From an optimization exercise on the open Yosys and OpenROAD flow, aimed at small area; shortcuts taken in it are not production practice.
In this exercise RTL edits were held to simulation tests only and were not proved equivalent to the original.
The series may have gaps, and a smaller design here may also do less where the tests do not look.

Figure 1. Met1 routing (run 1).
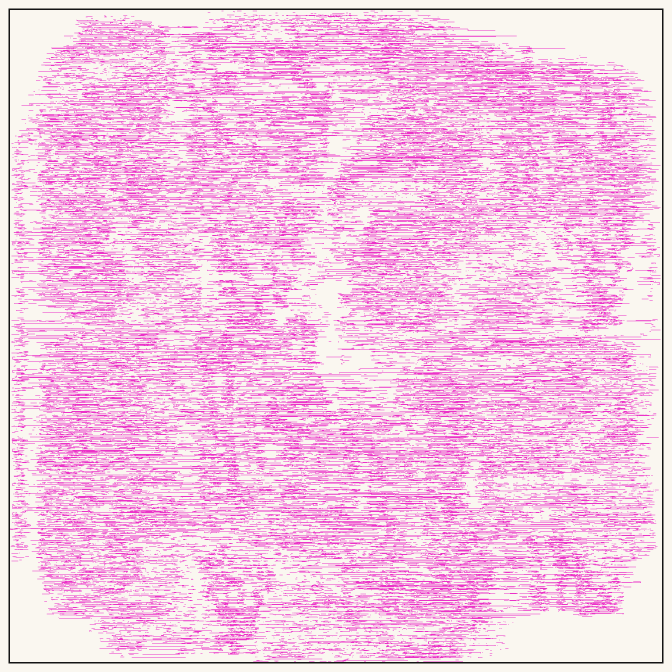
Figure 2. Clock tree after CTS (run 1).
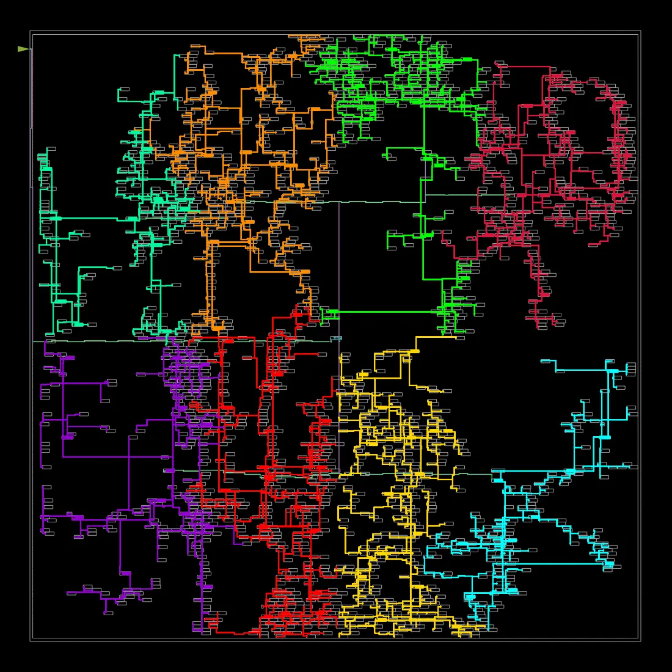
Figure 3. Cells by drive strength (run 1).
Scale bar: 200 microns.
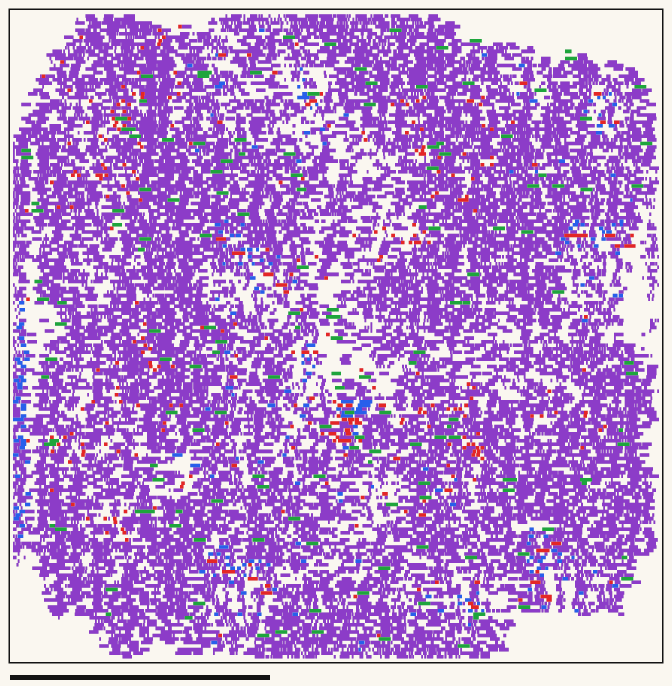
==> flow/design.v, too long to show whole: its modules and the start of the top module <==
// module bfa: 4 lines
// module bha: 4 lines
// module ntt_mul23_csa: 1086 lines
// module ntt_add23_ci: 76 lines
// module ntt_sub23_ci: 78 lines
// module ntt_sub23_rc: 55 lines
// module ntt_add25_ci: 77 lines
// module ntt_mult_reduction: 226 lines
// module ntt_butterfly: 87 lines
// module ntt_butterfly2x2: 119 lines
// module ntt_bf2x2_top: 30 lines
module ntt_bf2x2_top (
    input  wire         clk,
    input  wire         reset_n,
    input  wire         zeroize,
    input  wire [2:0]   mode,
    input  wire         enable,
    input  wire [183:0] uvw_i,
    input  wire [275:0] pw_uvw_i,
    input  wire         accumulate,
    output wire [91:0]  uv_o,
    output wire [91:0]  pwo_uv_o,
    output wire         ready_o
);
  // ...
==> flow/flow/run.sh <==
#!/bin/bash
# The standard layout (standard.sh, standard synthesis included), with
# one change: the input and output ports are buffered with the smallest
# buffer cell instead of the default delay-buffer cell. Timing repair later
# resizes any port buffer that needs more drive.
set -euo pipefail
export BUFFER_PORTS_ARGS="-buffer_cell sky130_fd_sc_hd__buf_1"
# make's own output; each ORFS step also writes its full log under orfs/logs/
bash standard.sh > standard_make.log 2>&1
==> flow/standard.sh <==
#!/bin/bash
# synth_recipe.tcl (not shown) runs the flow's synth.tcl, then flattens the netlist and writes it again
# the make line also repeats each setting of config.mk as NAME=value (left out here)
make -C /OpenROAD-flow-scripts/flow DESIGN_CONFIG=/design/flow/config.mk WORK_HOME=/design/flow/orfs CLKGATE_MAP_FILE= SYNTH_SCRIPT=/design/flow/synth_recipe.tcl "${@:-finish}"
==> flow/config.mk <==
export PLATFORM = sky130hd
export DESIGN_NAME = ntt_bf2x2_top
export DESIGN_NICKNAME = ntt_bf2x2_top
export VERILOG_FILES = /design/flow/design.v
export SDC_FILE = /design/flow/constraint.sdc
export NUM_CORES = 4
export LEC_CHECK = 0
export CAP_MARGIN = 30
export CORE_MARGIN = 2
export CORE_UTILIZATION = 60
export CTS_CLUSTER_DIAMETER = 100
export CTS_CLUSTER_SIZE = 25
export PLACE_DENSITY = 0.75
export SLEW_MARGIN = 30
export SYNTH_HIERARCHICAL = 1
==> flow/constraint.sdc <==
create_clock -name core_clock -period 11.0 [get_ports {clk}]
set_input_delay 2.2000 -clock core_clock [delete_from_list [all_inputs] [get_ports {clk}]]
set_output_delay 2.2000 -clock core_clock [all_outputs]
set_load 0.01 [all_outputs]
==> metrics.md, run 1 <==
| Metric | Value |
|---|---|
| Drt total wl | 473000 microns |
| Syn avg cell area | 11.4 sq um |
| FMAX | about 99 MHz |
| Gr ovfl total | 0 |
| Crit Path Max Fanout | between 40 and 50 |
| Area growth from synthesis to layout | 2.16% |
| Post-cts resize count | 0 |
| Required time of the worst setup path | 11.67 ns |
| Routed Antenna Nets | 0 |
| Hold Path Class | reg2reg |
| Initial Util | 0.603 |
| Worst path arrival time | about 11 ns |
| Startpoint Class | flop |
| Layout Skew | 0.0644 ns |
| DIE AREA | 0.251 sq mm |
| Placed insts | 16100 |
| Status | timing/DRC/antenna clean |
| Crit path time final | between 10 and 15 ns |
| DRC errors left | 0 |
| PnR worst setup slack | approximately 0.86 ns |
| Setup Total Neg Slack | 0 ns |
| CP Cell Sequence | nor2b_4, buf_4, a222oi_1, inv_1, buf_4, nand2_1, fa_1, fa_1, fa_1, fa_1, fa_1, fa_1, fa_1, fa_1, fa_1, fa_1, fa_1, fa_1, fa_1, fa_1, fa_1, fa_1, fa_1 |
| DP HPWL | roughly 380000 microns |
| Share of layout cells above drive strength 1 | 0.0543 |
| Hold Fails Final Rpt | 0 |
| Via density | between 6 and 7 |
| WS Path Type | reg2reg |
| Pin count of the biggest net entering global routing | 93 |
| R2R depth | 23 |
| Drt initial violations | approximately 11000 |
| Netlist Area Pre-Place | about 0.15 sq mm |
| Worst-path clk slew | approximately 0.1 ns |
| Critical path's most frequent cell | fa_1 |
| Clock insertion delay at the later pin of the skew report | 0.85 ns |
| Post-DR wirelength/cell | just under 30 microns |
| Fillers | around 20000 |
| FP Rows | 182 |
| Initial DRT Pass Iterations | 12 |
| Worst path slowest cell | fa_1 |
| DIE WIDTH | between 500 and 600 microns |
| Vias in the first global route | 106000 |
| Worst hold path stage count | 0 |
| CTS tree | yes |
| Via count | approximately 100k |
| Worst Tran Pin Value | ~1.1 ns |
| # hold bufs at CTS | 0 |
| Pre-CTS WS | between 0.9 and 1 ns |
| Die Height | 501 microns |
| Global placement routability congestion | roughly 1.0 |
| All-Layer GR Usage | 0.377 |
| RSZ-0062 raised after global routing | false |
| Relative slew slack | 0.289 |
| Finished Layout Cells | 16300 |
| Mapped Cells | roughly 13000 |
| CP endpoint kind | flop |
| H-Tree Depth | 3 |
-- Figure 1 (at the start) --
The layer carries 169 mm of wire. The wires run mostly horizontal. The longest straight run is 155 microns. The layer holds 36% of the routed length. 15154 nets have wire on it.

-- Figure 2 (at the start) --
clock sink total: 2128
seq_cells: 2128
Num CTS Buffers: 110
CTS root buffer: clkbuf_16

-- Figure 3 (at the start) --
Key: x3 and x4 = red [cells 319, share 2.5%, most used buf_4]; x2 = blue [cells 233, share 1.8%, most used mux2_2]; x6 and larger = green [cells 155, share 1.2%, most used clkbuf_16]; x1 and smaller = purple [cells 12309, share 95%, most used fa_1]

==> run 1: routing by layer <==
metal	part of all wire	global-route usage	up-vias
met5	0.00012	0	-
met4	0.084	0.255	8
met3	0.12	0.110	1516
met2	0.44	0.573	6489
met1	0.36	0.468	50700
li1	-	-	41400
==> run 1: per-stage QoR <==
stage	area (sq um)	utilization
after floorplan	149000	-
after global placement	148000	0.602
after detailed placement	148000	0.602
after CTS	151000	0.616
after global routing	151000	0.616
final	151000	0.616
==> run 1: critical path: cells and delay by family (launching register included) <==
kind	cells	cell delay (ns)
adders and majority gates	17	7.73
DFF	1	0.46
buffers and inverters	3	1.37
AOI/OAI and AO/OA	1	0.17
and+or+nand+nor	2	0.23
==> run 1: final cells by class <==
class                   instances  area, sq um  share of cell area
multi-input cells            8994        93600               0.618
well taps                    3220         4030              0.0266
repair buffers                921         4560              0.0301
diodes                         24         60.1            0.000397
clock buffers                 125         2910              0.0192
flip-flops and latches       2128        42700               0.282
clock inverters                38          576             0.00380
inverters                     810         3040              0.0201
==> run 1: cell usage in the layout, fill, tap and decap left out, types with 56 or more instances in the layout <==
cell type  count
and3_1        70
inv_1        810
buf_4        262
nand2_1     2451
buf_1        651
dfxtp_1     2111
nand3_1      113
nor2b_1       69
a21oi_1      165
a222oi_1     240
nor2_1       202
or3_1         56
xnor2_1      276
nand4_1       80
conb_1       188
nor3_1       123
and2_1       113
fa_1        2632
clkbuf_16    113
xor2_1       240
a22o_1       208
o21ai_0      223
mux2_1       233
ha_1         416
Figure 4. Wires at chosen ports, followed through buffers (run 1).
Scale bar: 200 microns.
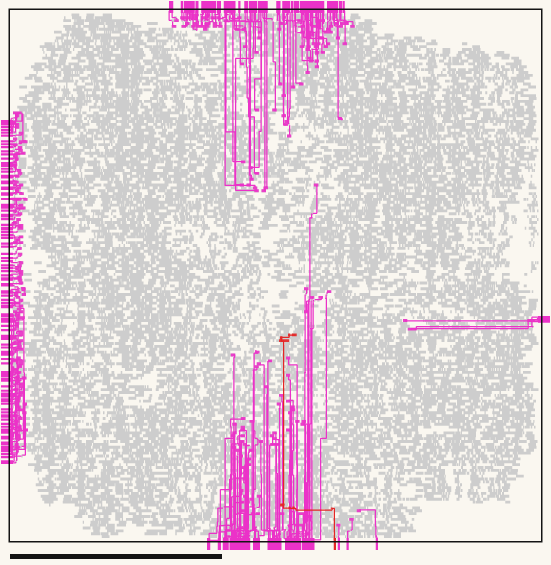

==> run 2: changes to the inputs <==
--- a/flow/design.v
+++ b/flow/design.v
@@ -1227,5 +1227,3 @@
 endmodule
-module ntt_sub23_ci (input wire [22:0] a, input wire [22:0] b, output wire [23:0] s);
-    wire [22:0] bn;
-    assign bn = ~b;
+module ntt_sub23_ci (input wire [22:0] a, input wire [22:0] bn, output wire [23:0] s);
     wire s0_0, c0_0, s0_1, c0_1, s0_2, c0_2, s0_3, c0_3, s0_4, c0_4, cb0, s0_5, c0_5, s0_6, c0_6, s0_7;
@@ -1305,5 +1303,3 @@
 endmodule
-module ntt_sub23_rc (input wire [22:0] a, input wire [22:0] b, output wire [23:0] s);
-    wire [22:0] bn;
-    assign bn = ~b;
+module ntt_sub23_rc (input wire [22:0] a, input wire [22:0] bn, output wire [23:0] s);
     wire s0_0, c0_0, s0_1, c0_1, s0_2, c0_2, s0_3, c0_3, s0_4, c0_4, s0_5, c0_5, s0_6, c0_6, s0_7, c0_7;
@@ -1664,6 +1660,12 @@
 import ntt_defines_pkg::*;
-module ntt_butterfly
+module ntt_butterfly2x2
 #(
-    parameter REG_SIZE  = 23,
-    parameter MLDSA_Q   = 23'd8380417
+    parameter REG_SIZE = 23,
+    parameter MLDSA_Q = 23'd8380417,
+    parameter MLDSA_Q_DIV2_ODD = (MLDSA_Q + 1) / 2,
+    parameter BF_LATENCY = 10,
+    parameter PWM_LATENCY = 5,
+    parameter PWA_LATENCY = 1,
+    parameter PWS_LATENCY = 1,
+    parameter BF_STAGE1_LATENCY = BF_LATENCY/2
 )
@@ -1671,14 +1673,12 @@
     input wire clk,
-    input wire sa_uv, sa_u4, sa_w4, sb_p4,    
-    input wire sx_v, sx_g,                    
-    input wire bs_w1, bs_w2, bs_u1,           
-    input wire ou_ar, ou_d4, ou_p4, ou_umv,   
-    input wire ov_sr, ov_p4,                  
-    input wire pw_en,                         
-    input wire   [REG_SIZE-1:0] opu_i,
-    input wire   [REG_SIZE-1:0] opv_i,
-    input wire   [REG_SIZE-1:0] opw_i,
-    output logic [REG_SIZE-1:0] u_o,
-    output logic [REG_SIZE-1:0] v_o,
-    output logic [REG_SIZE-1:0] pwm_res_o
+    input wire reset_n,
+    input wire zeroize,
+    input ntt_defines_pkg::mode_t mode,
+    input wire enable,
+    input ntt_defines_pkg::bf_uvwi_t uvw_i,
+    input ntt_defines_pkg::pwo_uvwi_t pw_uvw_i,
+    input wire accumulate,
+    output ntt_defines_pkg::bf_uvo_t uv_o,
+    output ntt_defines_pkg::pwo_t pwo_uv_o,
+    output logic ready_o
 );
@@ -1721,57 +1721,2 @@
     endfunction
-    logic [22:0] u1, u2, u3, u4, w1, w2, w3, w4;
-    logic [22:0] h1, h2, h3, h4;               
-    logic [23:0] umv_r, ar_r, sr_r;
-    logic [22:0] umv, ar, sr, p4;
-    logic [22:0] xa;                           
-    logic [22:0] add_a, add_b, mul_b;
-    wire  [23:0] umv_s, ar_s, sr_s;            
-    assign add_a = ({23{sa_uv}} & opu_i) | ({23{sa_u4}} & u4) | ({23{sa_w4}} & w4);
-    assign add_b = ({23{sa_uv}} & opv_i) | ({23{sb_p4}} & p4);
-    assign mul_b = ({23{bs_w1}} & w1) | ({23{bs_w2}} & w2) | ({23{bs_u1}} & u1);
-    ntt_sub23_ci u_umv (.a(opu_i), .b(opv_i), .s(umv_s));
-    ntt_add23_ci u_ar  (.a(add_a), .b(add_b), .s(ar_s));
-    ntt_sub23_rc u_sr  (.a(u4), .b(p4), .s(sr_s));
-    always_ff @(posedge clk) begin
-        u1 <= opu_i; u2 <= u1; u3 <= u2; u4 <= u3;
-        w1 <= opw_i; w2 <= w1; w3 <= w2; w4 <= w3;
-        umv_r <= {~umv_s[23], umv_s[22:0]};
-        ar_r  <= ar_s;
-        sr_r  <= {~sr_s[23], sr_s[22:0]};
-        h1 <= div2(ar); h2 <= h1; h3 <= h2; h4 <= h3;
-        xa <= ({23{sx_v}} & opv_i) | ({23{sx_g}} & div2(umv));
-    end
-    assign umv = corr_sub(umv_r);
-    assign ar  = corr_add(ar_r);
-    assign sr  = corr_sub(sr_r);
-    ntt_mult_reduction u_mul (.clk(clk), .a_i(xa), .b_i(mul_b), .res_o(p4));
-    assign u_o = ({23{ou_ar}} & ar) | ({23{ou_d4}} & h4) | ({23{ou_p4}} & p4) | ({23{ou_umv}} & umv);
-    assign v_o = ({23{ov_sr}} & sr) | ({23{ov_p4}} & p4);
-    assign pwm_res_o = {23{pw_en}} & u_o;
-endmodule
-import ntt_defines_pkg::*;
-module ntt_butterfly2x2
-#(
-    parameter REG_SIZE = 23,
-    parameter MLDSA_Q = 23'd8380417,
-    parameter MLDSA_Q_DIV2_ODD = (MLDSA_Q + 1) / 2,
-    parameter BF_LATENCY = 10,
-    parameter PWM_LATENCY = 5,
-    parameter PWA_LATENCY = 1,
-    parameter PWS_LATENCY = 1,
-    parameter BF_STAGE1_LATENCY = BF_LATENCY/2
-)
-(
-    input wire clk,
-    input wire reset_n,
-    input wire zeroize,
-    input ntt_defines_pkg::mode_t mode,
-    input wire enable,
-    input ntt_defines_pkg::bf_uvwi_t uvw_i,
-    input ntt_defines_pkg::pwo_uvwi_t pw_uvw_i,
-    input wire accumulate,
-    output ntt_defines_pkg::bf_uvo_t uv_o,
-    output ntt_defines_pkg::pwo_t pwo_uv_o,
-    output logic ready_o
-);
     logic [5:1] zf;
@@ -1791,8 +1736,8 @@
     logic ou_ar, ou_d4, ou_p4, ou_umv, ov_sr, ov_p4;
-    assign sa_uv  = m_gs | m_pwa;
-    assign sa_u4  = m_ct & ~zf[4];
-    assign sa_w4  = m_pwm & ~zf[4];
+    assign sa_uv  = m_gs | m_pwa;                  
+    assign sa_u4  = m_ct & ~zf[4];                 
+    assign sa_w4  = m_pwm & ~zf[4];                
     assign sb_p4  = (m_ct | m_pwm) & ~zf[4];
-    assign sx_v   = m_ct | m_pwm;
-    assign sx_g   = m_gs & ~zf[1];
+    assign sx_v   = m_ct | m_pwm;                  
+    assign sx_g   = m_gs & ~zf[1];                 
     always_ff @(posedge clk) begin
@@ -1800,5 +1745,5 @@
     end
-    assign bs_w1 = ct_d & ~zf[1];
-    assign bs_w2 = gs_d & ~zf[2];
-    assign bs_u1 = pwm_d & ~zf[1];
+    assign bs_w1  = ct_d & ~zf[1];
+    assign bs_w2  = gs_d & ~zf[2];
+    assign bs_u1  = pwm_d & ~zf[1];
     assign ou_ar  = (m_ct | m_pwa | (m_pwm & accumulate)) & ~zf[1];
@@ -1814,40 +1759,56 @@
     end
-    logic [REG_SIZE-1:0] u00, u01, v00, v01, w00, w01;
-    logic [REG_SIZE-1:0] u10, u11, v10, v11, w10, w11;
-    logic [REG_SIZE-1:0] u10_int, u11_int, v10_int, v11_int;
-    logic [REG_SIZE-1:0] pw00, pw01;
     logic w2_sel;
     assign w2_sel = ~pwo_mode & ~zf[5];
-    assign u00 = pwo_mode ? pw_uvw_i.u0_i : uvw_i.u00_i;
-    assign v00 = pwo_mode ? pw_uvw_i.v0_i : uvw_i.v00_i;
-    assign w00 = pwo_mode ? pw_uvw_i.w0_i : uvw_i.w00_i;
-    assign u01 = pwo_mode ? pw_uvw_i.u1_i : uvw_i.u01_i;
-    assign v01 = pwo_mode ? pw_uvw_i.v1_i : uvw_i.v01_i;
-    assign w01 = pwo_mode ? pw_uvw_i.w1_i : uvw_i.w01_i;
-    assign u10 = pwo_mode ? pw_uvw_i.u2_i : u10_int;
-    assign v10 = pwo_mode ? pw_uvw_i.v2_i : v10_int;
-    assign w10 = (pwo_mode ? pw_uvw_i.w2_i : '0) | (w2_sel ? w10_reg[0] : '0);
-    assign u11 = pwo_mode ? pw_uvw_i.u3_i : u11_int;
-    assign v11 = pwo_mode ? pw_uvw_i.v3_i : v11_int;
-    assign w11 = (pwo_mode ? pw_uvw_i.w3_i : '0) | (w2_sel ? w11_reg[0] : '0);
-    ntt_butterfly #(.REG_SIZE(REG_SIZE), .MLDSA_Q(MLDSA_Q)) bf_inst00 (.clk(clk), .sa_uv(sa_uv), .sa_u4(sa_u4), .sa_w4(sa_w4), .sb_p4(sb_p4), 
-        .sx_v(sx_v), .sx_g(sx_g), .bs_w1(bs_w1), .bs_w2(bs_w2), .bs_u1(bs_u1), .ou_ar(ou_ar), .ou_d4(ou_d4), 
-        .ou_p4(ou_p4), .ou_umv(ou_umv), .ov_sr(ov_sr), .ov_p4(ov_p4), .pw_en(pwo_mode),
-        .opu_i(u00), .opv_i(v00), .opw_i(w00),
-        .u_o(u10_int), .v_o(u11_int), .pwm_res_o(pwo_uv_o.uv0));
-    ntt_butterfly #(.REG_SIZE(REG_SIZE), .MLDSA_Q(MLDSA_Q)) bf_inst01 (.clk(clk), .sa_uv(sa_uv), .sa_u4(sa_u4), .sa_w4(sa_w4), .sb_p4(sb_p4), 
-        .sx_v(sx_v), .sx_g(sx_g), .bs_w1(bs_w1), .bs_w2(bs_w2), .bs_u1(bs_u1), .ou_ar(ou_ar), .ou_d4(ou_d4), 
-        .ou_p4(ou_p4), .ou_umv(ou_umv), .ov_sr(ov_sr), .ov_p4(ov_p4), .pw_en(pwo_mode),
-        .opu_i(u01), .opv_i(v01), .opw_i(w01),
-        .u_o(v10_int), .v_o(v11_int), .pwm_res_o(pwo_uv_o.uv1));
-    ntt_butterfly #(.REG_SIZE(REG_SIZE), .MLDSA_Q(MLDSA_Q)) bf_inst10 (.clk(clk), .sa_uv(sa_uv), .sa_u4(sa_u4), .sa_w4(sa_w4), .sb_p4(sb_p4), 
-        .sx_v(sx_v), .sx_g(sx_g), .bs_w1(bs_w1), .bs_w2(bs_w2), .bs_u1(bs_u1), .ou_ar(ou_ar), .ou_d4(ou_d4), 
-        .ou_p4(ou_p4), .ou_umv(ou_umv), .ov_sr(ov_sr), .ov_p4(ov_p4), .pw_en(pwo_mode),
-        .opu_i(u10), .opv_i(v10), .opw_i(w10),
-        .u_o(uv_o.u20_o), .v_o(uv_o.v20_o), .pwm_res_o(pwo_uv_o.uv2));
-    ntt_butterfly #(.REG_SIZE(REG_SIZE), .MLDSA_Q(MLDSA_Q)) bf_inst11 (.clk(clk), .sa_uv(sa_uv), .sa_u4(sa_u4), .sa_w4(sa_w4), .sb_p4(sb_p4), 
-        .sx_v(sx_v), .sx_g(sx_g), .bs_w1(bs_w1), .bs_w2(bs_w2), .bs_u1(bs_u1), .ou_ar(ou_ar), .ou_d4(ou_d4), 
-        .ou_p4(ou_p4), .ou_umv(ou_umv), .ov_sr(ov_sr), .ov_p4(ov_p4), .pw_en(pwo_mode),
-        .opu_i(u11), .opv_i(v11), .opw_i(w11),
-        .u_o(uv_o.u21_o), .v_o(uv_o.v21_o), .pwm_res_o(pwo_uv_o.uv3));
+    logic [3:0][22:0] opu, opv, opw, u_o, v_o, pw_o;
+    assign opu[0] = pwo_mode ? pw_uvw_i.u0_i : uvw_i.u00_i;
+    assign opv[0] = pwo_mode ? pw_uvw_i.v0_i : uvw_i.v00_i;
+    assign opw[0] = pwo_mode ? pw_uvw_i.w0_i : uvw_i.w00_i;
+    assign opu[1] = pwo_mode ? pw_uvw_i.u1_i : uvw_i.u01_i;
+    assign opv[1] = pwo_mode ? pw_uvw_i.v1_i : uvw_i.v01_i;
+    assign opw[1] = pwo_mode ? pw_uvw_i.w1_i : uvw_i.w01_i;
+    assign opu[2] = pwo_mode ? pw_uvw_i.u2_i : u_o[0];
+    assign opv[2] = pwo_mode ? pw_uvw_i.v2_i : u_o[1];
+    assign opw[2] = (pwo_mode ? pw_uvw_i.w2_i : '0) | (w2_sel ? w10_reg[0] : '0);
+    assign opu[3] = pwo_mode ? pw_uvw_i.u3_i : v_o[0];
+    assign opv[3] = pwo_mode ? pw_uvw_i.v3_i : v_o[1];
+    assign opw[3] = (pwo_mode ? pw_uvw_i.w3_i : '0) | (w2_sel ? w11_reg[0] : '0);
+    assign uv_o.u20_o = u_o[2];
+    assign uv_o.v20_o = v_o[2];
+    assign uv_o.u21_o = u_o[3];
+    assign uv_o.v21_o = v_o[3];
+    assign pwo_uv_o.uv0 = pw_o[0];
+    assign pwo_uv_o.uv1 = pw_o[1];
+    assign pwo_uv_o.uv2 = pw_o[2];
+    assign pwo_uv_o.uv3 = pw_o[3];
+    for (genvar g = 0; g < 4; g++) begin : bf
+        logic [22:0] u1, u2, u3, u4, w1, w2, w3, w4;
+        logic [22:0] h1, h2, h3, h4;           
+        logic [23:0] umv_r, ar_r, sr_r;
+        logic [22:0] umv, ar, sr, p4;
+        logic [22:0] xa;                       
+        logic [22:0] add_a, add_b, mul_b;
+        wire  [23:0] umv_s, ar_s, sr_s;        
+        assign add_a = ({23{sa_uv}} & opu[g]) | ({23{sa_u4}} & u4) | ({23{sa_w4}} & w4);
+        assign add_b = ({23{sa_uv}} & opv[g]) | ({23{sb_p4}} & p4);
+        assign mul_b = ({23{bs_w1}} & w1) | ({23{bs_w2}} & w2) | ({23{bs_u1}} & u1);
+        ntt_sub23_ci u_umv (.a(opu[g]), .bn(~opv[g]), .s(umv_s));
+        ntt_add23_ci u_ar  (.a(add_a), .b(add_b), .s(ar_s));
+        ntt_sub23_rc u_sr  (.a(u4), .bn(~p4), .s(sr_s));
+        always_ff @(posedge clk) begin
+            u1 <= opu[g]; u2 <= u1; u3 <= u2; u4 <= u3;
+            w1 <= opw[g]; w2 <= w1; w3 <= w2; w4 <= w3;
+            umv_r <= {~umv_s[23], umv_s[22:0]};
+            ar_r  <= ar_s;
+            sr_r  <= {~sr_s[23], sr_s[22:0]};
+            h1 <= div2(ar); h2 <= h1; h3 <= h2; h4 <= h3;
+            xa <= ({23{sx_v}} & opv[g]) | ({23{sx_g}} & div2(umv));
+        end
+        assign umv = corr_sub(umv_r);
+        assign ar  = corr_add(ar_r);
+        assign sr  = corr_sub(sr_r);
+        ntt_mult_reduction u_mul (.clk(clk), .a_i(xa), .b_i(mul_b), .res_o(p4));
+        assign u_o[g]  = ({23{ou_ar}} & ar) | ({23{ou_d4}} & h4) | ({23{ou_p4}} & p4) | ({23{ou_umv}} & umv);
+        assign v_o[g]  = ({23{ov_sr}} & sr) | ({23{ov_p4}} & p4);
+        assign pw_o[g] = {23{pwo_mode}} & u_o[g];
+    end
     logic [BF_LATENCY-1:0] ready_reg;
==> flow/flow/run.sh (replaced) <==
#!/bin/bash
set -euo pipefail
export BUFFER_PORTS_ARGS="-buffer_cell sky130_fd_sc_hd__buf_1"
export CTS_ARGS="-sink_clustering_enable -repair_clock_nets -sink_clustering_size 25 -sink_clustering_max_diameter 100 -dont_use_dummy_load"
# make's own output; each ORFS step also writes its full log under orfs/logs/
bash standard.sh > standard_make.log 2>&1
Figure 5. Wires at chosen ports, followed through buffers (run 2).
Scale bar: 100 microns.
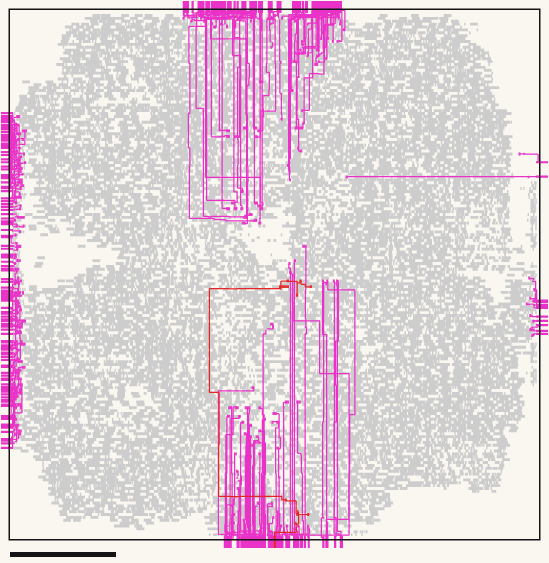
Key: `pw_uvw_i` = magenta [bits 276, direction input, edge 115 left, 86 top, 63 bottom, 12 right, end cells 281, buffers 276, wire 16300 microns]; `zeroize` = red [bits 1, direction input, edge bottom, end cells 10, buffers 1, wire 480 microns]
Port Buffers: 652
IO Count: 653

Figure 6. Clock tree after CTS (run 2).
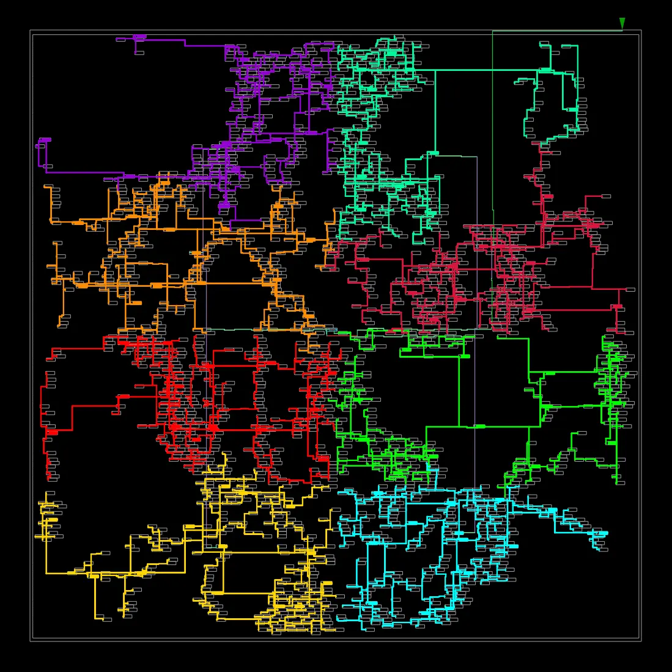
H-Tree Depth: 3
Num CTS Buffers: 108

Figure 7. Met1 routing (run 2).
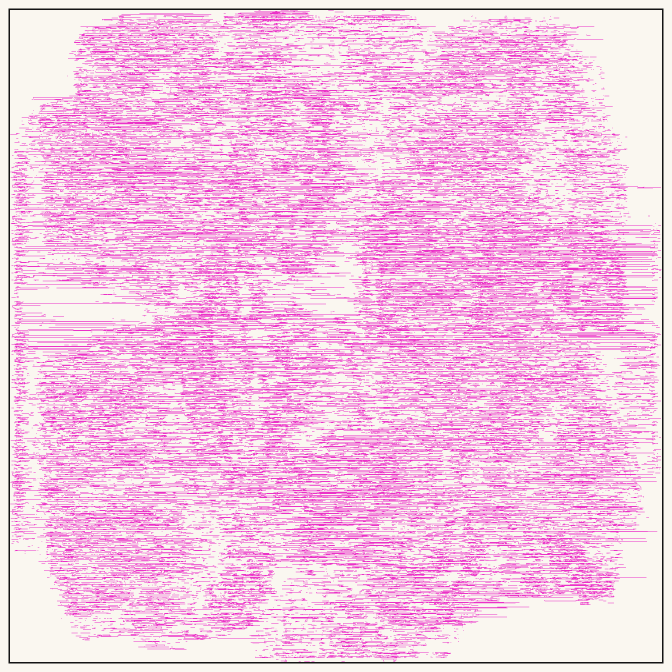
The longest straight run is 152 microns. The wires run mostly horizontal. The layer carries 170 mm of wire. 15381 nets have wire on it.

==> run 2 against run 1 <==
  * Global-route usage shrank 0.64 points
  * Hold slack lost 0.014 ns
  * Non-clock buffer count grew 21
  * First-iteration DRC count shrank 4.9%
  * Sequential share of layout area grew 0.33 points
  * Final cell count grew 1.5%
  * Synthesized cell count grew 2.6%
  * Critical path depth shrank 1
  * Clock-buffer cell count shrank 17
  * Highest routed layer unchanged
==> metrics.md, run 2 <==
| Metric | Value |
|---|---|
| Met3 usage | 0.103 |
| DRC errors left | 0 |
| CP endpoint kind | flop |
| # hold bufs at CTS | 0 |
| Pin count of the biggest net entering global routing | around 180 |
| Drt total wl | between 400000 and 500000 microns |
| M1 GR Usage | 0.477 |
| All-Layer GR Usage | 0.371 |
| R2R depth | 22 |
| Area growth from synthesis to layout | 1.86% |
| Met2 usage | 0.551 |
| Status | timing/DRC/antenna clean |
| Post-cts resize count | 0 |
| DIE AREA | ~0.25 sq mm |
| Commonest non-fill, non-tap cell in the layout | nand2_1 |
| FP Rows | 181 |
| Worst Tran Pin Value | ~1.1 ns |
| Worst hold path stage count | 0 |
| Vias in the first global route | 103000 |
| Drt initial violations | approximately 11000 |
| CTS tree | yes |
| Via count | 100000 |
| Worst path arrival time | roughly 11 ns |
| Crit Path Max Fanout | 92 |
| Hold Path Class | reg2reg |
| Clock sink total | approximately 2100 |
| Layout Skew | 0.0676 ns |
| Mapped Cells | between 10000 and 15000 |
| Commonest cells after routing, fill and taps aside | nand2_1 (3039), fa_1 (2632), dfxtp_1 (2113), buf_1 (649), inv_1 (515) |
| WS Path Type | reg2reg |
| Worst-path clk slew | approximately 0.09 ns |
| Pre-CTS WS | just over 1 ns |
| DIE WIDTH | around 500 microns |
| Required time of the worst setup path | around 12 ns |
| Post-DR wirelength/cell | ~28 microns |
| Hold Fails Final Rpt | 0 |
| Initial DRT Pass Iterations | 9 |
| Via density | between 6 and 7 |
| RSZ-0062 raised after global routing | false |
| Relative slew slack | 0.236 |
| Initial Util | 0.604 |
| Startpoint Class | flop |
| Syn avg cell area | roughly 11 sq um |
| Clock insertion delay at the later pin of the skew report | roughly 0.85 ns |
| Fillers | 19600 |
| DP HPWL | ~360000 microns |
==> run 2: stage by stage <==
step | hold WS (ns) | utilization | cell area, sq um
after floorplan | 0.310 | - | 148000
after global placement | 0.310 | 0.603 | 147000
after detailed placement | 0.312 | 0.603 | 147000
after CTS | 0.294 | 0.614 | 150000
after global routing | 0.299 | 0.615 | 150000
final | 0.298 | 0.615 | 150000
==> run 2: area by class of cell <==
type	instances	area (sq um)	area share
clock buffers	108	2700	0.0181
inverters	517	1940	0.0130
multi-input cells	9578	93500	0.625
flip-flops and latches	2128	42700	0.285
diodes	22	55.1	0.000368
well taps	3202	4010	0.0268
repair buffers	942	4740	0.0316
==> run 2: routing by layer <==
layer,vias to the layer above,share of wire
met5,-,0.00016
met4,14,0.081
met3,1289,0.12
met2,6347,0.43
met1,50400,0.37
li1,42100,-
==> run 2: critical path, stage by stage (launching register included) <==
cell     delay, ns
dfstp_2       0.70
nor2b_4       0.07
buf_12        0.18
nand2_1       0.24
nand2_1       0.47
nand2_1       0.23
fa_1          0.45
fa_1          0.52
fa_1          0.53
fa_1          0.53
fa_1          0.55
fa_1          0.53
fa_1          0.52
fa_1          0.47
fa_1          0.40
fa_1          0.40
fa_1          0.40
fa_1          0.40
fa_1          0.43
fa_1          0.41
fa_1          0.41
fa_1          0.40
fa_1          0.44
Figure 8. Cells by drive strength (run 2).
Scale bar: 100 microns.
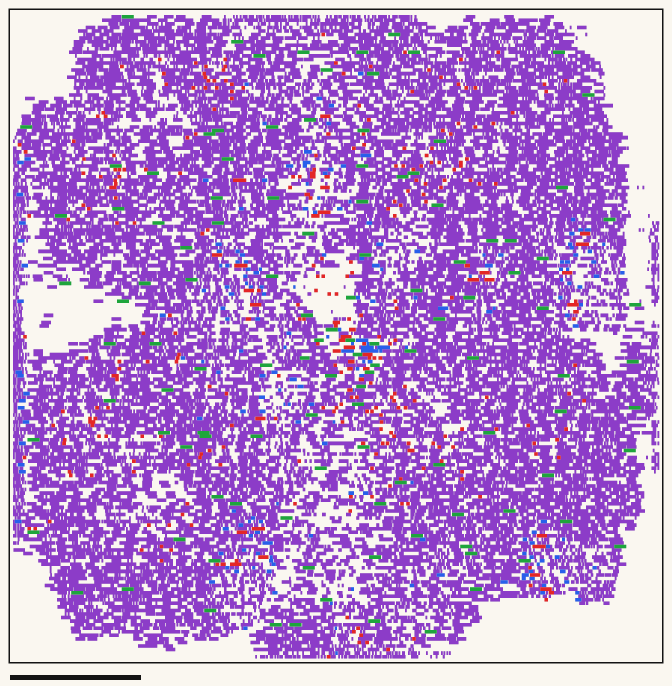

==> run 3: changes to the inputs <==
--- a/flow/design.v
+++ b/flow/design.v
@@ -1433,2 +1433,33 @@
 endmodule
+module ntt_inc #(parameter N = 10) (input wire [N-1:0] x, input wire cin, output wire [N-1:0] s, output wire cout);
+    wire [N:0] t;
+    assign t[0] = cin;
+    for (genvar i = 0; i < N; i++) begin : c
+        bha u (.a(x[i]), .b(t[i]), .s(s[i]), .co(t[i+1]));
+    end
+    assign cout = t[N];
+endmodule
+module ntt_dec #(parameter N = 10) (input wire [N-1:0] x, input wire bin, output wire [N-1:0] s, output wire bout);
+    wire [N-1:0] sn;
+    ntt_inc #(.N(N)) u (.x(~x), .cin(bin), .s(sn), .cout(bout));
+    assign s = ~sn;
+endmodule
+module ntt_corr_add (input wire [23:0] s, output wire [22:0] r);
+    wire lnz, ge, b_unused, c_unused;
+    assign lnz = |s[12:0];
+    assign ge  = s[23] | ((&s[22:13]) & lnz);
+    ntt_dec #(.N(13)) u_lo (.x(s[12:0]),  .bin(ge),       .s(r[12:0]),  .bout(b_unused));
+    ntt_inc #(.N(10)) u_hi (.x(s[22:13]), .cin(ge & lnz), .s(r[22:13]), .cout(c_unused));
+endmodule
+module ntt_corr_sub (input wire [23:0] d, output wire [22:0] r);
+    wire c, b_unused;
+    ntt_inc #(.N(13)) u_lo (.x(d[12:0]),  .cin(d[23]),      .s(r[12:0]),  .cout(c));
+    ntt_dec #(.N(10)) u_hi (.x(d[22:13]), .bin(d[23] & ~c), .s(r[22:13]), .bout(b_unused));
+endmodule
+module ntt_div2 (input wire [22:0] x, output wire [22:0] r);
+    wire c, b;
+    ntt_inc #(.N(12)) u_lo (.x(x[12:1]),  .cin(x[0]),      .s(r[11:0]),  .cout(c));
+    ntt_dec #(.N(10)) u_hi (.x(x[22:13]), .bin(x[0] & ~c), .s(r[21:12]), .bout(b));
+    assign r[22] = x[0] & ~b;
+endmodule
 module ntt_mult_reduction (
@@ -1648,8 +1679,32 @@
     assign h1 = {n268, n266, n264, n262, n260, n258, n256, n254, n252, n250, n248, n246, n244, n242, n240, n238, n236, n234, n232, n230, n228, n226, n224, n222, 1'b1};
-    logic [1:0]  k0;
-    logic [23:0] wv;
-    always_comb begin
-        k0 = s_r[24:23];
-        wv = {1'b0, s_r[22:0]} + {9'd0, k0, 13'd0} - {22'd0, k0};
-    end
+    wire  [1:0]  k0;
+    wire  [14:0] m;
+    wire  [23:0] wv;
+    wire  [22:0] wc;
+    assign k0 = s_r[24:23];
+    assign m  = {k0 == 2'd3, k0 == 2'd2, {11{|k0}}, ^k0, k0[0]};
+    assign wc[0] = 1'b0;
+    bha u_w0 (.a(s_r[0]), .b(m[0]), .s(wv[0]), .co(wc[1]));
+    bfa u_w1 (.a(s_r[1]), .b(m[1]), .c(wc[1]), .s(wv[1]), .co(wc[2]));
+    bfa u_w2 (.a(s_r[2]), .b(m[2]), .c(wc[2]), .s(wv[2]), .co(wc[3]));
+    bfa u_w3 (.a(s_r[3]), .b(m[3]), .c(wc[3]), .s(wv[3]), .co(wc[4]));
+    bfa u_w4 (.a(s_r[4]), .b(m[4]), .c(wc[4]), .s(wv[4]), .co(wc[5]));
+    bfa u_w5 (.a(s_r[5]), .b(m[5]), .c(wc[5]), .s(wv[5]), .co(wc[6]));
+    bfa u_w6 (.a(s_r[6]), .b(m[6]), .c(wc[6]), .s(wv[6]), .co(wc[7]));
+    bfa u_w7 (.a(s_r[7]), .b(m[7]), .c(wc[7]), .s(wv[7]), .co(wc[8]));
+    bfa u_w8 (.a(s_r[8]), .b(m[8]), .c(wc[8]), .s(wv[8]), .co(wc[9]));
+    bfa u_w9 (.a(s_r[9]), .b(m[9]), .c(wc[9]), .s(wv[9]), .co(wc[10]));
+    bfa u_w10 (.a(s_r[10]), .b(m[10]), .c(wc[10]), .s(wv[10]), .co(wc[11]));
+    bfa u_w11 (.a(s_r[11]), .b(m[11]), .c(wc[11]), .s(wv[11]), .co(wc[12]));
+    bfa u_w12 (.a(s_r[12]), .b(m[12]), .c(wc[12]), .s(wv[12]), .co(wc[13]));
+    bfa u_w13 (.a(s_r[13]), .b(m[13]), .c(wc[13]), .s(wv[13]), .co(wc[14]));
+    bfa u_w14 (.a(s_r[14]), .b(m[14]), .c(wc[14]), .s(wv[14]), .co(wc[15]));
+    bha u_w15 (.a(s_r[15]), .b(wc[15]), .s(wv[15]), .co(wc[16]));
+    bha u_w16 (.a(s_r[16]), .b(wc[16]), .s(wv[16]), .co(wc[17]));
+    bha u_w17 (.a(s_r[17]), .b(wc[17]), .s(wv[17]), .co(wc[18]));
+    bha u_w18 (.a(s_r[18]), .b(wc[18]), .s(wv[18]), .co(wc[19]));
+    bha u_w19 (.a(s_r[19]), .b(wc[19]), .s(wv[19]), .co(wc[20]));
+    bha u_w20 (.a(s_r[20]), .b(wc[20]), .s(wv[20]), .co(wc[21]));
+    bha u_w21 (.a(s_r[21]), .b(wc[21]), .s(wv[21]), .co(wc[22]));
+    bha u_w22 (.a(s_r[22]), .b(wc[22]), .s(wv[22]), .co(wv[23]));
     always_ff @(posedge clk) begin
@@ -1788,2 +1843,3 @@
         logic [22:0] xa;                       
+        wire  [22:0] ar_h, umv_h;              
         logic [22:0] add_a, add_b, mul_b;
@@ -1802,8 +1858,10 @@
             sr_r  <= {~sr_s[23], sr_s[22:0]};
-            h1 <= div2(ar); h2 <= h1; h3 <= h2; h4 <= h3;
-            xa <= ({23{sx_v}} & opv[g]) | ({23{sx_g}} & div2(umv));
+            h1 <= ar_h; h2 <= h1; h3 <= h2; h4 <= h3;
+            xa <= ({23{sx_v}} & opv[g]) | ({23{sx_g}} & umv_h);
         end
-        assign umv = corr_sub(umv_r);
-        assign ar  = corr_add(ar_r);
+        ntt_corr_sub u_cumv (.d(umv_r), .r(umv));
+        ntt_corr_add u_car  (.s(ar_r), .r(ar));
         assign sr  = corr_sub(sr_r);
+        ntt_div2 u_har (.x(ar), .r(ar_h));
+        ntt_div2 u_hum (.x(umv), .r(umv_h));
         ntt_mult_reduction u_mul (.clk(clk), .a_i(xa), .b_i(mul_b), .res_o(p4));
Figure 9. Cells by drive strength (run 3).
Scale bar: 100 microns.
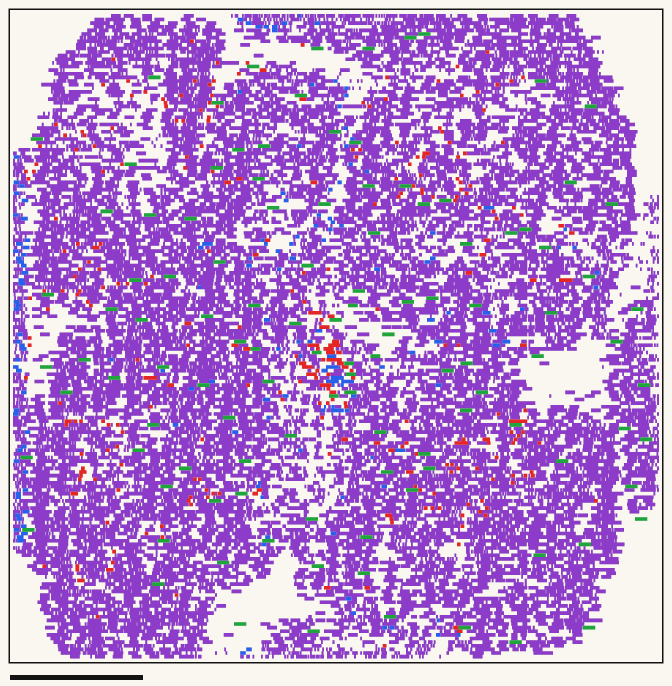
Key: x2 = blue [cells 162, share 1.3%, most used mux2_2]; x1 and smaller = purple [cells 11610, share 95%, most used nand2_1]; x6 and larger = green [cells 114, share 0.93%, most used clkbuf_16]; x3 and x4 = red [cells 308, share 2.5%, most used buf_4]

Figure 10. Met1 routing (run 3).
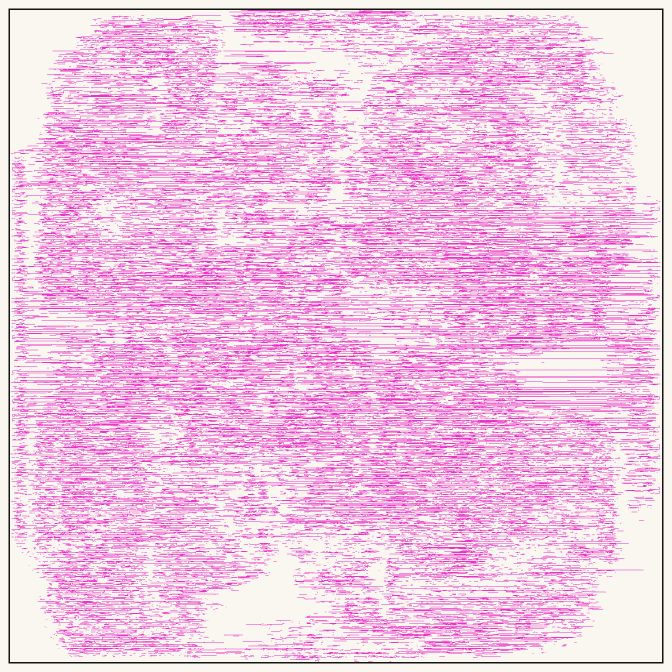
The layer holds 37% of the routed length. The wires run mostly horizontal. The longest straight run is 174 microns. 14675 nets have wire on it. The layer carries 165 mm of wire.

Figure 11. Wires at chosen ports, followed through buffers (run 3).
Scale bar: 100 microns.
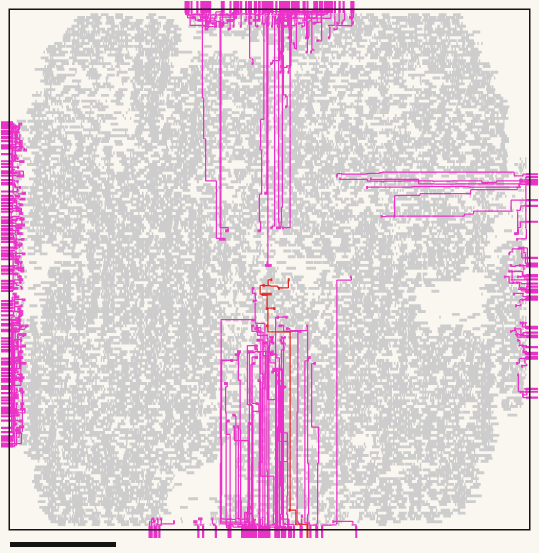

==> run 3 against run 2 <==
  * Non-clock buffer count shrank 24
  * Clock-buffer cell count shrank 1
  * Area after synthesis shrank 3.6%
  * Via count shrank 8.0%
  * Register-to-register slack gained 0.098 ns
  * Cell area shrank 3.6%
  * Hold slack gained 0.0033 ns
  * Critical path type unchanged
  * Wire length shrank 2.6%
==> metrics.md, run 3 <==
| Metric | Value |
|---|---|
| Num CTS Buffers | roughly 110 |
| CTS root buffer | clkbuf_16 |
| Post-cts resize count | 0 |
| Via count | 92100 |
| Hold Path Class | reg2reg |
| WHS | 0.301 ns |
| Util after Layout | 0.614 |
| Crit Path Max Fanout | 92 |
| Worst path arrival time | around 11 ns |
| DP HPWL | 357000 microns |
| FMAX | ~100 MHz |
| Initial Util | 0.603 |
| Syn avg cell area | between 10 and 15 sq um |
| Global placement routability congestion | about 1.1 |
| DIE AREA | around 0.24 sq mm |
| Pin count of the biggest net entering global routing | between 100 and 150 |
| Relative slew slack | 0.257 |
| Drt initial violations | about 10000 |
| Area growth from synthesis to layout | 1.83% |
| Post-DR wirelength/cell | slightly below 30 microns |
| Routed Antenna Nets | 0 |
| H-Tree Depth | 3 |
| Gr ovfl total | 0 |
| DIE WIDTH | approximately 490 microns |
| Drt total wl | about 450000 microns |
| Netlist Area Pre-Place | 0.142 sq mm |
| Worst Tran Pin Value | ~1.1 ns |
| Port Buffers | ~650 |
| DRC errors left | 0 |
| CP endpoint kind | flop |
| Vias in the first global route | around 100000 |
| RSZ-0062 raised after global routing | false |
| Required time of the worst setup path | around 12 ns |
| Status | timing/DRC/antenna clean |
## run 3: final cells by class
| cell class | instances | area, sq um |
|---|---|---|
| antenna | 34 | 85.1 |
| clock buffer | 107 | 2680 |
| fill | 18600 | 90700 |
| inverter | 713 | 2680 |
| multi-input combinational | 8328 | 87700 |
| sequential | 2128 | 42700 |
| tap | 3150 | 3940 |
| timing repair buffer | 918 | 4540 |
## run 3: metal layers
layer | vias up | wire length, microns | global-route usage | part of all wire
li1 | 37600 | - | - | -
met1 | 46900 | 165000 | 0.483 | 0.37
met2 | 6195 | 194000 | 0.553 | 0.43
met3 | 1428 | 51300 | 0.107 | 0.11
met4 | 10 | 37600 | 0.247 | 0.084
met5 | - | 69 | 0 | 0.00015
## run 3: metrics by stage
stage          setup slack, ns  cells
6_report                 0.926  15400
5_1_grt                  0.816  15400
4_1_cts                   1.12  15300
3_5_place_dp              1.17  15200
3_3_place_gp              1.29  15200
2_1_floorplan             1.58  12300
## run 3: worst max-delay path, cell delays in order (launching register included)
cell and delay, ns:
dfstp_2 0.71, nor2b_4 0.08, buf_12 0.22, a22oi_1 0.32
nand2_1 0.45, nand2_1 0.22, fa_1 0.46, fa_1 0.52
fa_1 0.54, fa_1 0.54, fa_1 0.52, fa_1 0.53
fa_1 0.52, fa_1 0.46, fa_1 0.39, fa_1 0.39
fa_1 0.41, fa_1 0.42, fa_1 0.39, fa_1 0.39
fa_1 0.38, fa_1 0.38, fa_1 0.43
Figure 12. Clock tree after CTS (run 3).
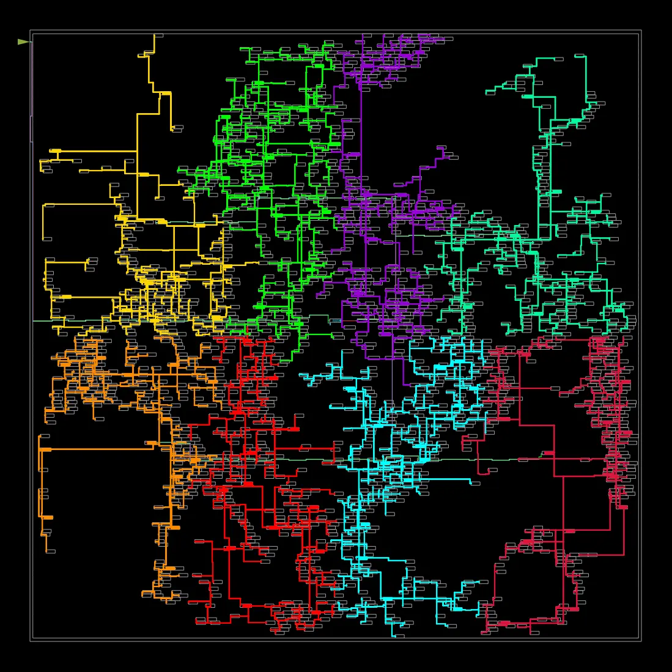

==> run 4: changes to the inputs <==
--- a/flow/design.v
+++ b/flow/design.v
@@ -65,2 +65,8 @@
 endmodule
+module bxn (input wire a, input wire b, output wire y);
+    assign y = ~(a ^ b);
+endmodule
+module bor (input wire a, input wire b, output wire y);
+    assign y = a | b;
+endmodule
 module ntt_mul23_csa (input wire [22:0] a, input wire [22:0] b, output wire [45:0] sn, output wire [45:0] cn);
@@ -686,8 +692,11 @@
     assign pp22_22 = ~(a[22] & b[22]);
-    bfa h0 (.a(pp0_19), .b(pp1_18), .c(1'b1), .s(t1), .co(t2));
+    bxn h0 (.a(pp0_19), .b(pp1_18), .y(t1));
+    bor o0 (.a(pp0_19), .b(pp1_18), .y(t2));
     bfa f1 (.a(pp0_20), .b(pp1_19), .c(pp2_18), .s(t3), .co(t4));
-    bfa h2 (.a(pp3_17), .b(pp4_16), .c(1'b1), .s(t5), .co(t6));
+    bxn h2 (.a(pp3_17), .b(pp4_16), .y(t5));
+    bor o2 (.a(pp3_17), .b(pp4_16), .y(t6));
     bfa f3 (.a(pp0_21), .b(pp1_20), .c(pp2_19), .s(t7), .co(t8));
     bfa f4 (.a(pp3_18), .b(pp4_17), .c(pp5_16), .s(t9), .co(t10));
-    bfa h5 (.a(pp6_15), .b(pp7_14), .c(1'b1), .s(t11), .co(t12));
+    bxn h5 (.a(pp6_15), .b(pp7_14), .y(t11));
+    bor o5 (.a(pp6_15), .b(pp7_14), .y(t12));
     bfa f6 (.a(pp0_22), .b(pp1_21), .c(pp2_20), .s(t13), .co(t14));
@@ -695,3 +704,4 @@
     bfa f8 (.a(pp6_16), .b(pp7_15), .c(pp8_14), .s(t17), .co(t18));
-    bfa h9 (.a(pp9_13), .b(pp10_12), .c(1'b1), .s(t19), .co(t20));
+    bxn h9 (.a(pp9_13), .b(pp10_12), .y(t19));
+    bor o9 (.a(pp9_13), .b(pp10_12), .y(t20));
     bfa f10 (.a(pp1_22), .b(pp2_21), .c(pp3_20), .s(t21), .co(t22));
@@ -699,3 +709,4 @@
     bfa f12 (.a(pp7_16), .b(pp8_15), .c(pp9_14), .s(t25), .co(t26));
-    bfa h13 (.a(pp10_13), .b(pp11_12), .c(1'b1), .s(t27), .co(t28));
+    bxn h13 (.a(pp10_13), .b(pp11_12), .y(t27));
+    bor o13 (.a(pp10_13), .b(pp11_12), .y(t28));
     bfa f14 (.a(pp2_22), .b(pp3_21), .c(pp4_20), .s(t29), .co(t30));
@@ -706,8 +717,11 @@
     bfa f19 (.a(pp4_22), .b(pp5_21), .c(pp6_20), .s(t39), .co(t40));
-    bfa h20 (.a(pp0_13), .b(pp1_12), .c(1'b1), .s(t41), .co(t42));
+    bxn h20 (.a(pp0_13), .b(pp1_12), .y(t41));
+    bor o20 (.a(pp0_13), .b(pp1_12), .y(t42));
     bfa f21 (.a(pp0_14), .b(pp1_13), .c(pp2_12), .s(t43), .co(t44));
-    bfa h22 (.a(pp3_11), .b(pp4_10), .c(1'b1), .s(t45), .co(t46));
+    bxn h22 (.a(pp3_11), .b(pp4_10), .y(t45));
+    bor o22 (.a(pp3_11), .b(pp4_10), .y(t46));
     bfa f23 (.a(pp0_15), .b(pp1_14), .c(pp2_13), .s(t47), .co(t48));
     bfa f24 (.a(pp3_12), .b(pp4_11), .c(pp5_10), .s(t49), .co(t50));
-    bfa h25 (.a(pp6_9), .b(pp7_8), .c(1'b1), .s(t51), .co(t52));
+    bxn h25 (.a(pp6_9), .b(pp7_8), .y(t51));
+    bor o25 (.a(pp6_9), .b(pp7_8), .y(t52));
     bfa f26 (.a(pp0_16), .b(pp1_15), .c(pp2_14), .s(t53), .co(t54));
@@ -715,3 +729,4 @@
     bfa f28 (.a(pp6_10), .b(pp7_9), .c(pp8_8), .s(t57), .co(t58));
-    bfa h29 (.a(pp9_7), .b(pp10_6), .c(1'b1), .s(t59), .co(t60));
+    bxn h29 (.a(pp9_7), .b(pp10_6), .y(t59));
+    bor o29 (.a(pp9_7), .b(pp10_6), .y(t60));
     bfa f30 (.a(pp0_17), .b(pp1_16), .c(pp2_15), .s(t61), .co(t62));
@@ -720,3 +735,4 @@
     bfa f33 (.a(pp9_8), .b(pp10_7), .c(pp11_6), .s(t67), .co(t68));
-    bfa h34 (.a(pp12_5), .b(pp13_4), .c(1'b1), .s(t69), .co(t70));
+    bxn h34 (.a(pp12_5), .b(pp13_4), .y(t69));
+    bor o34 (.a(pp12_5), .b(pp13_4), .y(t70));
     bfa f35 (.a(pp0_18), .b(pp1_17), .c(pp2_16), .s(t71), .co(t72));
@@ -726,3 +742,4 @@
     bfa f39 (.a(pp12_6), .b(pp13_5), .c(pp14_4), .s(t79), .co(t80));
-    bfa h40 (.a(pp15_3), .b(pp16_2), .c(1'b1), .s(t81), .co(t82));
+    bxn h40 (.a(pp15_3), .b(pp16_2), .y(t81));
+    bor o40 (.a(pp15_3), .b(pp16_2), .y(t82));
     bfa f41 (.a(t1), .b(pp2_17), .c(pp3_16), .s(t83), .co(t84));
@@ -796,8 +813,11 @@
     bfa f109 (.a(pp10_22), .b(pp11_21), .c(pp12_20), .s(t219), .co(t220));
-    bfa h110 (.a(pp0_9), .b(pp1_8), .c(1'b1), .s(t221), .co(t222));
+    bxn h110 (.a(pp0_9), .b(pp1_8), .y(t221));
+    bor o110 (.a(pp0_9), .b(pp1_8), .y(t222));
     bfa f111 (.a(pp0_10), .b(pp1_9), .c(pp2_8), .s(t223), .co(t224));
-    bfa h112 (.a(pp3_7), .b(pp4_6), .c(1'b1), .s(t225), .co(t226));
+    bxn h112 (.a(pp3_7), .b(pp4_6), .y(t225));
+    bor o112 (.a(pp3_7), .b(pp4_6), .y(t226));
     bfa f113 (.a(pp0_11), .b(pp1_10), .c(pp2_9), .s(t227), .co(t228));
     bfa f114 (.a(pp3_8), .b(pp4_7), .c(pp5_6), .s(t229), .co(t230));
-    bfa h115 (.a(pp6_5), .b(pp7_4), .c(1'b1), .s(t231), .co(t232));
+    bxn h115 (.a(pp6_5), .b(pp7_4), .y(t231));
+    bor o115 (.a(pp6_5), .b(pp7_4), .y(t232));
     bfa f116 (.a(pp0_12), .b(pp1_11), .c(pp2_10), .s(t233), .co(t234));
@@ -805,3 +825,4 @@
     bfa f118 (.a(pp6_6), .b(pp7_5), .c(pp8_4), .s(t237), .co(t238));
-    bfa h119 (.a(pp9_3), .b(pp10_2), .c(1'b1), .s(t239), .co(t240));
+    bxn h119 (.a(pp9_3), .b(pp10_2), .y(t239));
+    bor o119 (.a(pp9_3), .b(pp10_2), .y(t240));
     bfa f120 (.a(t41), .b(pp2_11), .c(pp3_10), .s(t241), .co(t242));
@@ -896,8 +917,11 @@
     bfa f209 (.a(pp14_22), .b(pp15_21), .c(pp16_20), .s(t419), .co(t420));
-    bfa h210 (.a(pp0_6), .b(pp1_5), .c(1'b1), .s(t421), .co(t422));
+    bxn h210 (.a(pp0_6), .b(pp1_5), .y(t421));
+    bor o210 (.a(pp0_6), .b(pp1_5), .y(t422));
     bfa f211 (.a(pp0_7), .b(pp1_6), .c(pp2_5), .s(t423), .co(t424));
-    bfa h212 (.a(pp3_4), .b(pp4_3), .c(1'b1), .s(t425), .co(t426));
+    bxn h212 (.a(pp3_4), .b(pp4_3), .y(t425));
+    bor o212 (.a(pp3_4), .b(pp4_3), .y(t426));
     bfa f213 (.a(pp0_8), .b(pp1_7), .c(pp2_6), .s(t427), .co(t428));
     bfa f214 (.a(pp3_5), .b(pp4_4), .c(pp5_3), .s(t429), .co(t430));
-    bfa h215 (.a(pp6_2), .b(pp7_1), .c(1'b1), .s(t431), .co(t432));
+    bxn h215 (.a(pp6_2), .b(pp7_1), .y(t431));
+    bor o215 (.a(pp6_2), .b(pp7_1), .y(t432));
     bfa f216 (.a(t221), .b(pp2_7), .c(pp3_6), .s(t433), .co(t434));
@@ -992,5 +1016,7 @@
     bfa f305 (.a(pp17_22), .b(pp18_21), .c(pp19_20), .s(t611), .co(t612));
-    bfa h306 (.a(pp0_4), .b(pp1_3), .c(1'b1), .s(t613), .co(t614));
+    bxn h306 (.a(pp0_4), .b(pp1_3), .y(t613));
+    bor o306 (.a(pp0_4), .b(pp1_3), .y(t614));
     bfa f307 (.a(pp0_5), .b(pp1_4), .c(pp2_3), .s(t615), .co(t616));
-    bfa h308 (.a(pp3_2), .b(pp4_1), .c(1'b1), .s(t617), .co(t618));
+    bxn h308 (.a(pp3_2), .b(pp4_1), .y(t617));
+    bor o308 (.a(pp3_2), .b(pp4_1), .y(t618));
     bfa f309 (.a(t421), .b(pp2_4), .c(pp3_3), .s(t619), .co(t620));
@@ -1066,3 +1092,4 @@
     bfa f379 (.a(pp19_22), .b(pp20_21), .c(pp21_20), .s(t759), .co(t760));
-    bfa h380 (.a(pp0_3), .b(pp1_2), .c(1'b1), .s(t761), .co(t762));
+    bxn h380 (.a(pp0_3), .b(pp1_2), .y(t761));
+    bor o380 (.a(pp0_3), .b(pp1_2), .y(t762));
     bfa f381 (.a(t613), .b(pp2_2), .c(pp3_1), .s(t763), .co(t764));
@@ -1106,3 +1133,4 @@
     bfa f419 (.a(pp20_22), .b(pp21_21), .c(pp22_20), .s(t839), .co(t840));
-    bfa h420 (.a(pp0_2), .b(pp1_1), .c(1'b1), .s(t841), .co(t842));
+    bxn h420 (.a(pp0_2), .b(pp1_1), .y(t841));
+    bor o420 (.a(pp0_2), .b(pp1_1), .y(t842));
     bfa f421 (.a(t761), .b(pp2_1), .c(pp3_0), .s(t843), .co(t844));
@@ -1233,3 +1261,4 @@
     wire t_21, t_22, all3, cb3;
-    bfa f0 (.a(a[0]), .b(bn[0]), .c(1'b1), .s(s0_0), .co(c0_0));
+    bxn x0 (.a(a[0]), .b(bn[0]), .y(s0_0));
+    bor o0 (.a(a[0]), .b(bn[0]), .y(c0_0));
     bfa f1 (.a(a[1]), .b(bn[1]), .c(c0_0), .s(s0_1), .co(c0_1));
@@ -1307,3 +1336,4 @@
     wire s0_16, c0_16, s0_17, c0_17, s0_18, c0_18, s0_19, c0_19, s0_20, c0_20, s0_21, c0_21, s0_22, c0_22, cb0;
-    bfa f0 (.a(a[0]), .b(bn[0]), .c(1'b1), .s(s0_0), .co(c0_0));
+    bxn x0 (.a(a[0]), .b(bn[0]), .y(s0_0));
+    bor o0 (.a(a[0]), .b(bn[0]), .y(c0_0));
     bfa f1 (.a(a[1]), .b(bn[1]), .c(c0_0), .s(s0_1), .co(c0_1));
@@ -1532,3 +1562,4 @@
     ntt_add25_ci u_sum (.a(h0), .b(h1), .s(hs));
-    bfa ni1 (.a(sn[0]), .b(cn[0]), .c(1'b1), .s(n1), .co(n2));
+    bxn nx1 (.a(sn[0]), .b(cn[0]), .y(n1));
+    bor no1 (.a(sn[0]), .b(cn[0]), .y(n2));
     bfa ni2 (.a(sn[1]), .b(cn[1]), .c(n2), .s(n3), .co(n4));
@@ -1539,3 +1570,4 @@
     bfa ni7 (.a(sn[6]), .b(cn[6]), .c(n12), .s(n13), .co(n14));
-    bfa ni8 (.a(sn[7]), .b(cn[7]), .c(1'b1), .s(n15), .co(n16));
+    bxn nx8 (.a(sn[7]), .b(cn[7]), .y(n15));
+    bor no8 (.a(sn[7]), .b(cn[7]), .y(n16));
     bfa ni9 (.a(sn[8]), .b(cn[8]), .c(n16), .s(n17), .co(n18));
@@ -1545,3 +1577,4 @@
     bfa ni13 (.a(sn[12]), .b(cn[12]), .c(n24), .s(n25), .co(n26));
-    bfa ni14 (.a(sn[13]), .b(cn[13]), .c(1'b1), .s(n27), .co(n28));
+    bxn nx14 (.a(sn[13]), .b(cn[13]), .y(n27));
+    bor no14 (.a(sn[13]), .b(cn[13]), .y(n28));
     bfa ni15 (.a(sn[14]), .b(cn[14]), .c(n28), .s(n29), .co(n30));
@@ -1555,3 +1588,4 @@
     bfa ni23 (.a(sn[22]), .b(cn[22]), .c(n44), .s(n45), .co(n46));
-    bfa ni24 (.a(sn[23]), .b(cn[23]), .c(1'b1), .s(n47), .co(n48));
+    bxn nx24 (.a(sn[23]), .b(cn[23]), .y(n47));
+    bor no24 (.a(sn[23]), .b(cn[23]), .y(n48));
     bfa ni25 (.a(sn[24]), .b(cn[24]), .c(n48), .s(n49), .co(n50));
@@ -1565,3 +1599,4 @@
     bfa ni33 (.a(sn[32]), .b(cn[32]), .c(n64), .s(n65), .co(n66));
-    bfa ni34 (.a(sn[33]), .b(cn[33]), .c(1'b1), .s(n67), .co(n68));
+    bxn nx34 (.a(sn[33]), .b(cn[33]), .y(n67));
+    bor no34 (.a(sn[33]), .b(cn[33]), .y(n68));
     bfa ni35 (.a(sn[34]), .b(cn[34]), .c(n68), .s(n69), .co(n70));
@@ -1575,3 +1610,4 @@
     bfa ni43 (.a(sn[42]), .b(cn[42]), .c(n84), .s(n85), .co(n86));
-    bfa ni44 (.a(sn[43]), .b(cn[43]), .c(1'b1), .s(n87), .co(n88));
+    bxn nx44 (.a(sn[43]), .b(cn[43]), .y(n87));
+    bor no44 (.a(sn[43]), .b(cn[43]), .y(n88));
     bfa ni45 (.a(sn[44]), .b(cn[44]), .c(n88), .s(n89), .co(n90));
@@ -1606,5 +1642,7 @@
     bfa ni71 (.a(n103), .b(zp[35]), .c(zn[38]), .s(n141), .co(n142));
-    bfa ni72 (.a(zp[45]), .b(n102), .c(1'b1), .s(n143), .co(n144));
+    bxn nx72 (.a(zp[45]), .b(n102), .y(n143));
+    bor no72 (.a(zp[45]), .b(n102), .y(n144));
     bfa ni73 (.a(zp[16]), .b(zp[26]), .c(zp[36]), .s(n145), .co(n146));
-    bfa ni74 (.a(zn[39]), .b(n104), .c(1'b1), .s(n147), .co(n148));
+    bxn nx74 (.a(zn[39]), .b(n104), .y(n147));
+    bor no74 (.a(zn[39]), .b(n104), .y(n148));
     bfa ni75 (.a(zp[17]), .b(zp[27]), .c(zp[37]), .s(n149), .co(n150));
@@ -1653,13 +1691,23 @@
     bfa ni108 (.a(n177), .b(n108), .c(n176), .s(n225), .co(n226));
-    bfa ni109 (.a(n179), .b(n178), .c(1'b1), .s(n227), .co(n228));
-    bfa ni110 (.a(n181), .b(n180), .c(1'b1), .s(n229), .co(n230));
-    bfa ni111 (.a(n183), .b(n182), .c(1'b1), .s(n231), .co(n232));
-    bfa ni112 (.a(n185), .b(n184), .c(1'b1), .s(n233), .co(n234));
-    bfa ni113 (.a(n187), .b(n186), .c(1'b1), .s(n235), .co(n236));
-    bfa ni114 (.a(n189), .b(n188), .c(1'b1), .s(n237), .co(n238));
-    bfa ni115 (.a(n191), .b(n190), .c(1'b1), .s(n239), .co(n240));
-    bfa ni116 (.a(n193), .b(n192), .c(1'b1), .s(n241), .co(n242));
+    bxn nx109 (.a(n179), .b(n178), .y(n227));
+    bor no109 (.a(n179), .b(n178), .y(n228));
+    bxn nx110 (.a(n181), .b(n180), .y(n229));
+    bor no110 (.a(n181), .b(n180), .y(n230));
+    bxn nx111 (.a(n183), .b(n182), .y(n231));
+    bor no111 (.a(n183), .b(n182), .y(n232));
+    bxn nx112 (.a(n185), .b(n184), .y(n233));
+    bor no112 (.a(n185), .b(n184), .y(n234));
+    bxn nx113 (.a(n187), .b(n186), .y(n235));
+    bor no113 (.a(n187), .b(n186), .y(n236));
+    bxn nx114 (.a(n189), .b(n188), .y(n237));
+    bor no114 (.a(n189), .b(n188), .y(n238));
+    bxn nx115 (.a(n191), .b(n190), .y(n239));
+    bor no115 (.a(n191), .b(n190), .y(n240));
+    bxn nx116 (.a(n193), .b(n192), .y(n241));
+    bor no116 (.a(n193), .b(n192), .y(n242));
     bfa ni117 (.a(n195), .b(n128), .c(n194), .s(n243), .co(n244));
-    bfa ni118 (.a(n197), .b(n196), .c(1'b1), .s(n245), .co(n246));
-    bfa ni119 (.a(n199), .b(n198), .c(1'b1), .s(n247), .co(n248));
+    bxn nx118 (.a(n197), .b(n196), .y(n245));
+    bor no118 (.a(n197), .b(n196), .y(n246));
+    bxn nx119 (.a(n199), .b(n198), .y(n247));
+    bor no119 (.a(n199), .b(n198), .y(n248));
     bfa ni120 (.a(n201), .b(n136), .c(n200), .s(n249), .co(n250));
@@ -1673,3 +1721,4 @@
     bfa ni128 (.a(n217), .b(n168), .c(n216), .s(n265), .co(n266));
-    bfa ni129 (.a(n219), .b(n218), .c(1'b1), .s(n267), .co(n268));
+    bxn nx129 (.a(n219), .b(n218), .y(n267));
+    bor no129 (.a(n219), .b(n218), .y(n268));
     assign n269 = ~n220;
Figure 13. Clock tree after CTS (run 4).
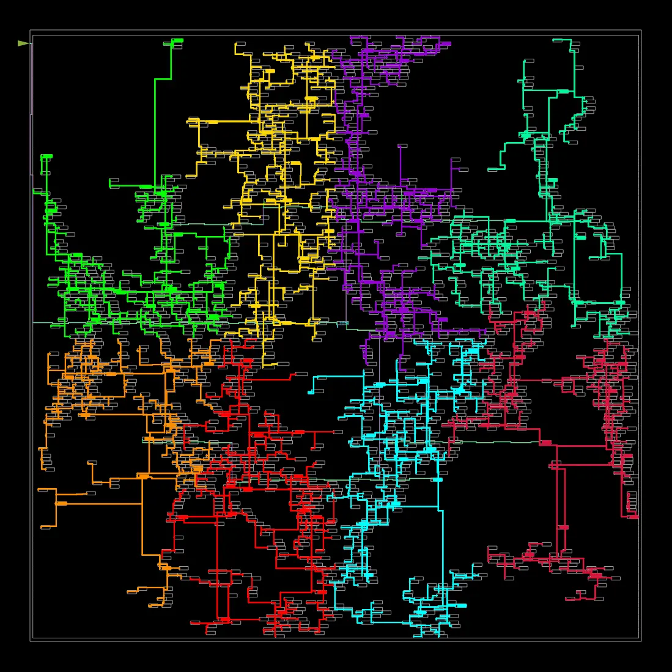
Num CTS Buffers: 107

Figure 14. Wires at chosen ports, followed through buffers (run 4).
Scale bar: 100 microns.
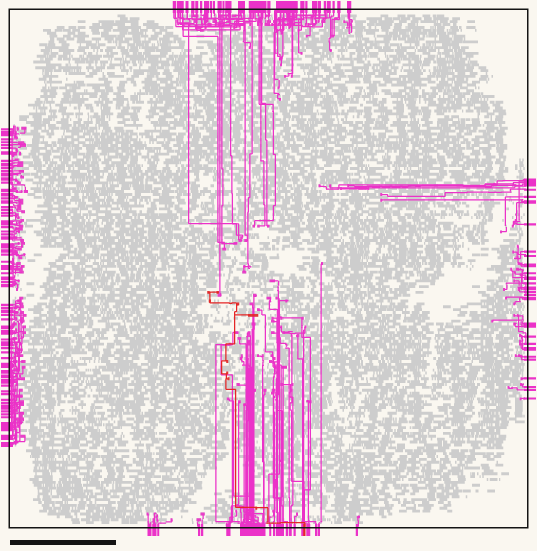
Key: `zeroize` = red [bits 1, direction input, edge bottom, end cells 9, buffers 1, wire 374 microns]; `pw_uvw_i` = magenta [bits 276, direction input, edge 106 left, 82 top, 51 bottom, 37 right, end cells 295, buffers 276, wire 15200 microns]

Figure 15. Placed standard cells (run 4).
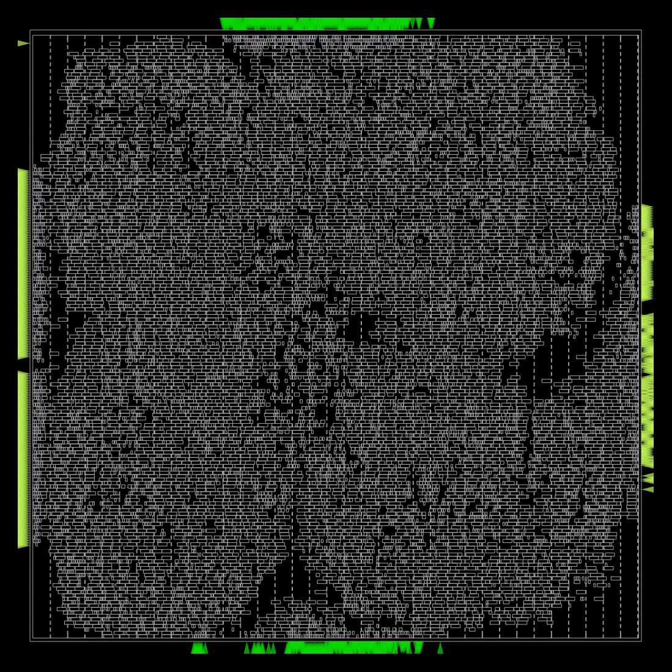
fillers: 18800
sequential cell area share: 0.299
Util after Layout: 0.613
Finished Layout Cells: 15400

==> run 4 against run 3 <==
  * Sequential share of layout area is 0.28 points higher
  * Synthesized cell count is 1.3% higher
  * Cell area is 0.95% lower
  * Clock skew is 0.040 ns higher
  * Die area is 0.62% lower
==> metrics.md, run 4 <==
| Metric | Value |
|---|---|
| Delay-heaviest family, CP | adder cells |
| WS Path Type | reg2reg |
| Pin count of the biggest net entering global routing | ~140 |
| Worst-path clk slew | around 0.1 ns |
| Reg area | around 0.043 sq mm |
| Met3 usage | 0.105 |
| Status | timing/DRC/antenna clean |
| Commonest non-fill, non-tap cell in the layout | nand2_1 |
| Syn avg cell area | between 10 and 15 sq um |
| Clock sink total | ~2100 |
| Crit Path Max Fanout | 44 |
| CP Cell Sequence | nor2b_4, buf_4, nand2_1, nand2_1, nand2_1, fa_1, fa_1, fa_1, fa_1, fa_1, fa_1, fa_1, or2_1, fa_1, fa_1, fa_1, fa_1, fa_1, fa_1, fa_1, fa_1, fa_1 |
| H-Tree Depth | 3 |
| DIE WIDTH | around 490 microns |
| All-Layer GR Usage | 0.377 |
| Worst path slowest cell | nand2_1 |
| CTS root buffer | clkbuf_16 |
| Netlist Area Pre-Place | 0.141 sq mm |
| Worst path arrival time | 10.57 ns |
| WHS | 0.293 ns |
| Mapped Cells | roughly 12000 |
| M1 GR Usage | 0.480 |
| Required time of the worst setup path | between 10 and 15 ns |
| Relative slew slack | 0.234 |
| Drt total wl | ~450000 microns |
| Die Height | between 400 and 500 microns |
| Bufs and invs on worst path | 1 |
| Met2 usage | 0.561 |
| FMAX | approximately 100 MHz |
| Hold Path Class | reg2reg |
| Multi-input gate area | between 0.08 and 0.09 sq mm |
| CTS tree | yes |
| Critical Path Max Stage Delay | about 0.60 ns |
| Worst Tran Pin Value | approximately 1.1 ns |
| Via count | around 93000 |
| FP Rows | 177 |
## run 4: metal layers
metal | wire (microns) | part of all wire | vias to the layer above
li1 | - | - | 38000
met1 | 165000 | 0.37 | 47000
met2 | 193000 | 0.43 | 6051
met3 | 49500 | 0.11 | 1491
met4 | 38600 | 0.087 | 10
met5 | 88 | 0.00020 | -
## run 4: per-stage QoR
stage | worst slack (ns) | area, sq um | util | cells
5_1_grt | 0.880 | 143000 | 0.613 | 15400
3_3_place_gp | 1.25 | 140000 | 0.601 | 15200
4_1_cts | 1.12 | 143000 | 0.613 | 15300
2_1_floorplan | 1.75 | 141000 | - | 12300
3_5_place_dp | 1.20 | 140000 | 0.601 | 15200
6_report | 1.09 | 143000 | 0.613 | 15400
## run 4: final cells by class
class | instances | area share
Antenna cell | 25 | 0.000438
Clock buffer | 107 | 0.0187
Inverter | 713 | 0.0187
Multi-Input combinational cell | 8328 | 0.603
Sequential cell | 2128 | 0.299
Tap cell | 3132 | 0.0274
Timing Repair Buffer | 939 | 0.0331
Figure 16. Cells by drive strength (run 4).
Scale bar: 100 microns.
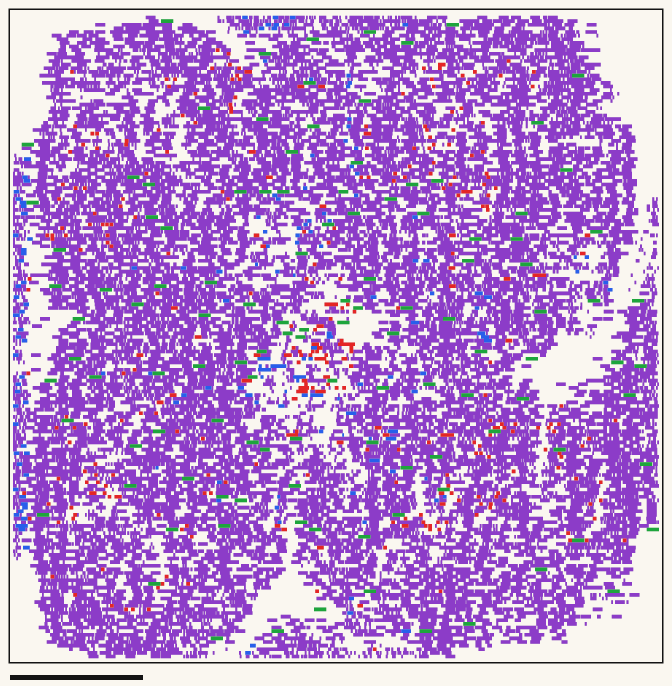

--- run 5: outline of the changes from run 4 ---
flow/design.v: 1969 -> 1797 lines; modules unchanged: 15
  ntt_mul23_csa: edited, 1108 -> 931 lines
  ntt_bsa: new, 3 lines
  ntt_bxr: new, 3 lines
  ntt_mult_reduction: edited, 269 -> 268 lines
==> module ntt_bxr as of run 5 <==
module ntt_bxr (input wire a, input wire b, output wire y);
    assign y = a ^ b;
endmodule
==> module ntt_bsa as of run 5 <==
module ntt_bsa (input wire one, input wire two, input wire x1, input wire x2, output wire y);
    assign y = (one & x1) | (two & x2);
endmodule
Figure 17. Cells by drive strength (run 5).
Scale bar: 100 microns.
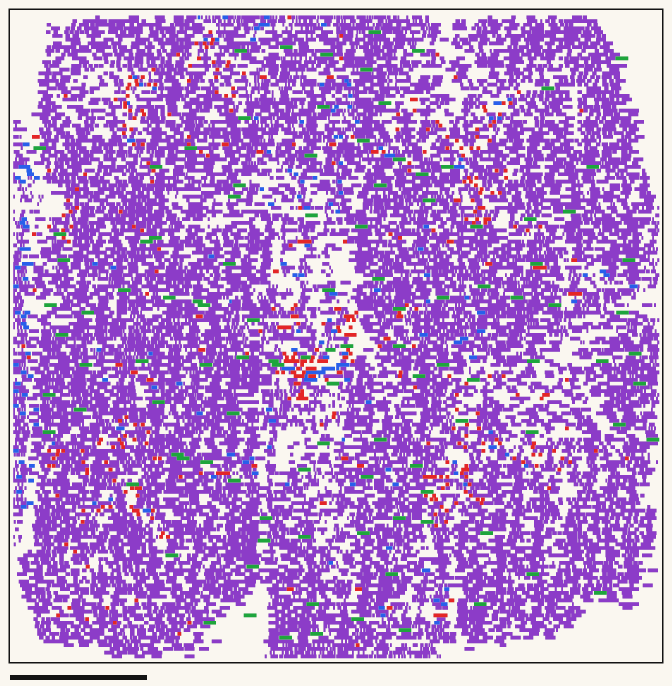
area growth from synthesis to layout: 4.39%
number of non-clock buffers in the layout: 976

Figure 18. Clock tree after CTS (run 5).
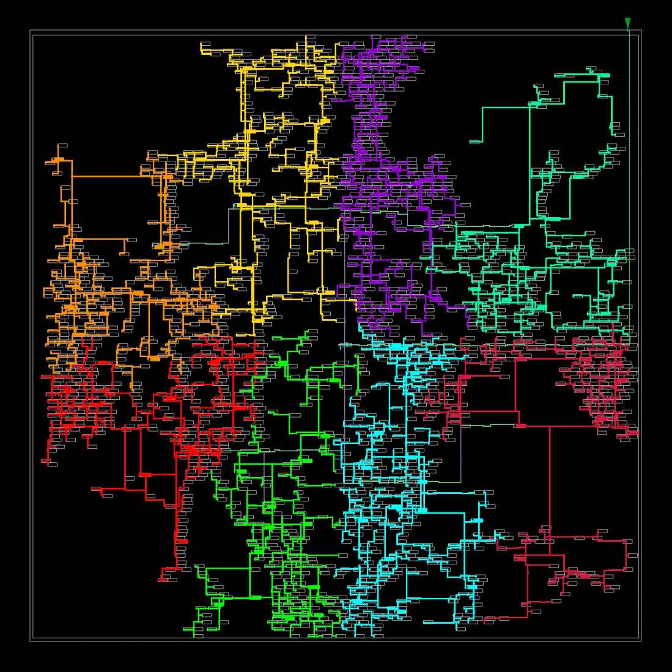
seq_cells: 2132
Num CTS Buffers: 106

==> run 5 against run 4 <==
  * Largest cell class unchanged
  * Still clean
  * Sequential cell count is 4 higher
  * Final cell count is 4.8% lower
  * Hold slack worse by 0.019 ns
  * Cell area is 3.0% lower
  * Critical path type unchanged
  * Clock-buffer cell count is 1 lower
  * Setup slack better by 0.055 ns
==> metrics.md, run 5 <==
| Metric | Value |
|---|---|
| DRC errors left | 0 |
| DRT met1 WL | 168000 microns |
| WS Path Type | reg2reg |
| Setup Total Neg Slack | 0 ns |
| Status | timing/DRC/antenna clean |
| Met3 WL | 41500 microns |
| Global placement routability congestion | approximately 1.0 |
| All-Layer GR Usage | 0.384 |
| Crit path time final | just under 10 ns |
| FMAX | 101 MHz |
| Layout Skew | 0.0729 ns |
| Worst path arrival time | around 11 ns |
| Worst Tran Pin Value | 1.10 ns |
| Commonest cells after routing, fill and taps aside | dfxtp_1 (2115), fa_1 (1644), xor2_1 (1092), a22o_1 (1071), ha_1 (824) |
| Critical path's most frequent cell | fa_1 |
| Fillers | ~17000 |
| CP Cell Sequence | inv_1, or2_1, fa_1, fa_1, fa_1, fa_1, fa_1, fa_1, fa_1, fa_1, fa_1, fa_1, fa_1, fa_1, fa_1, fa_1, fa_1, fa_1, fa_1, fa_1, fa_1, fa_1, fa_1, fa_1 |
| Multi-input gate area | roughly 0.08 sq mm |
| Reg area | approximately 0.043 sq mm |
| Critical Path Max Stage Delay | 0.47 ns |
| Hold Path Class | reg2reg |
| CTS tree | yes |
| Post-DR wirelength/cell | 29.8 microns |
| Pin count of the biggest net entering global routing | 80 |
| Worst path slowest cell | fa_1 |
| Placed insts | between 10000 and 15000 |
| Drt initial violations | 10900 |
| Worst hold path stage count | 0 |
| R2R depth | 24 |
| Via density | between 6 and 7 |
| Mapped Cells | ~11000 |
| Crit Path Max Fanout | 3 |
Figure 19. Met1 routing (run 5).
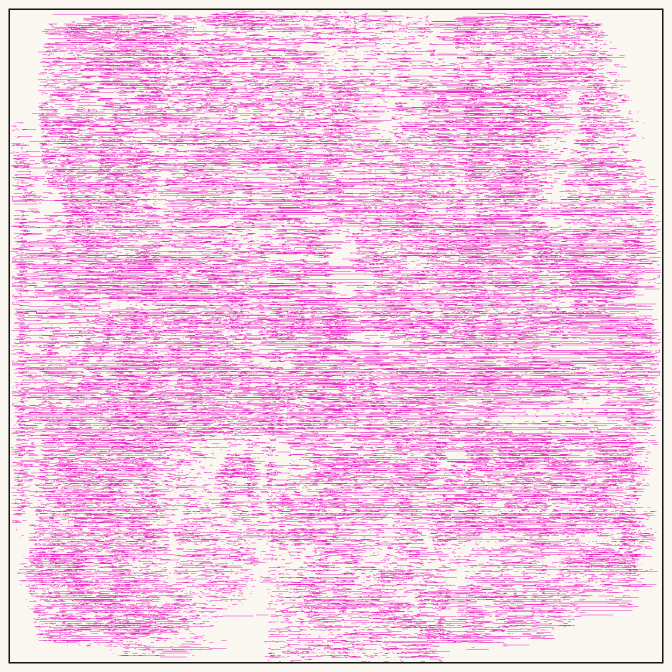
The wires run mostly horizontal. The longest straight run is 137 microns.
drt total wl: 436000 microns
M1 GR Usage: 0.500
via count: 91800

[run 5: worst max-delay path, delay by kind of cell (launching register included)]
| kind | cells | cell delay (ns) |
|---|---|---|
| adder cells (fa/ha/maj) | 22 | 8.97 |
| buffers and inverters | 1 | 0.09 |
| flip-flops | 1 | 0.37 |
| AND/OR/NAND/NOR | 1 | 0.25 |
[run 5: layout make-up]
class                      instances  area share
tap                             2958      0.0267
inverter                         669      0.0181
sequential                      2132       0.308
multi-input combinational       7780       0.592
antenna                           19    0.000343
clock buffer                     106      0.0191
timing repair buffer             976      0.0356
[run 5: per-stage QoR]
step / hold WS (ns) / utilization / setup slack [ns]
5_1_grt: 0.273 / 0.630 / 0.950
3_5_place_dp: 0.312 / 0.618 / 1.33
2_1_floorplan: 0.310 / - / 1.67
3_3_place_gp: 0.310 / 0.618 / 1.37
6_report: 0.274 / 0.630 / 1.14
4_1_cts: 0.279 / 0.630 / 1.30
[run 5: layer usage]
layer / vias to the layer above / GRT usage
met5: - / 0
met4: 14 / 0.247
met3: 1156 / 0.0749
met2: 5440 / 0.587
met1: 46400 / 0.500
li1: 38900 / -
Figure 20. Metal 2 (run 5).
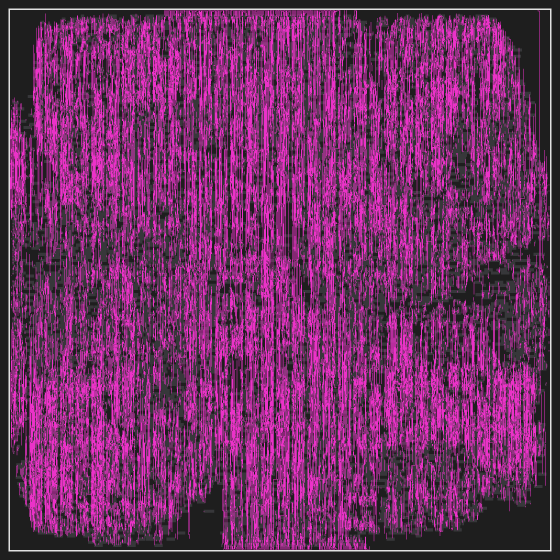

==> run 6: changes to the inputs <==
==> flow/flow/run.sh (replaced) <==
#!/bin/bash
# The standard layout (standard.sh, standard synthesis included), with
# two changes:
#  - the input and output ports are buffered with the smallest buffer cell
#    instead of the default delay-buffer cell (timing repair later resizes any
#    port buffer that needs more drive);
#  - clock tree synthesis clusters at most 16 registers within 80 um per
#    clkbuf_8 leaf buffer and inserts no dummy loads.
set -euo pipefail
export BUFFER_PORTS_ARGS="-buffer_cell sky130_fd_sc_hd__buf_1"
export CTS_ARGS="-sink_clustering_enable -repair_clock_nets -sink_clustering_size 16 -sink_clustering_max_diameter 80 -dont_use_dummy_load -buf_list sky130_fd_sc_hd__clkbuf_8"
# make's own output; each ORFS step also writes its full log under orfs/logs/
bash standard.sh > standard_make.log 2>&1
--- a/flow/config.mk
+++ b/flow/config.mk
@@ -9,6 +9,6 @@
 export CORE_MARGIN = 2
-export CORE_UTILIZATION = 60
-export CTS_CLUSTER_DIAMETER = 100
-export CTS_CLUSTER_SIZE = 25
-export PLACE_DENSITY = 0.75
+export CORE_UTILIZATION = 70
+export CTS_CLUSTER_DIAMETER = 80
+export CTS_CLUSTER_SIZE = 16
+export PLACE_DENSITY = 0.85
 export SLEW_MARGIN = 30
Figure 21. Metal 2 (run 6).
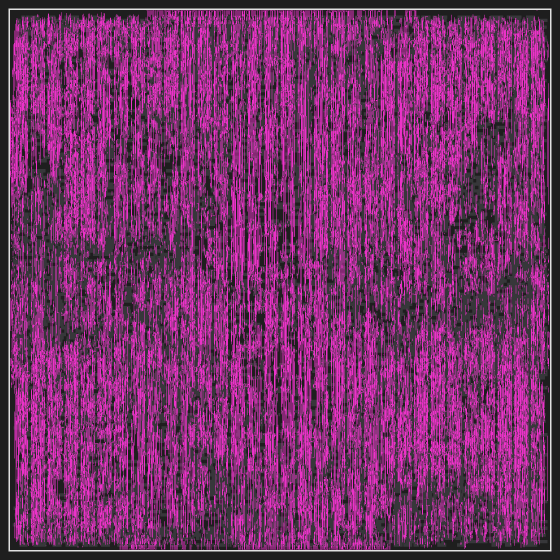
The layer carries 192 mm of wire. The layer holds 45% of the routed length. The wires run mostly vertical. The longest straight run is 132 microns.

Figure 22. Met1 routing (run 6).
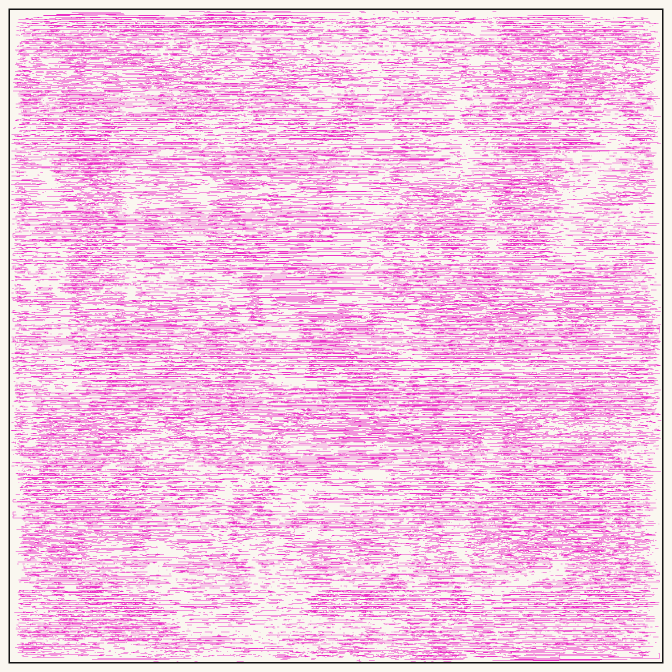
The longest straight run is 110 microns. The layer carries 156 mm of wire.

Figure 23. Placed standard cells (run 6).
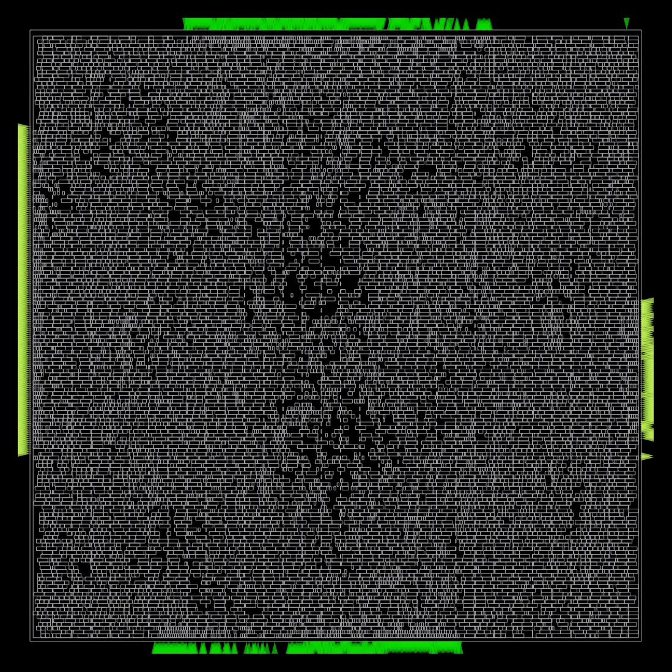
fillers: 13200
Well Taps: 2495

==> run 6 against run 5 <==
  * Still clean
  * Setup slack gained 0.029 ns
  * Global-route usage rose by 6.0 points
  * Non-clock buffer count fell by 28
  * Maximum frequency is 0.29% higher
  * Register-to-register slack improved by 0.03 ns
  * Cell area is 0.87% lower
  * First-iteration DRC count increased by 0.62%
  * Largest cell class unchanged
==> metrics.md, run 6 <==
| Metric | Value |
|---|---|
| Gr ovfl total | 0 |
| Status | timing/DRC/antenna clean |
| Initial Util | 0.706 |
| Worst Tran Pin Value | approximately 1.1 ns |
| PnR worst setup slack | roughly 1.2 ns |
| Vias in the first global route | between 90000 and 100k |
| DIE AREA | ~0.19 sq mm |
| DIE WIDTH | between 400 and 500 microns |
| DP HPWL | roughly 330000 microns |
| Setup Total Neg Slack | 0 ns |
| Port Buffers | 652 |
| Share of layout cells above drive strength 1 | 0.0582 |
| Netlist Area Pre-Place | approximately 0.13 sq mm |
| Via density | approximately 6.6 |
| Syn avg cell area | roughly 12 sq um |
| Hold Fails Final Rpt | 0 |
| DRC errors left | 0 |
| Area growth from synthesis to layout | 3.48% |
| Crit path time final | approximately 9.8 ns |
| CTS root buffer | clkbuf_8 |
| Mapped Cells | about 11000 |
| Critical path's most frequent cell | fa_1 |
| CTS tree | yes |
| FP Rows | between 150 and 200 |
| Relative slew slack | 0.268 |
| Finished Layout Cells | ~14000 |
[run 6: through the flow]
| stage | instance area (sq um) |
|---|---|
| 6_report | 137000 |
| 5_1_grt | 137000 |
| 4_1_cts | 137000 |
| 3_5_place_dp | 135000 |
| 3_3_place_gp | 135000 |
| 2_1_floorplan | 133000 |
[run 6: cell type report]
| cell class | instances | area, sq um |
|---|---|---|
| antenna | 34 | 85.1 |
| clock buffer | 159 | 2190 |
| fill | 13200 | 50800 |
| inverter | 669 | 2510 |
| multi-input combinational | 7780 | 82000 |
| sequential | 2132 | 42800 |
| tap | 2495 | 3120 |
| timing repair buffer | 948 | 4750 |
[run 6: worst max-delay path: cells and delay by family, from the launching register on]
family / cells / cell delay [ns]
fa+ha+maj: 22 / 9.05
flops: 1 / 0.37
simple gates: 1 / 0.24
buf+inv: 1 / 0.08
[run 6: routing by layer]
metal | GRT usage | vias up | share of wire
met5 | 0 | - | 0.00025
met4 | 0.322 | 14 | 0.088
met3 | 0.109 | 1475 | 0.10
met2 | 0.681 | 6113 | 0.45
met1 | 0.548 | 46800 | 0.36
li1 | - | 38900 | -
Figure 24. Clock tree after CTS (run 6).
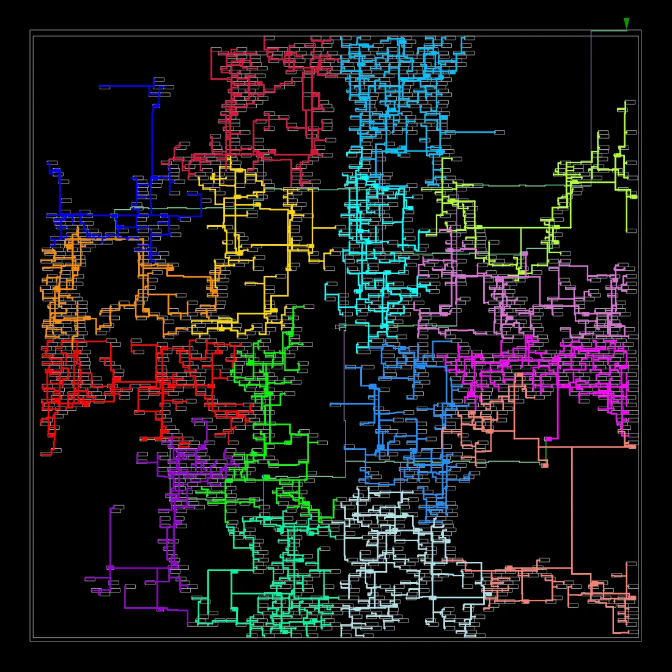

==> run 7: changes to the inputs <==
--- a/flow/config.mk
+++ b/flow/config.mk
@@ -9,6 +9,6 @@
 export CORE_MARGIN = 2
-export CORE_UTILIZATION = 70
+export CORE_UTILIZATION = 60
 export CTS_CLUSTER_DIAMETER = 80
 export CTS_CLUSTER_SIZE = 16
-export PLACE_DENSITY = 0.85
+export PLACE_DENSITY = 0.75
 export SLEW_MARGIN = 30
Figure 25. Clock tree after CTS (run 7).
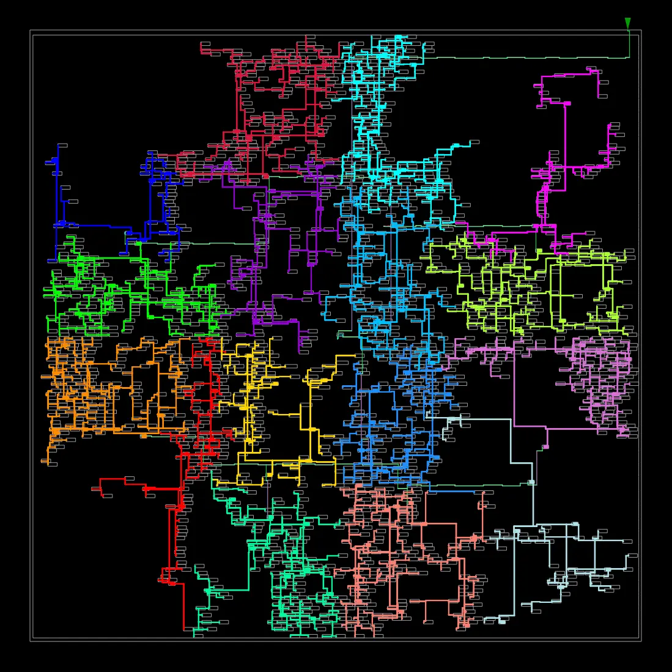
CTS root buffer: clkbuf_8
clock sink total: 2132
H-Tree Depth: 4
Num CTS Buffers: 166

Figure 26. Cells by drive strength (run 7).
Scale bar: 100 microns.
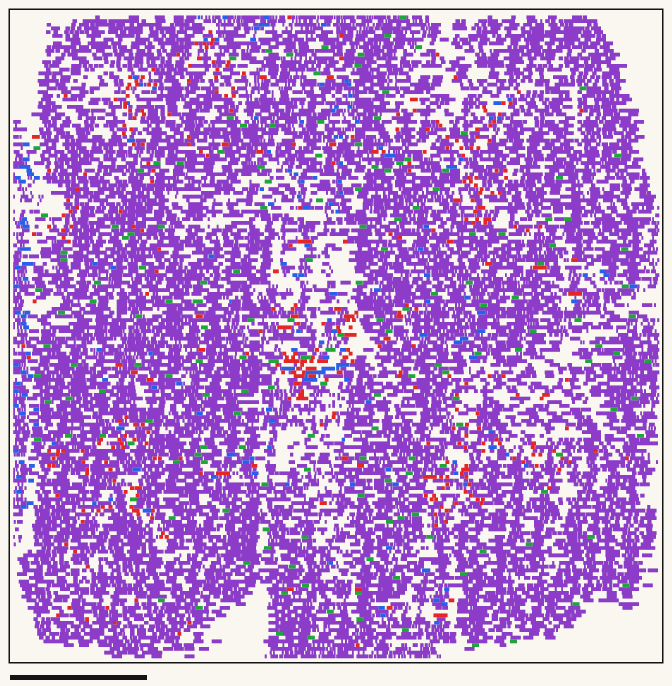
Key: x1 and smaller = purple [cells 11006, share 94%, most used dfxtp_1]; x6 and larger = green [cells 170, share 1.5%, most used clkbuf_8]; x2 = blue [cells 178, share 1.5%, most used mux2_2]; x3 and x4 = red [cells 369, share 3.1%, most used buf_4]
post-route cell area: 0.138 sq mm
area growth from synthesis to layout: 4.12%
PnR worst setup slack: 1.22 ns

==> run 7 against run 6 <==
  * Critical path type unchanged
  * Core utilization fell by 10 points
  * Still clean
  * Area after synthesis did not move
  * Register-to-register slack gained 0.05 ns
  * Critical endpoint unchanged
==> metrics.md, run 7 <==
| Metric | Value |
|---|---|
| Worst Tran Pin Value | roughly 1.1 ns |
| Post-cts resize count | 0 |
| RSZ-0062 raised after global routing | false |
| Critical Path Max Stage Delay | 0.46 ns |
| Status | timing/DRC/antenna clean |
| Gr ovfl total | 0 |
| Relative slew slack | 0.253 |
| Mapped Cells | 11400 |
| Hold Path Class | reg2reg |
| Routed Antenna Nets | 0 |
| Die Height | 474 microns |
| R2R depth | 24 |
| FMAX | around 100 MHz |
| Clock insertion delay at the later pin of the skew report | around 0.98 ns |
| Worst hold path stage count | 0 |
| Pin count of the biggest net entering global routing | 80 |
| Crit path time final | 9.78 ns |
| CP Cell Sequence | inv_1, or2_1, fa_1, fa_1, fa_1, fa_1, fa_1, fa_1, fa_1, fa_1, fa_1, fa_1, fa_1, fa_1, fa_1, fa_1, fa_1, fa_1, fa_1, fa_1, fa_1, fa_1, fa_1, fa_1 |
| Commonest non-fill, non-tap cell in the layout | dfxtp_1 |
| WS Path Type | reg2reg |
| Commonest cells after routing, fill and taps aside | dfxtp_1 (2115), fa_1 (1644), xor2_1 (1091), a22o_1 (1071), ha_1 (824) |
| Port Buffers | ~650 |
| Layout Skew | between 0.1 and 0.15 ns |
| CP endpoint kind | flop |
| Via density | between 6 and 7 |
| DIE AREA | 0.225 sq mm |
| DIE WIDTH | 474 microns |
| DP HPWL | between 300000 and 400000 microns |
| Worst path arrival time | 10.62 ns |
| DRC errors left | 0 |
| Netlist Area Pre-Place | around 0.13 sq mm |
| All-Layer GR Usage | 0.385 |
| Post-DR wirelength/cell | 29.7 microns |
| Worst-path clk slew | about 0.10 ns |
| CTS tree | yes |
| Hold Fails Final Rpt | 0 |
Figure 27. Placed standard cells (run 7).
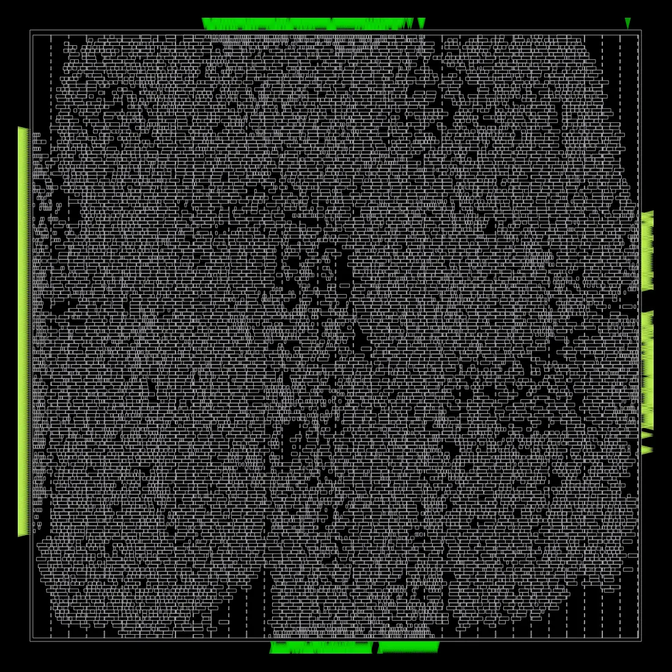
Finished Layout Cells: 14700
FP Rows: 172
fillers: 17500
Well Taps: 2958
sequential cell area share: 0.309

## run 7: cell count changes in the layout (fill, tap and decap cells not counted), moves of 2 or more
cell	previous run	this run
buf_4	289	320
diode_2	34	22
clkbuf_8	159	166
o21ai_2	12	17
mux2i_1	133	136
mux2i_2	8	5
o21ai_0	152	149
buf_12	6	4
o21ai_1	105	103
## run 7: cell type report
| class | instances | area, sq um | area share |
|---|---|---|---|
| multi-input cells | 7780 | 82000 | 0.593 |
| flip-flops and latches | 2132 | 42800 | 0.309 |
| repair buffers | 976 | 4940 | 0.0357 |
| well taps | 2958 | 3700 | 0.0268 |
| inverters | 669 | 2510 | 0.0182 |
| clock buffers | 166 | 2280 | 0.0165 |
| diodes | 22 | 55.1 | 0.000398 |
## run 7: per-stage QoR
stage | instances | util | setup slack, ns
floorplan | 11400 | - | 1.67
global placement | 14500 | 0.618 | 1.37
detailed placement | 14500 | 0.618 | 1.33
CTS | 14700 | 0.628 | 1.30
global route | 14700 | 0.629 | 0.990
finish | 14700 | 0.629 | 1.22
## run 7: critical path: cells and delay by family (launching register included)
| kind | cells | cell delay (ns) |
|---|---|---|
| DFF | 1 | 0.37 |
| adders and majority gates | 22 | 8.95 |
| buffers and inverters | 1 | 0.10 |
| and+or+nand+nor | 1 | 0.25 |
## run 7: routing by layer
metal / part of all wire / routed length, microns / track usage / up-vias
li1: - / - / - / 39000
met1: 0.38 / 167000 / 0.497 / 46400
met2: 0.44 / 194000 / 0.587 / 5590
met3: 0.098 / 42900 / 0.0822 / 1210
met4: 0.077 / 33700 / 0.249 / 14
met5: 0.00024 / 103 / 0 / -
Figure 28. Metal 2 (run 7).
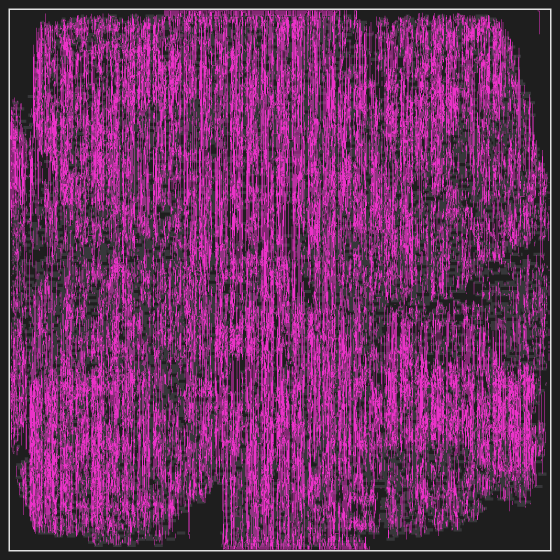

==> run 8: changes to the inputs <==
--- a/flow/design.v
+++ b/flow/design.v
@@ -1740,3 +1740,3 @@
         ntt_corr_add u_car  (.s(ar_r), .r(ar));
-        assign sr  = corr_sub(sr_r);
+        ntt_corr_sub u_csr  (.d(sr_r), .r(sr));
         ntt_div2 u_har (.x(ar), .r(ar_h));
--- a/flow/config.mk
+++ b/flow/config.mk
@@ -9,6 +9,6 @@
 export CORE_MARGIN = 2
-export CORE_UTILIZATION = 60
+export CORE_UTILIZATION = 70
 export CTS_CLUSTER_DIAMETER = 80
 export CTS_CLUSTER_SIZE = 16
-export PLACE_DENSITY = 0.75
+export PLACE_DENSITY = 0.85
 export SLEW_MARGIN = 30
Figure 29. Metal 2 (run 8).
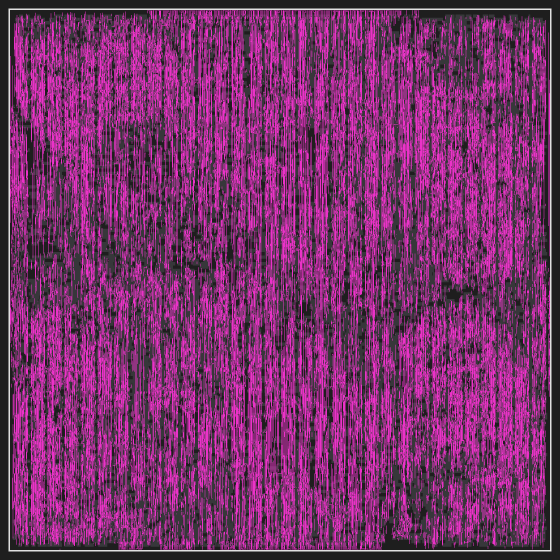
via count: 91700
drt total wl: 428000 microns
met2 usage: 0.682

Figure 30. Wires at chosen ports, followed through buffers (run 8).
Scale bar: 100 microns.
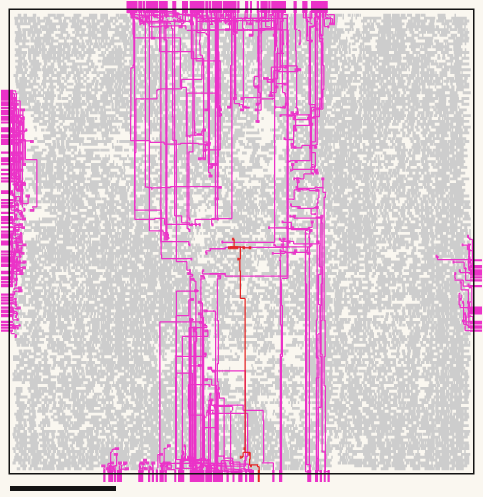

==> run 8 against run 7 <==
  * Critical path depth did not move
  * Wire length down 2.1%
  * Die area shrank 14%
  * Largest cell class unchanged
  * Area after synthesis decreased by 0.37%
  * Sequential cell count unchanged
  * Critical path type unchanged
  * Via count down 0.58%
  * Clock-buffer cell count shrank 5
  * Hold slack improved by 0.022 ns
==> metrics.md, run 8 <==
| Metric | Value |
|---|---|
| Worst path slowest cell | fa_1 |
| DIE WIDTH | approximately 440 microns |
| Clock sink total | about 2100 |
| Post-cts resize count | 0 |
| # hold bufs at CTS | 0 |
| Clock insertion delay at the later pin of the skew report | between 0.9 and 1 ns |
| RSZ-0062 raised after global routing | false |
| Bufs and invs on worst path | 1 |
| Status | timing/DRC/antenna clean |
| R2R depth | 24 |
| Gr ovfl total | 0 |
| Crit path time final | 9.91 ns |
| Area growth from synthesis to layout | 3.97% |
| Drt initial violations | 10500 |
| Relative slew slack | 0.216 |
| Initial DRT Pass Iterations | 30 |
| Post-DR wirelength/cell | 30.5 microns |
| CP endpoint kind | flop |
| Worst path arrival time | 10.75 ns |
| Hold Fails Final Rpt | 0 |
| Global placement routability congestion | 1.03 |
| Netlist Area Pre-Place | 0.132 sq mm |
| CP Cell Sequence | inv_1, or2_1, fa_1, fa_1, fa_1, fa_1, fa_1, fa_1, fa_1, fa_1, fa_1, fa_1, fa_1, fa_1, fa_1, fa_1, fa_1, fa_1, fa_1, fa_1, fa_1, fa_1, fa_1, fa_1 |
| Port Buffers | 652 |
| Via density | around 6.5 |
| Met3 usage | 0.0958 |
| Vias in the first global route | 94800 |
| Initial Util | 0.705 |
| Delay-heaviest family, CP | adder cells |
| IO Count | between 600 and 700 |
| Share of layout cells above drive strength 1 | 0.0618 |
| PnR worst setup slack | 1.09 ns |
| Worst-path clk slew | 0.10 ns |
| Critical path's most frequent cell | fa_1 |
| H-Tree Depth | 4 |
| Syn avg cell area | about 12 sq um |
| Routed Antenna Nets | 0 |
| DP HPWL | 331000 microns |
| Commonest non-fill, non-tap cell in the layout | dfxtp_1 |
| CTS tree | yes |
| Die Height | 439 microns |
| DIE AREA | between 0.15 and 0.2 sq mm |
| Layout Skew | slightly below 0.09 ns |
| Most used routing layer in global routing | met2 |
| Critical Path Stages | 24 |
| M1 GR Usage | 0.546 |
| Num CTS Buffers | 161 |
| CTS root buffer | clkbuf_8 |
| Startpoint Class | flop |
| Mapped Cells | between 10000 and 15000 |
| Commonest cells after routing, fill and taps aside | dfxtp_1 (2117), fa_1 (1644), a22o_1 (1148), xor2_1 (1075), ha_1 (912) |
| FMAX | between 100 and 150 MHz |
| Crit Path Max Fanout | 4 |
| Required time of the worst setup path | roughly 12 ns |
| Critical Path Max Stage Delay | 0.46 ns |
| Worst Tran Pin Value | ~1.2 ns |
| FP Rows | roughly 160 |
| Pre-CTS WS | between 1 and 1.5 ns |
| All-Layer GR Usage | 0.441 |
Figure 31. Cells by drive strength (run 8).
Scale bar: 100 microns.
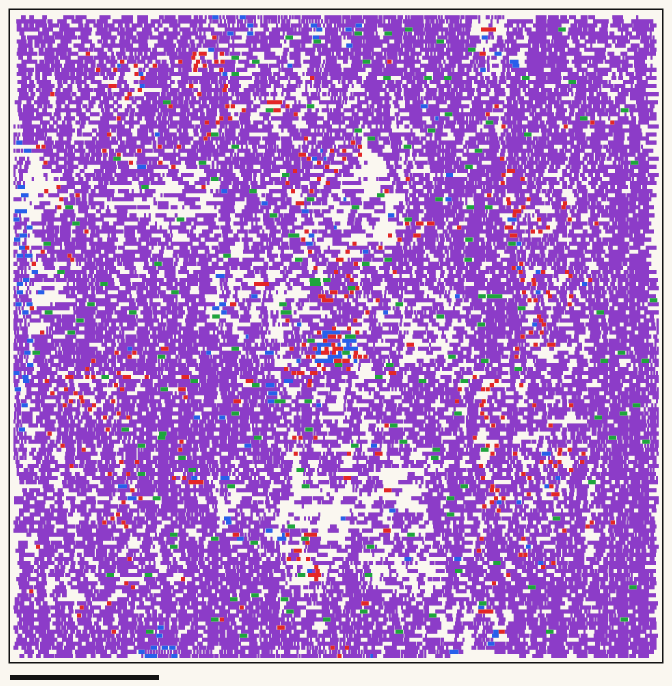
Key: x1 and smaller = purple [cells 10781, share 94%, most used dfxtp_1]; x6 and larger = green [cells 168, share 1.5%, most used clkbuf_8]; x3 and x4 = red [cells 389, share 3.4%, most used buf_4]; x2 = blue [cells 153, share 1.3%, most used mux2_2]

## run 8: routing by layer
layer	up-vias	routed length, microns
met1	45900	153000
met3	1424	42900
met4	12	39600
met5	-	85
met2	6053	192000
li1	38300	-
## run 8: worst register-to-register path: cells and delay by family (launching register included)
| kind | cells | cell delay [ns] |
|---|---|---|
| AND/OR/NAND/NOR | 1 | 0.25 |
| adder cells (fa/ha/maj) | 22 | 9.05 |
| flip-flops | 1 | 0.41 |
| buffers and inverters | 1 | 0.09 |
## run 8: layout make-up
class                      instances  area, sq um
multi-input combinational       7427        81300
fill                           13000        50200
sequential                      2132        42800
timing repair buffer            1014         5240
tap                             2495         3120
inverter                         757         2840
clock buffer                     161         2220
antenna                           30         75.1
## run 8: per-stage QoR
step / hold WS [ns] / cell area (sq um) / cells / utilization
after floorplan: 0.310 / 132000 / 11200 / -
after detailed placement: 0.312 / 135000 / 13800 / 0.720
after CTS: 0.258 / 137000 / 14000 / 0.732
after global placement: 0.310 / 135000 / 13800 / 0.720
after global routing: 0.250 / 138000 / 14000 / 0.733
final: 0.272 / 138000 / 14000 / 0.733
Figure 32. Clock tree after CTS (run 8).
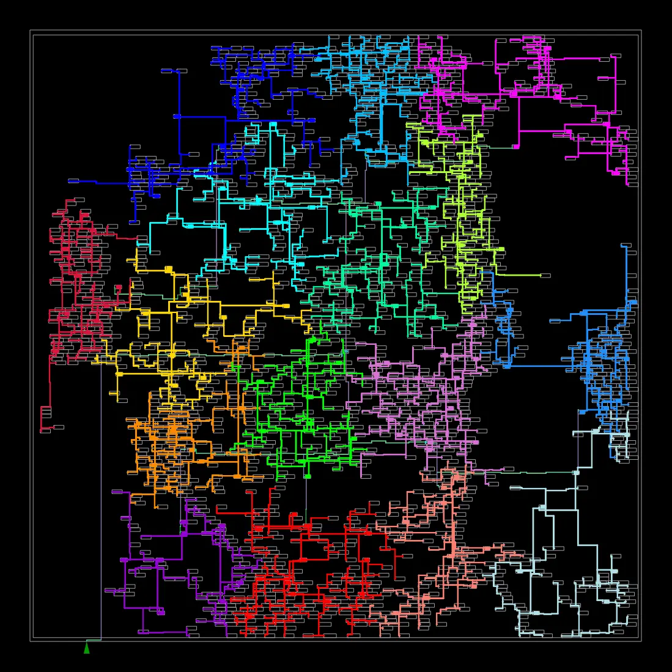

--- run 9: outline of the changes from run 8 ---
flow/design.v: 1797 -> 1786 lines; modules unchanged: 18
  ntt_mul23_csa: edited, 931 -> 920 lines
Figure 33. Clock tree after CTS (run 9).
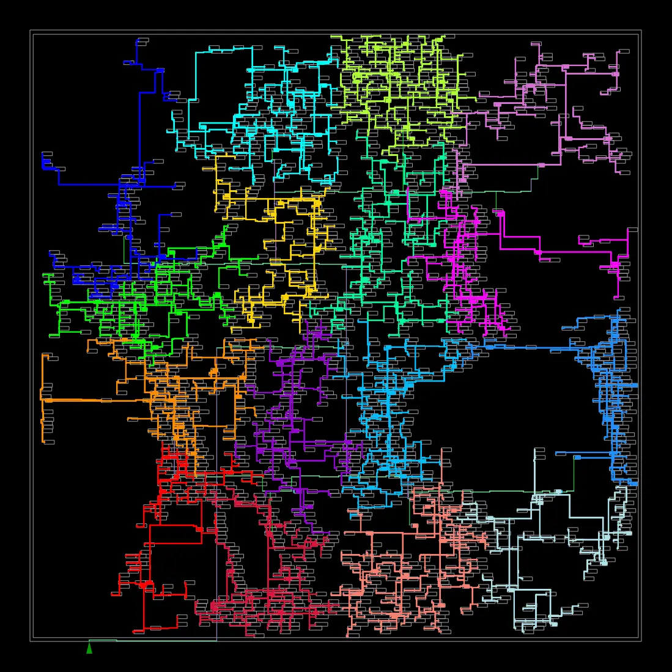
Num CTS Buffers: 159

Figure 34. Metal 2 (run 9).
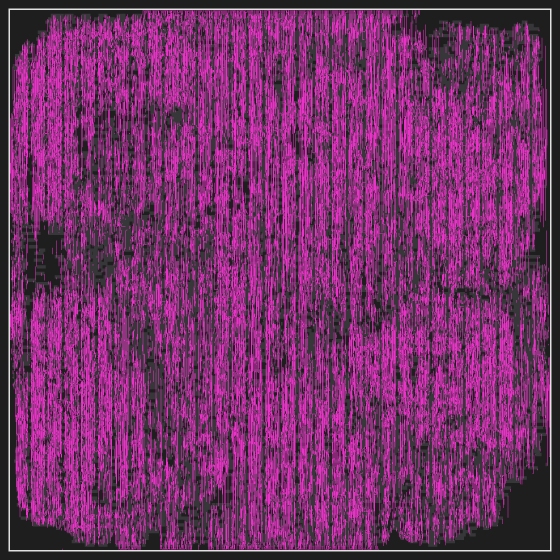
The longest straight run is 142 microns. The wires run mostly vertical. The layer carries 187 mm of wire.

Figure 35. Placed standard cells (run 9).
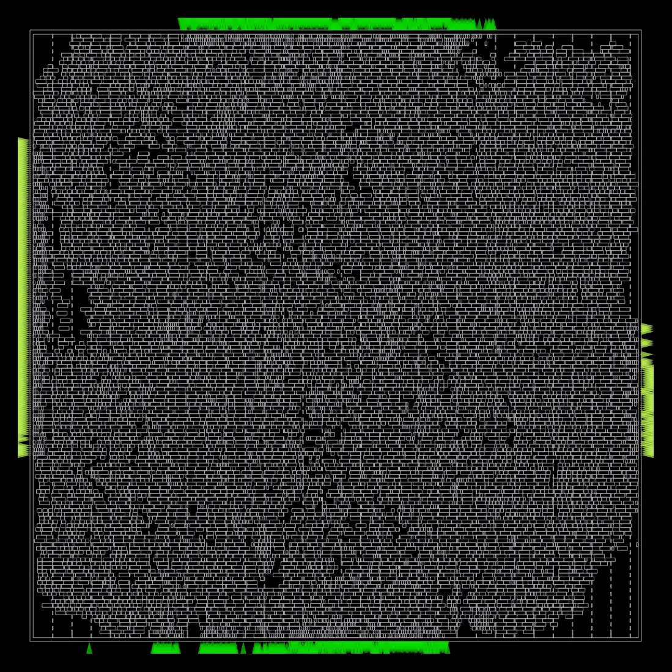
Util after Layout: 0.732
fillers: 12900
Finished Layout Cells: 14000
sequential cell area share: 0.312

==> run 9 against run 8 <==
  * Maximum frequency decreased by 0.35%
  * Via count increased by 0.48%
  * Sequential cell count unchanged
==> metrics.md, run 9 <==
| Metric | Value |
|---|---|
| Startpoint Class | flop |
| Post-DR wirelength/cell | 30.2 microns |
| Share of layout cells above drive strength 1 | 0.0624 |
| Worst Tran Pin Value | 1.10 ns |
| Layout Skew | around 0.094 ns |
| Pre-CTS WS | about 1.2 ns |
| FP Rows | about 160 |
| R2R depth | 24 |
| Setup Total Neg Slack | 0 ns |
| Reg area | roughly 0.043 sq mm |
| Bufs and invs on worst path | 1 |
| DRC errors left | 0 |
| Area growth from synthesis to layout | 3.95% |
| CTS root buffer | clkbuf_8 |
| Delay-heaviest family, CP | adder cells |
| Relative slew slack | 0.262 |
| Clock insertion delay at the later pin of the skew report | a little under 1 ns |
| Syn avg cell area | 11.9 sq um |
| DIE WIDTH | between 400 and 500 microns |
| Required time of the worst setup path | about 12 ns |
| Die Height | 438 microns |
| Critical Path Max Stage Delay | between 0.4 and 0.5 ns |
| CTS tree | yes |
| Crit path time final | 9.94 ns |
| WS Path Type | reg2reg |
| DIE AREA | ~0.19 sq mm |
| Status | timing/DRC/antenna clean |
| Initial Util | 0.704 |
| Post-cts resize count | 0 |
| DP HPWL | about 320000 microns |
| Hold Fails Final Rpt | 0 |
| IO Count | 653 |
| Vias in the first global route | ~95000 |
| CP Cell Sequence | inv_1, or2_1, fa_1, fa_1, fa_1, fa_1, fa_1, fa_1, fa_1, fa_1, fa_1, fa_1, fa_1, fa_1, fa_1, fa_1, fa_1, fa_1, fa_1, fa_1, fa_1, fa_1, fa_1, fa_1 |
| Worst path arrival time | 10.78 ns |
| Clock sink total | ~2100 |
| Initial DRT Pass Iterations | 14 |
| RSZ-0062 raised after global routing | false |
| Placed insts | approximately 14000 |
| Mapped Cells | between 10000 and 15000 |
| Via count | slightly above 90000 |
| Dpl cell area | 0.135 sq mm |
| Worst path slowest cell | fa_1 |
| Commonest non-fill, non-tap cell in the layout | dfxtp_1 |
| Pin count of the biggest net entering global routing | 93 |
| All-Layer GR Usage | 0.438 |
| Port Buffers | approximately 650 |
| CP endpoint kind | flop |
| Post-route cell area | 0.137 sq mm |
| Global placement routability congestion | between 1 and 1.5 |
| Critical path's most frequent cell | fa_1 |
| Multi-input gate area | 0.0811 sq mm |
| Commonest cells after routing, fill and taps aside | dfxtp_1 (2116), fa_1 (1644), a22o_1 (1148), xor2_1 (1072), ha_1 (916) |
| Gr ovfl total | 0 |
==> run 9: area by class of cell <==
class / instances / area share
diodes: 29 / 0.000529
clock buffers: 159 / 0.0159
flip-flops and latches: 2132 / 0.312
well taps: 2495 / 0.0227
inverters: 757 / 0.0207
multi-input cells: 7383 / 0.591
repair buffers: 1009 / 0.0377
==> run 9: per-stage QoR <==
stage           util  hold WS [ns]
6_report       0.732         0.286
5_1_grt        0.732         0.279
4_1_cts        0.731         0.288
3_5_place_dp   0.719         0.312
3_3_place_gp   0.719         0.310
2_1_floorplan      -         0.310
==> run 9: routing by layer <==
layer  share of wire  vias up  GRT usage  wire, microns
met5         0.00033        -          0            139
met4           0.099       20      0.348          41900
met3            0.11     1601      0.115          46000
met2            0.44     6454      0.664         187000
met1            0.35    45900      0.531         148000
li1                -    38200          -              -
Figure 36. Wires at chosen ports, followed through buffers (run 9).
Scale bar: 100 microns.
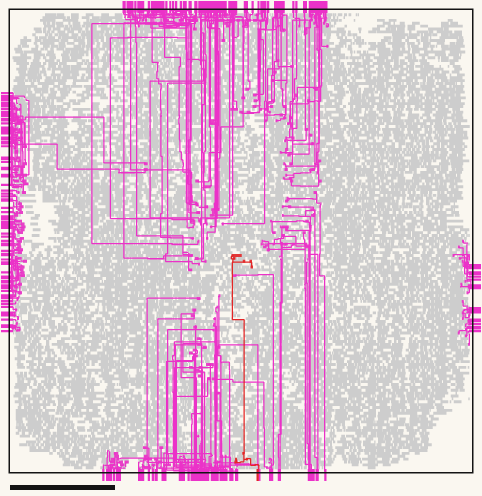

==> run 10: changes to the inputs <==
==> flow/flow/run.sh (replaced) <==
#!/bin/bash
set -euo pipefail
export BUFFER_PORTS_ARGS="-buffer_cell sky130_fd_sc_hd__buf_1"
export CTS_ARGS="-sink_clustering_enable -repair_clock_nets -sink_clustering_size 25 -sink_clustering_max_diameter 100 -dont_use_dummy_load"
# make's own output; each ORFS step also writes its full log under orfs/logs/
bash standard.sh > standard_make.log 2>&1
--- a/flow/config.mk
+++ b/flow/config.mk
@@ -10,4 +10,4 @@
 export CORE_UTILIZATION = 70
-export CTS_CLUSTER_DIAMETER = 80
-export CTS_CLUSTER_SIZE = 16
+export CTS_CLUSTER_DIAMETER = 100
+export CTS_CLUSTER_SIZE = 25
 export PLACE_DENSITY = 0.85
Figure 37. Wires at chosen ports, followed through buffers (run 10).
Scale bar: 100 microns.
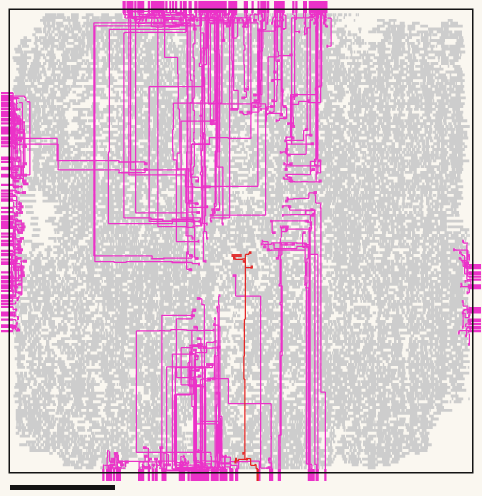
Key: `zeroize` = red [bits 1, direction input, edge bottom, end cells 9, buffers 1, wire 268 microns]; `pw_uvw_i` = magenta [bits 276, direction input, edge 104 top, 82 left, 70 bottom, 20 right, end cells 322, buffers 276, wire 22.3 mm]

Figure 38. Cells by drive strength (run 10).
Scale bar: 100 microns.
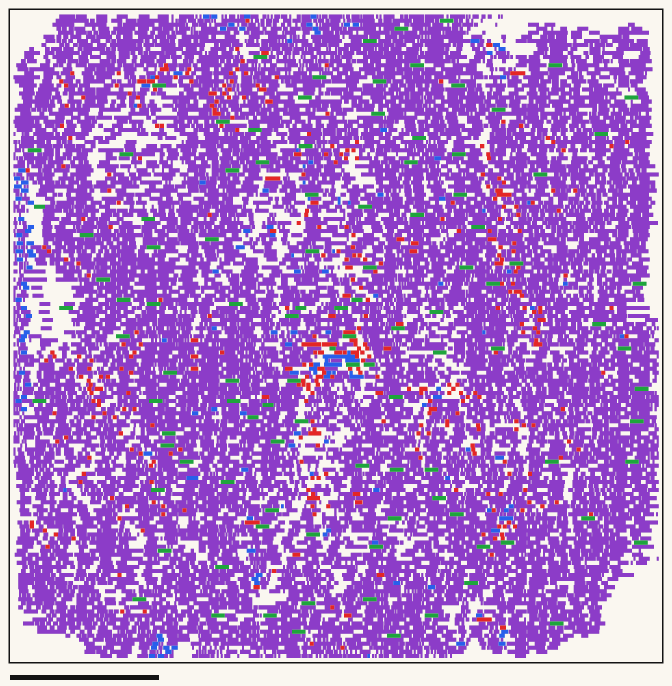
Key: x3 and x4 = red [cells 388, share 3.4%, most used buf_4]; x6 and larger = green [cells 108, share 0.95%, most used clkbuf_16]; x1 and smaller = purple [cells 10725, share 94%, most used dfxtp_1]; x2 = blue [cells 160, share 1.4%, most used mux2_2]
area growth from synthesis to layout: 4.22%
number of non-clock buffers in the layout: 1008

Figure 39. Placed standard cells (run 10).
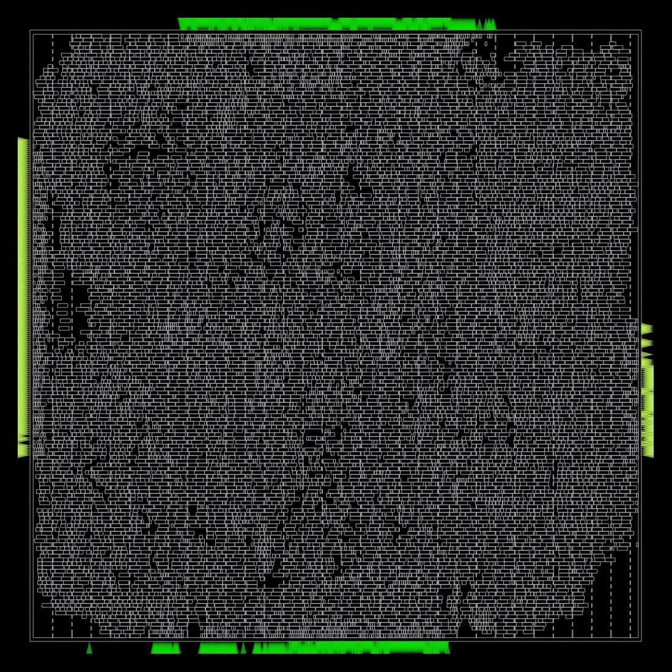
FP Rows: 159
Util after Layout: 0.733
Well Taps: 2495
CORE AREA: 0.188 sq mm

==> run 10 against run 9 <==
  * Still clean
  * Area after synthesis unchanged
  * Wire length up 0.12%
  * First-iteration DRC count rose by 0.50%
  * Cell area rose by 0.25%
  * Largest cell class unchanged
==> metrics.md, run 10 <==
| Metric | Value |
|---|---|
| Status | timing/DRC/antenna clean |
| Clock insertion delay at the later pin of the skew report | ~0.84 ns |
| Setup Total Neg Slack | 0 ns |
| H-Tree Depth | 3 |
| Routed Antenna Nets | 0 |
| Relative slew slack | 0.247 |
| Clock sink total | between 2000 and 2500 |
| Crit Path Max Fanout | 4 |
| Bufs and invs on worst path | 1 |
| Crit path time final | around 10 ns |
| Post-cts resize count | 0 |
| Critical path's most frequent cell | fa_1 |
| WS Path Type | reg2reg |
| Via count | around 90000 |
| CTS root buffer | clkbuf_16 |
| DIE WIDTH | 438 microns |
| Num CTS Buffers | 101 |
| All-Layer GR Usage | 0.438 |
| Initial Util | 0.704 |
| Via density | around 6.6 |
| FMAX | about 100 MHz |
| Worst-path clk slew | around 0.090 ns |
| Drt total wl | 423000 microns |
| Worst path arrival time | ~11 ns |
| Commonest non-fill, non-tap cell in the layout | dfxtp_1 |
| PnR worst setup slack | roughly 1 ns |
| Worst hold path stage count | 0 |
| DP HPWL | between 300000 and 400000 microns |
| DRC errors left | 0 |
| Hold Path Class | reg2reg |
| Commonest cells after routing, fill and taps aside | dfxtp_1 (2116), fa_1 (1644), a22o_1 (1148), xor2_1 (1072), ha_1 (916) |
| Required time of the worst setup path | 11.66 ns |
| Vias in the first global route | about 95000 |
| Hold Fails Final Rpt | 0 |
| Share of layout cells above drive strength 1 | 0.0576 |
| Global placement routability congestion | between 1 and 1.5 |
| Startpoint Class | flop |
| Port Buffers | around 650 |
| CP endpoint kind | flop |
| Syn avg cell area | between 10 and 15 sq um |
| # hold bufs at CTS | 0 |
| Drt initial violations | 11400 |
| CP Cell Sequence | inv_1, or2_1, fa_1, fa_1, fa_1, fa_1, fa_1, fa_1, fa_1, fa_1, fa_1, fa_1, fa_1, fa_1, fa_1, fa_1, fa_1, fa_1, fa_1, fa_1, fa_1, fa_1, fa_1, fa_1 |
| Worst Tran Pin Value | 1.10 ns |
| Pre-CTS WS | between 1 and 1.5 ns |
| R2R depth | 24 |
| Die Height | around 440 microns |
| Post-DR wirelength/cell | 30.4 microns |
| Pin count of the biggest net entering global routing | slightly above 90 |
| DIE AREA | slightly below 0.2 sq mm |
| Mapped Cells | between 10000 and 15000 |
-- run 10: worst reg2reg max path, delay by kind of cell (launching register included) --
family	cells	cell delay, ns
simple gates	1	0.26
buf+inv	1	0.09
fa+ha+maj	22	9.07
flops	1	0.41
-- run 10: final cells by class --
cell class | instances | area (sq um)
Inverter | 757 | 2840
Antenna cell | 29 | 72.6
Clock buffer | 101 | 2530
Fill cell | 12800 | 50000
Timing Repair Buffer | 1008 | 5170
Multi-Input combinational cell | 7383 | 81100
Sequential cell | 2132 | 42800
Tap cell | 2495 | 3120
-- run 10: per-layer routing --
layer	global-route usage	up-vias	wire length (microns)
met3	0.111	1664	45100
met1	0.534	45900	148000
li1	-	38100	-
met4	0.346	30	42800
met5	0	-	221
met2	0.667	6432	187000
-- run 10: metrics by stage --
| stage | hold WS, ns | std cells | cell area (sq um) |
|---|---|---|---|
| floorplan | 0.310 | 11100 | 132000 |
| global placement | 0.310 | 13800 | 135000 |
| detailed placement | 0.312 | 13800 | 135000 |
| CTS | 0.253 | 13900 | 137000 |
| global route | 0.273 | 13900 | 138000 |
| finish | 0.272 | 13900 | 138000 |

[separate check: timing with driven ports]
The results above use ideal ports. As a check the final layouts listed here were re-extracted and re-timed, cells and wires unchanged.
Step 1: set_driving_cell puts a clkbuf_16 on clk and a buf_2 on each other input, an assumption about the parent block.
Step 2, shift: input delay + t, output delay - t, t = (earliest + latest rising clock arrival at the registers) / 2. This alone moves slack from input paths to output paths.
Slacks: ideal / step 1 / step 2; pairs: ideal / step 1.
run | shift t [ns] | setup slack, ns | worst hold slack (ns) | worst setup path after step 2 | clock arrival spread, ns
run 1 | 0.920 | 0.857 / 0.857 / 0.857 | 0.312 / 0.312 / 0.312 | register to register | 0.070 / 0.070
run 2 | 0.898 | 0.828 / 0.828 / 0.828 | 0.298 / 0.298 / 0.298 | register to register | 0.078 / 0.078
run 3 | 0.892 | 0.926 / 0.926 / 0.926 | 0.301 / 0.301 / 0.301 | register to register | 0.071 / 0.070
run 4 | 0.877 | 1.086 / 1.086 / 1.086 | 0.293 / 0.293 / 0.293 | register to register | 0.102 / 0.103
run 5 | 0.875 | 1.141 / 1.141 / 1.141 | 0.274 / 0.274 / 0.274 | register to register | 0.095 / 0.095
run 6 | 1.018 | 1.170 / 1.170 / 1.170 | 0.263 / 0.263 / 0.263 | register to register | 0.157 / 0.157
run 7 | 1.033 | 1.218 / 1.218 / 1.218 | 0.250 / 0.250 / 0.250 | register to register | 0.142 / 0.142
run 8 | 1.030 | 1.093 / 1.093 / 1.093 | 0.272 / 0.272 / 0.272 | register to register | 0.102 / 0.101
run 9 | 1.012 | 1.058 / 1.058 / 1.058 | 0.286 / 0.286 / 0.286 | register to register | 0.113 / 0.113
run 10 | 0.871 | 0.984 / 0.984 / 0.984 | 0.272 / 0.272 / 0.272 | register to register | 0.132 / 0.133
After both steps every run listed still meets setup and hold.
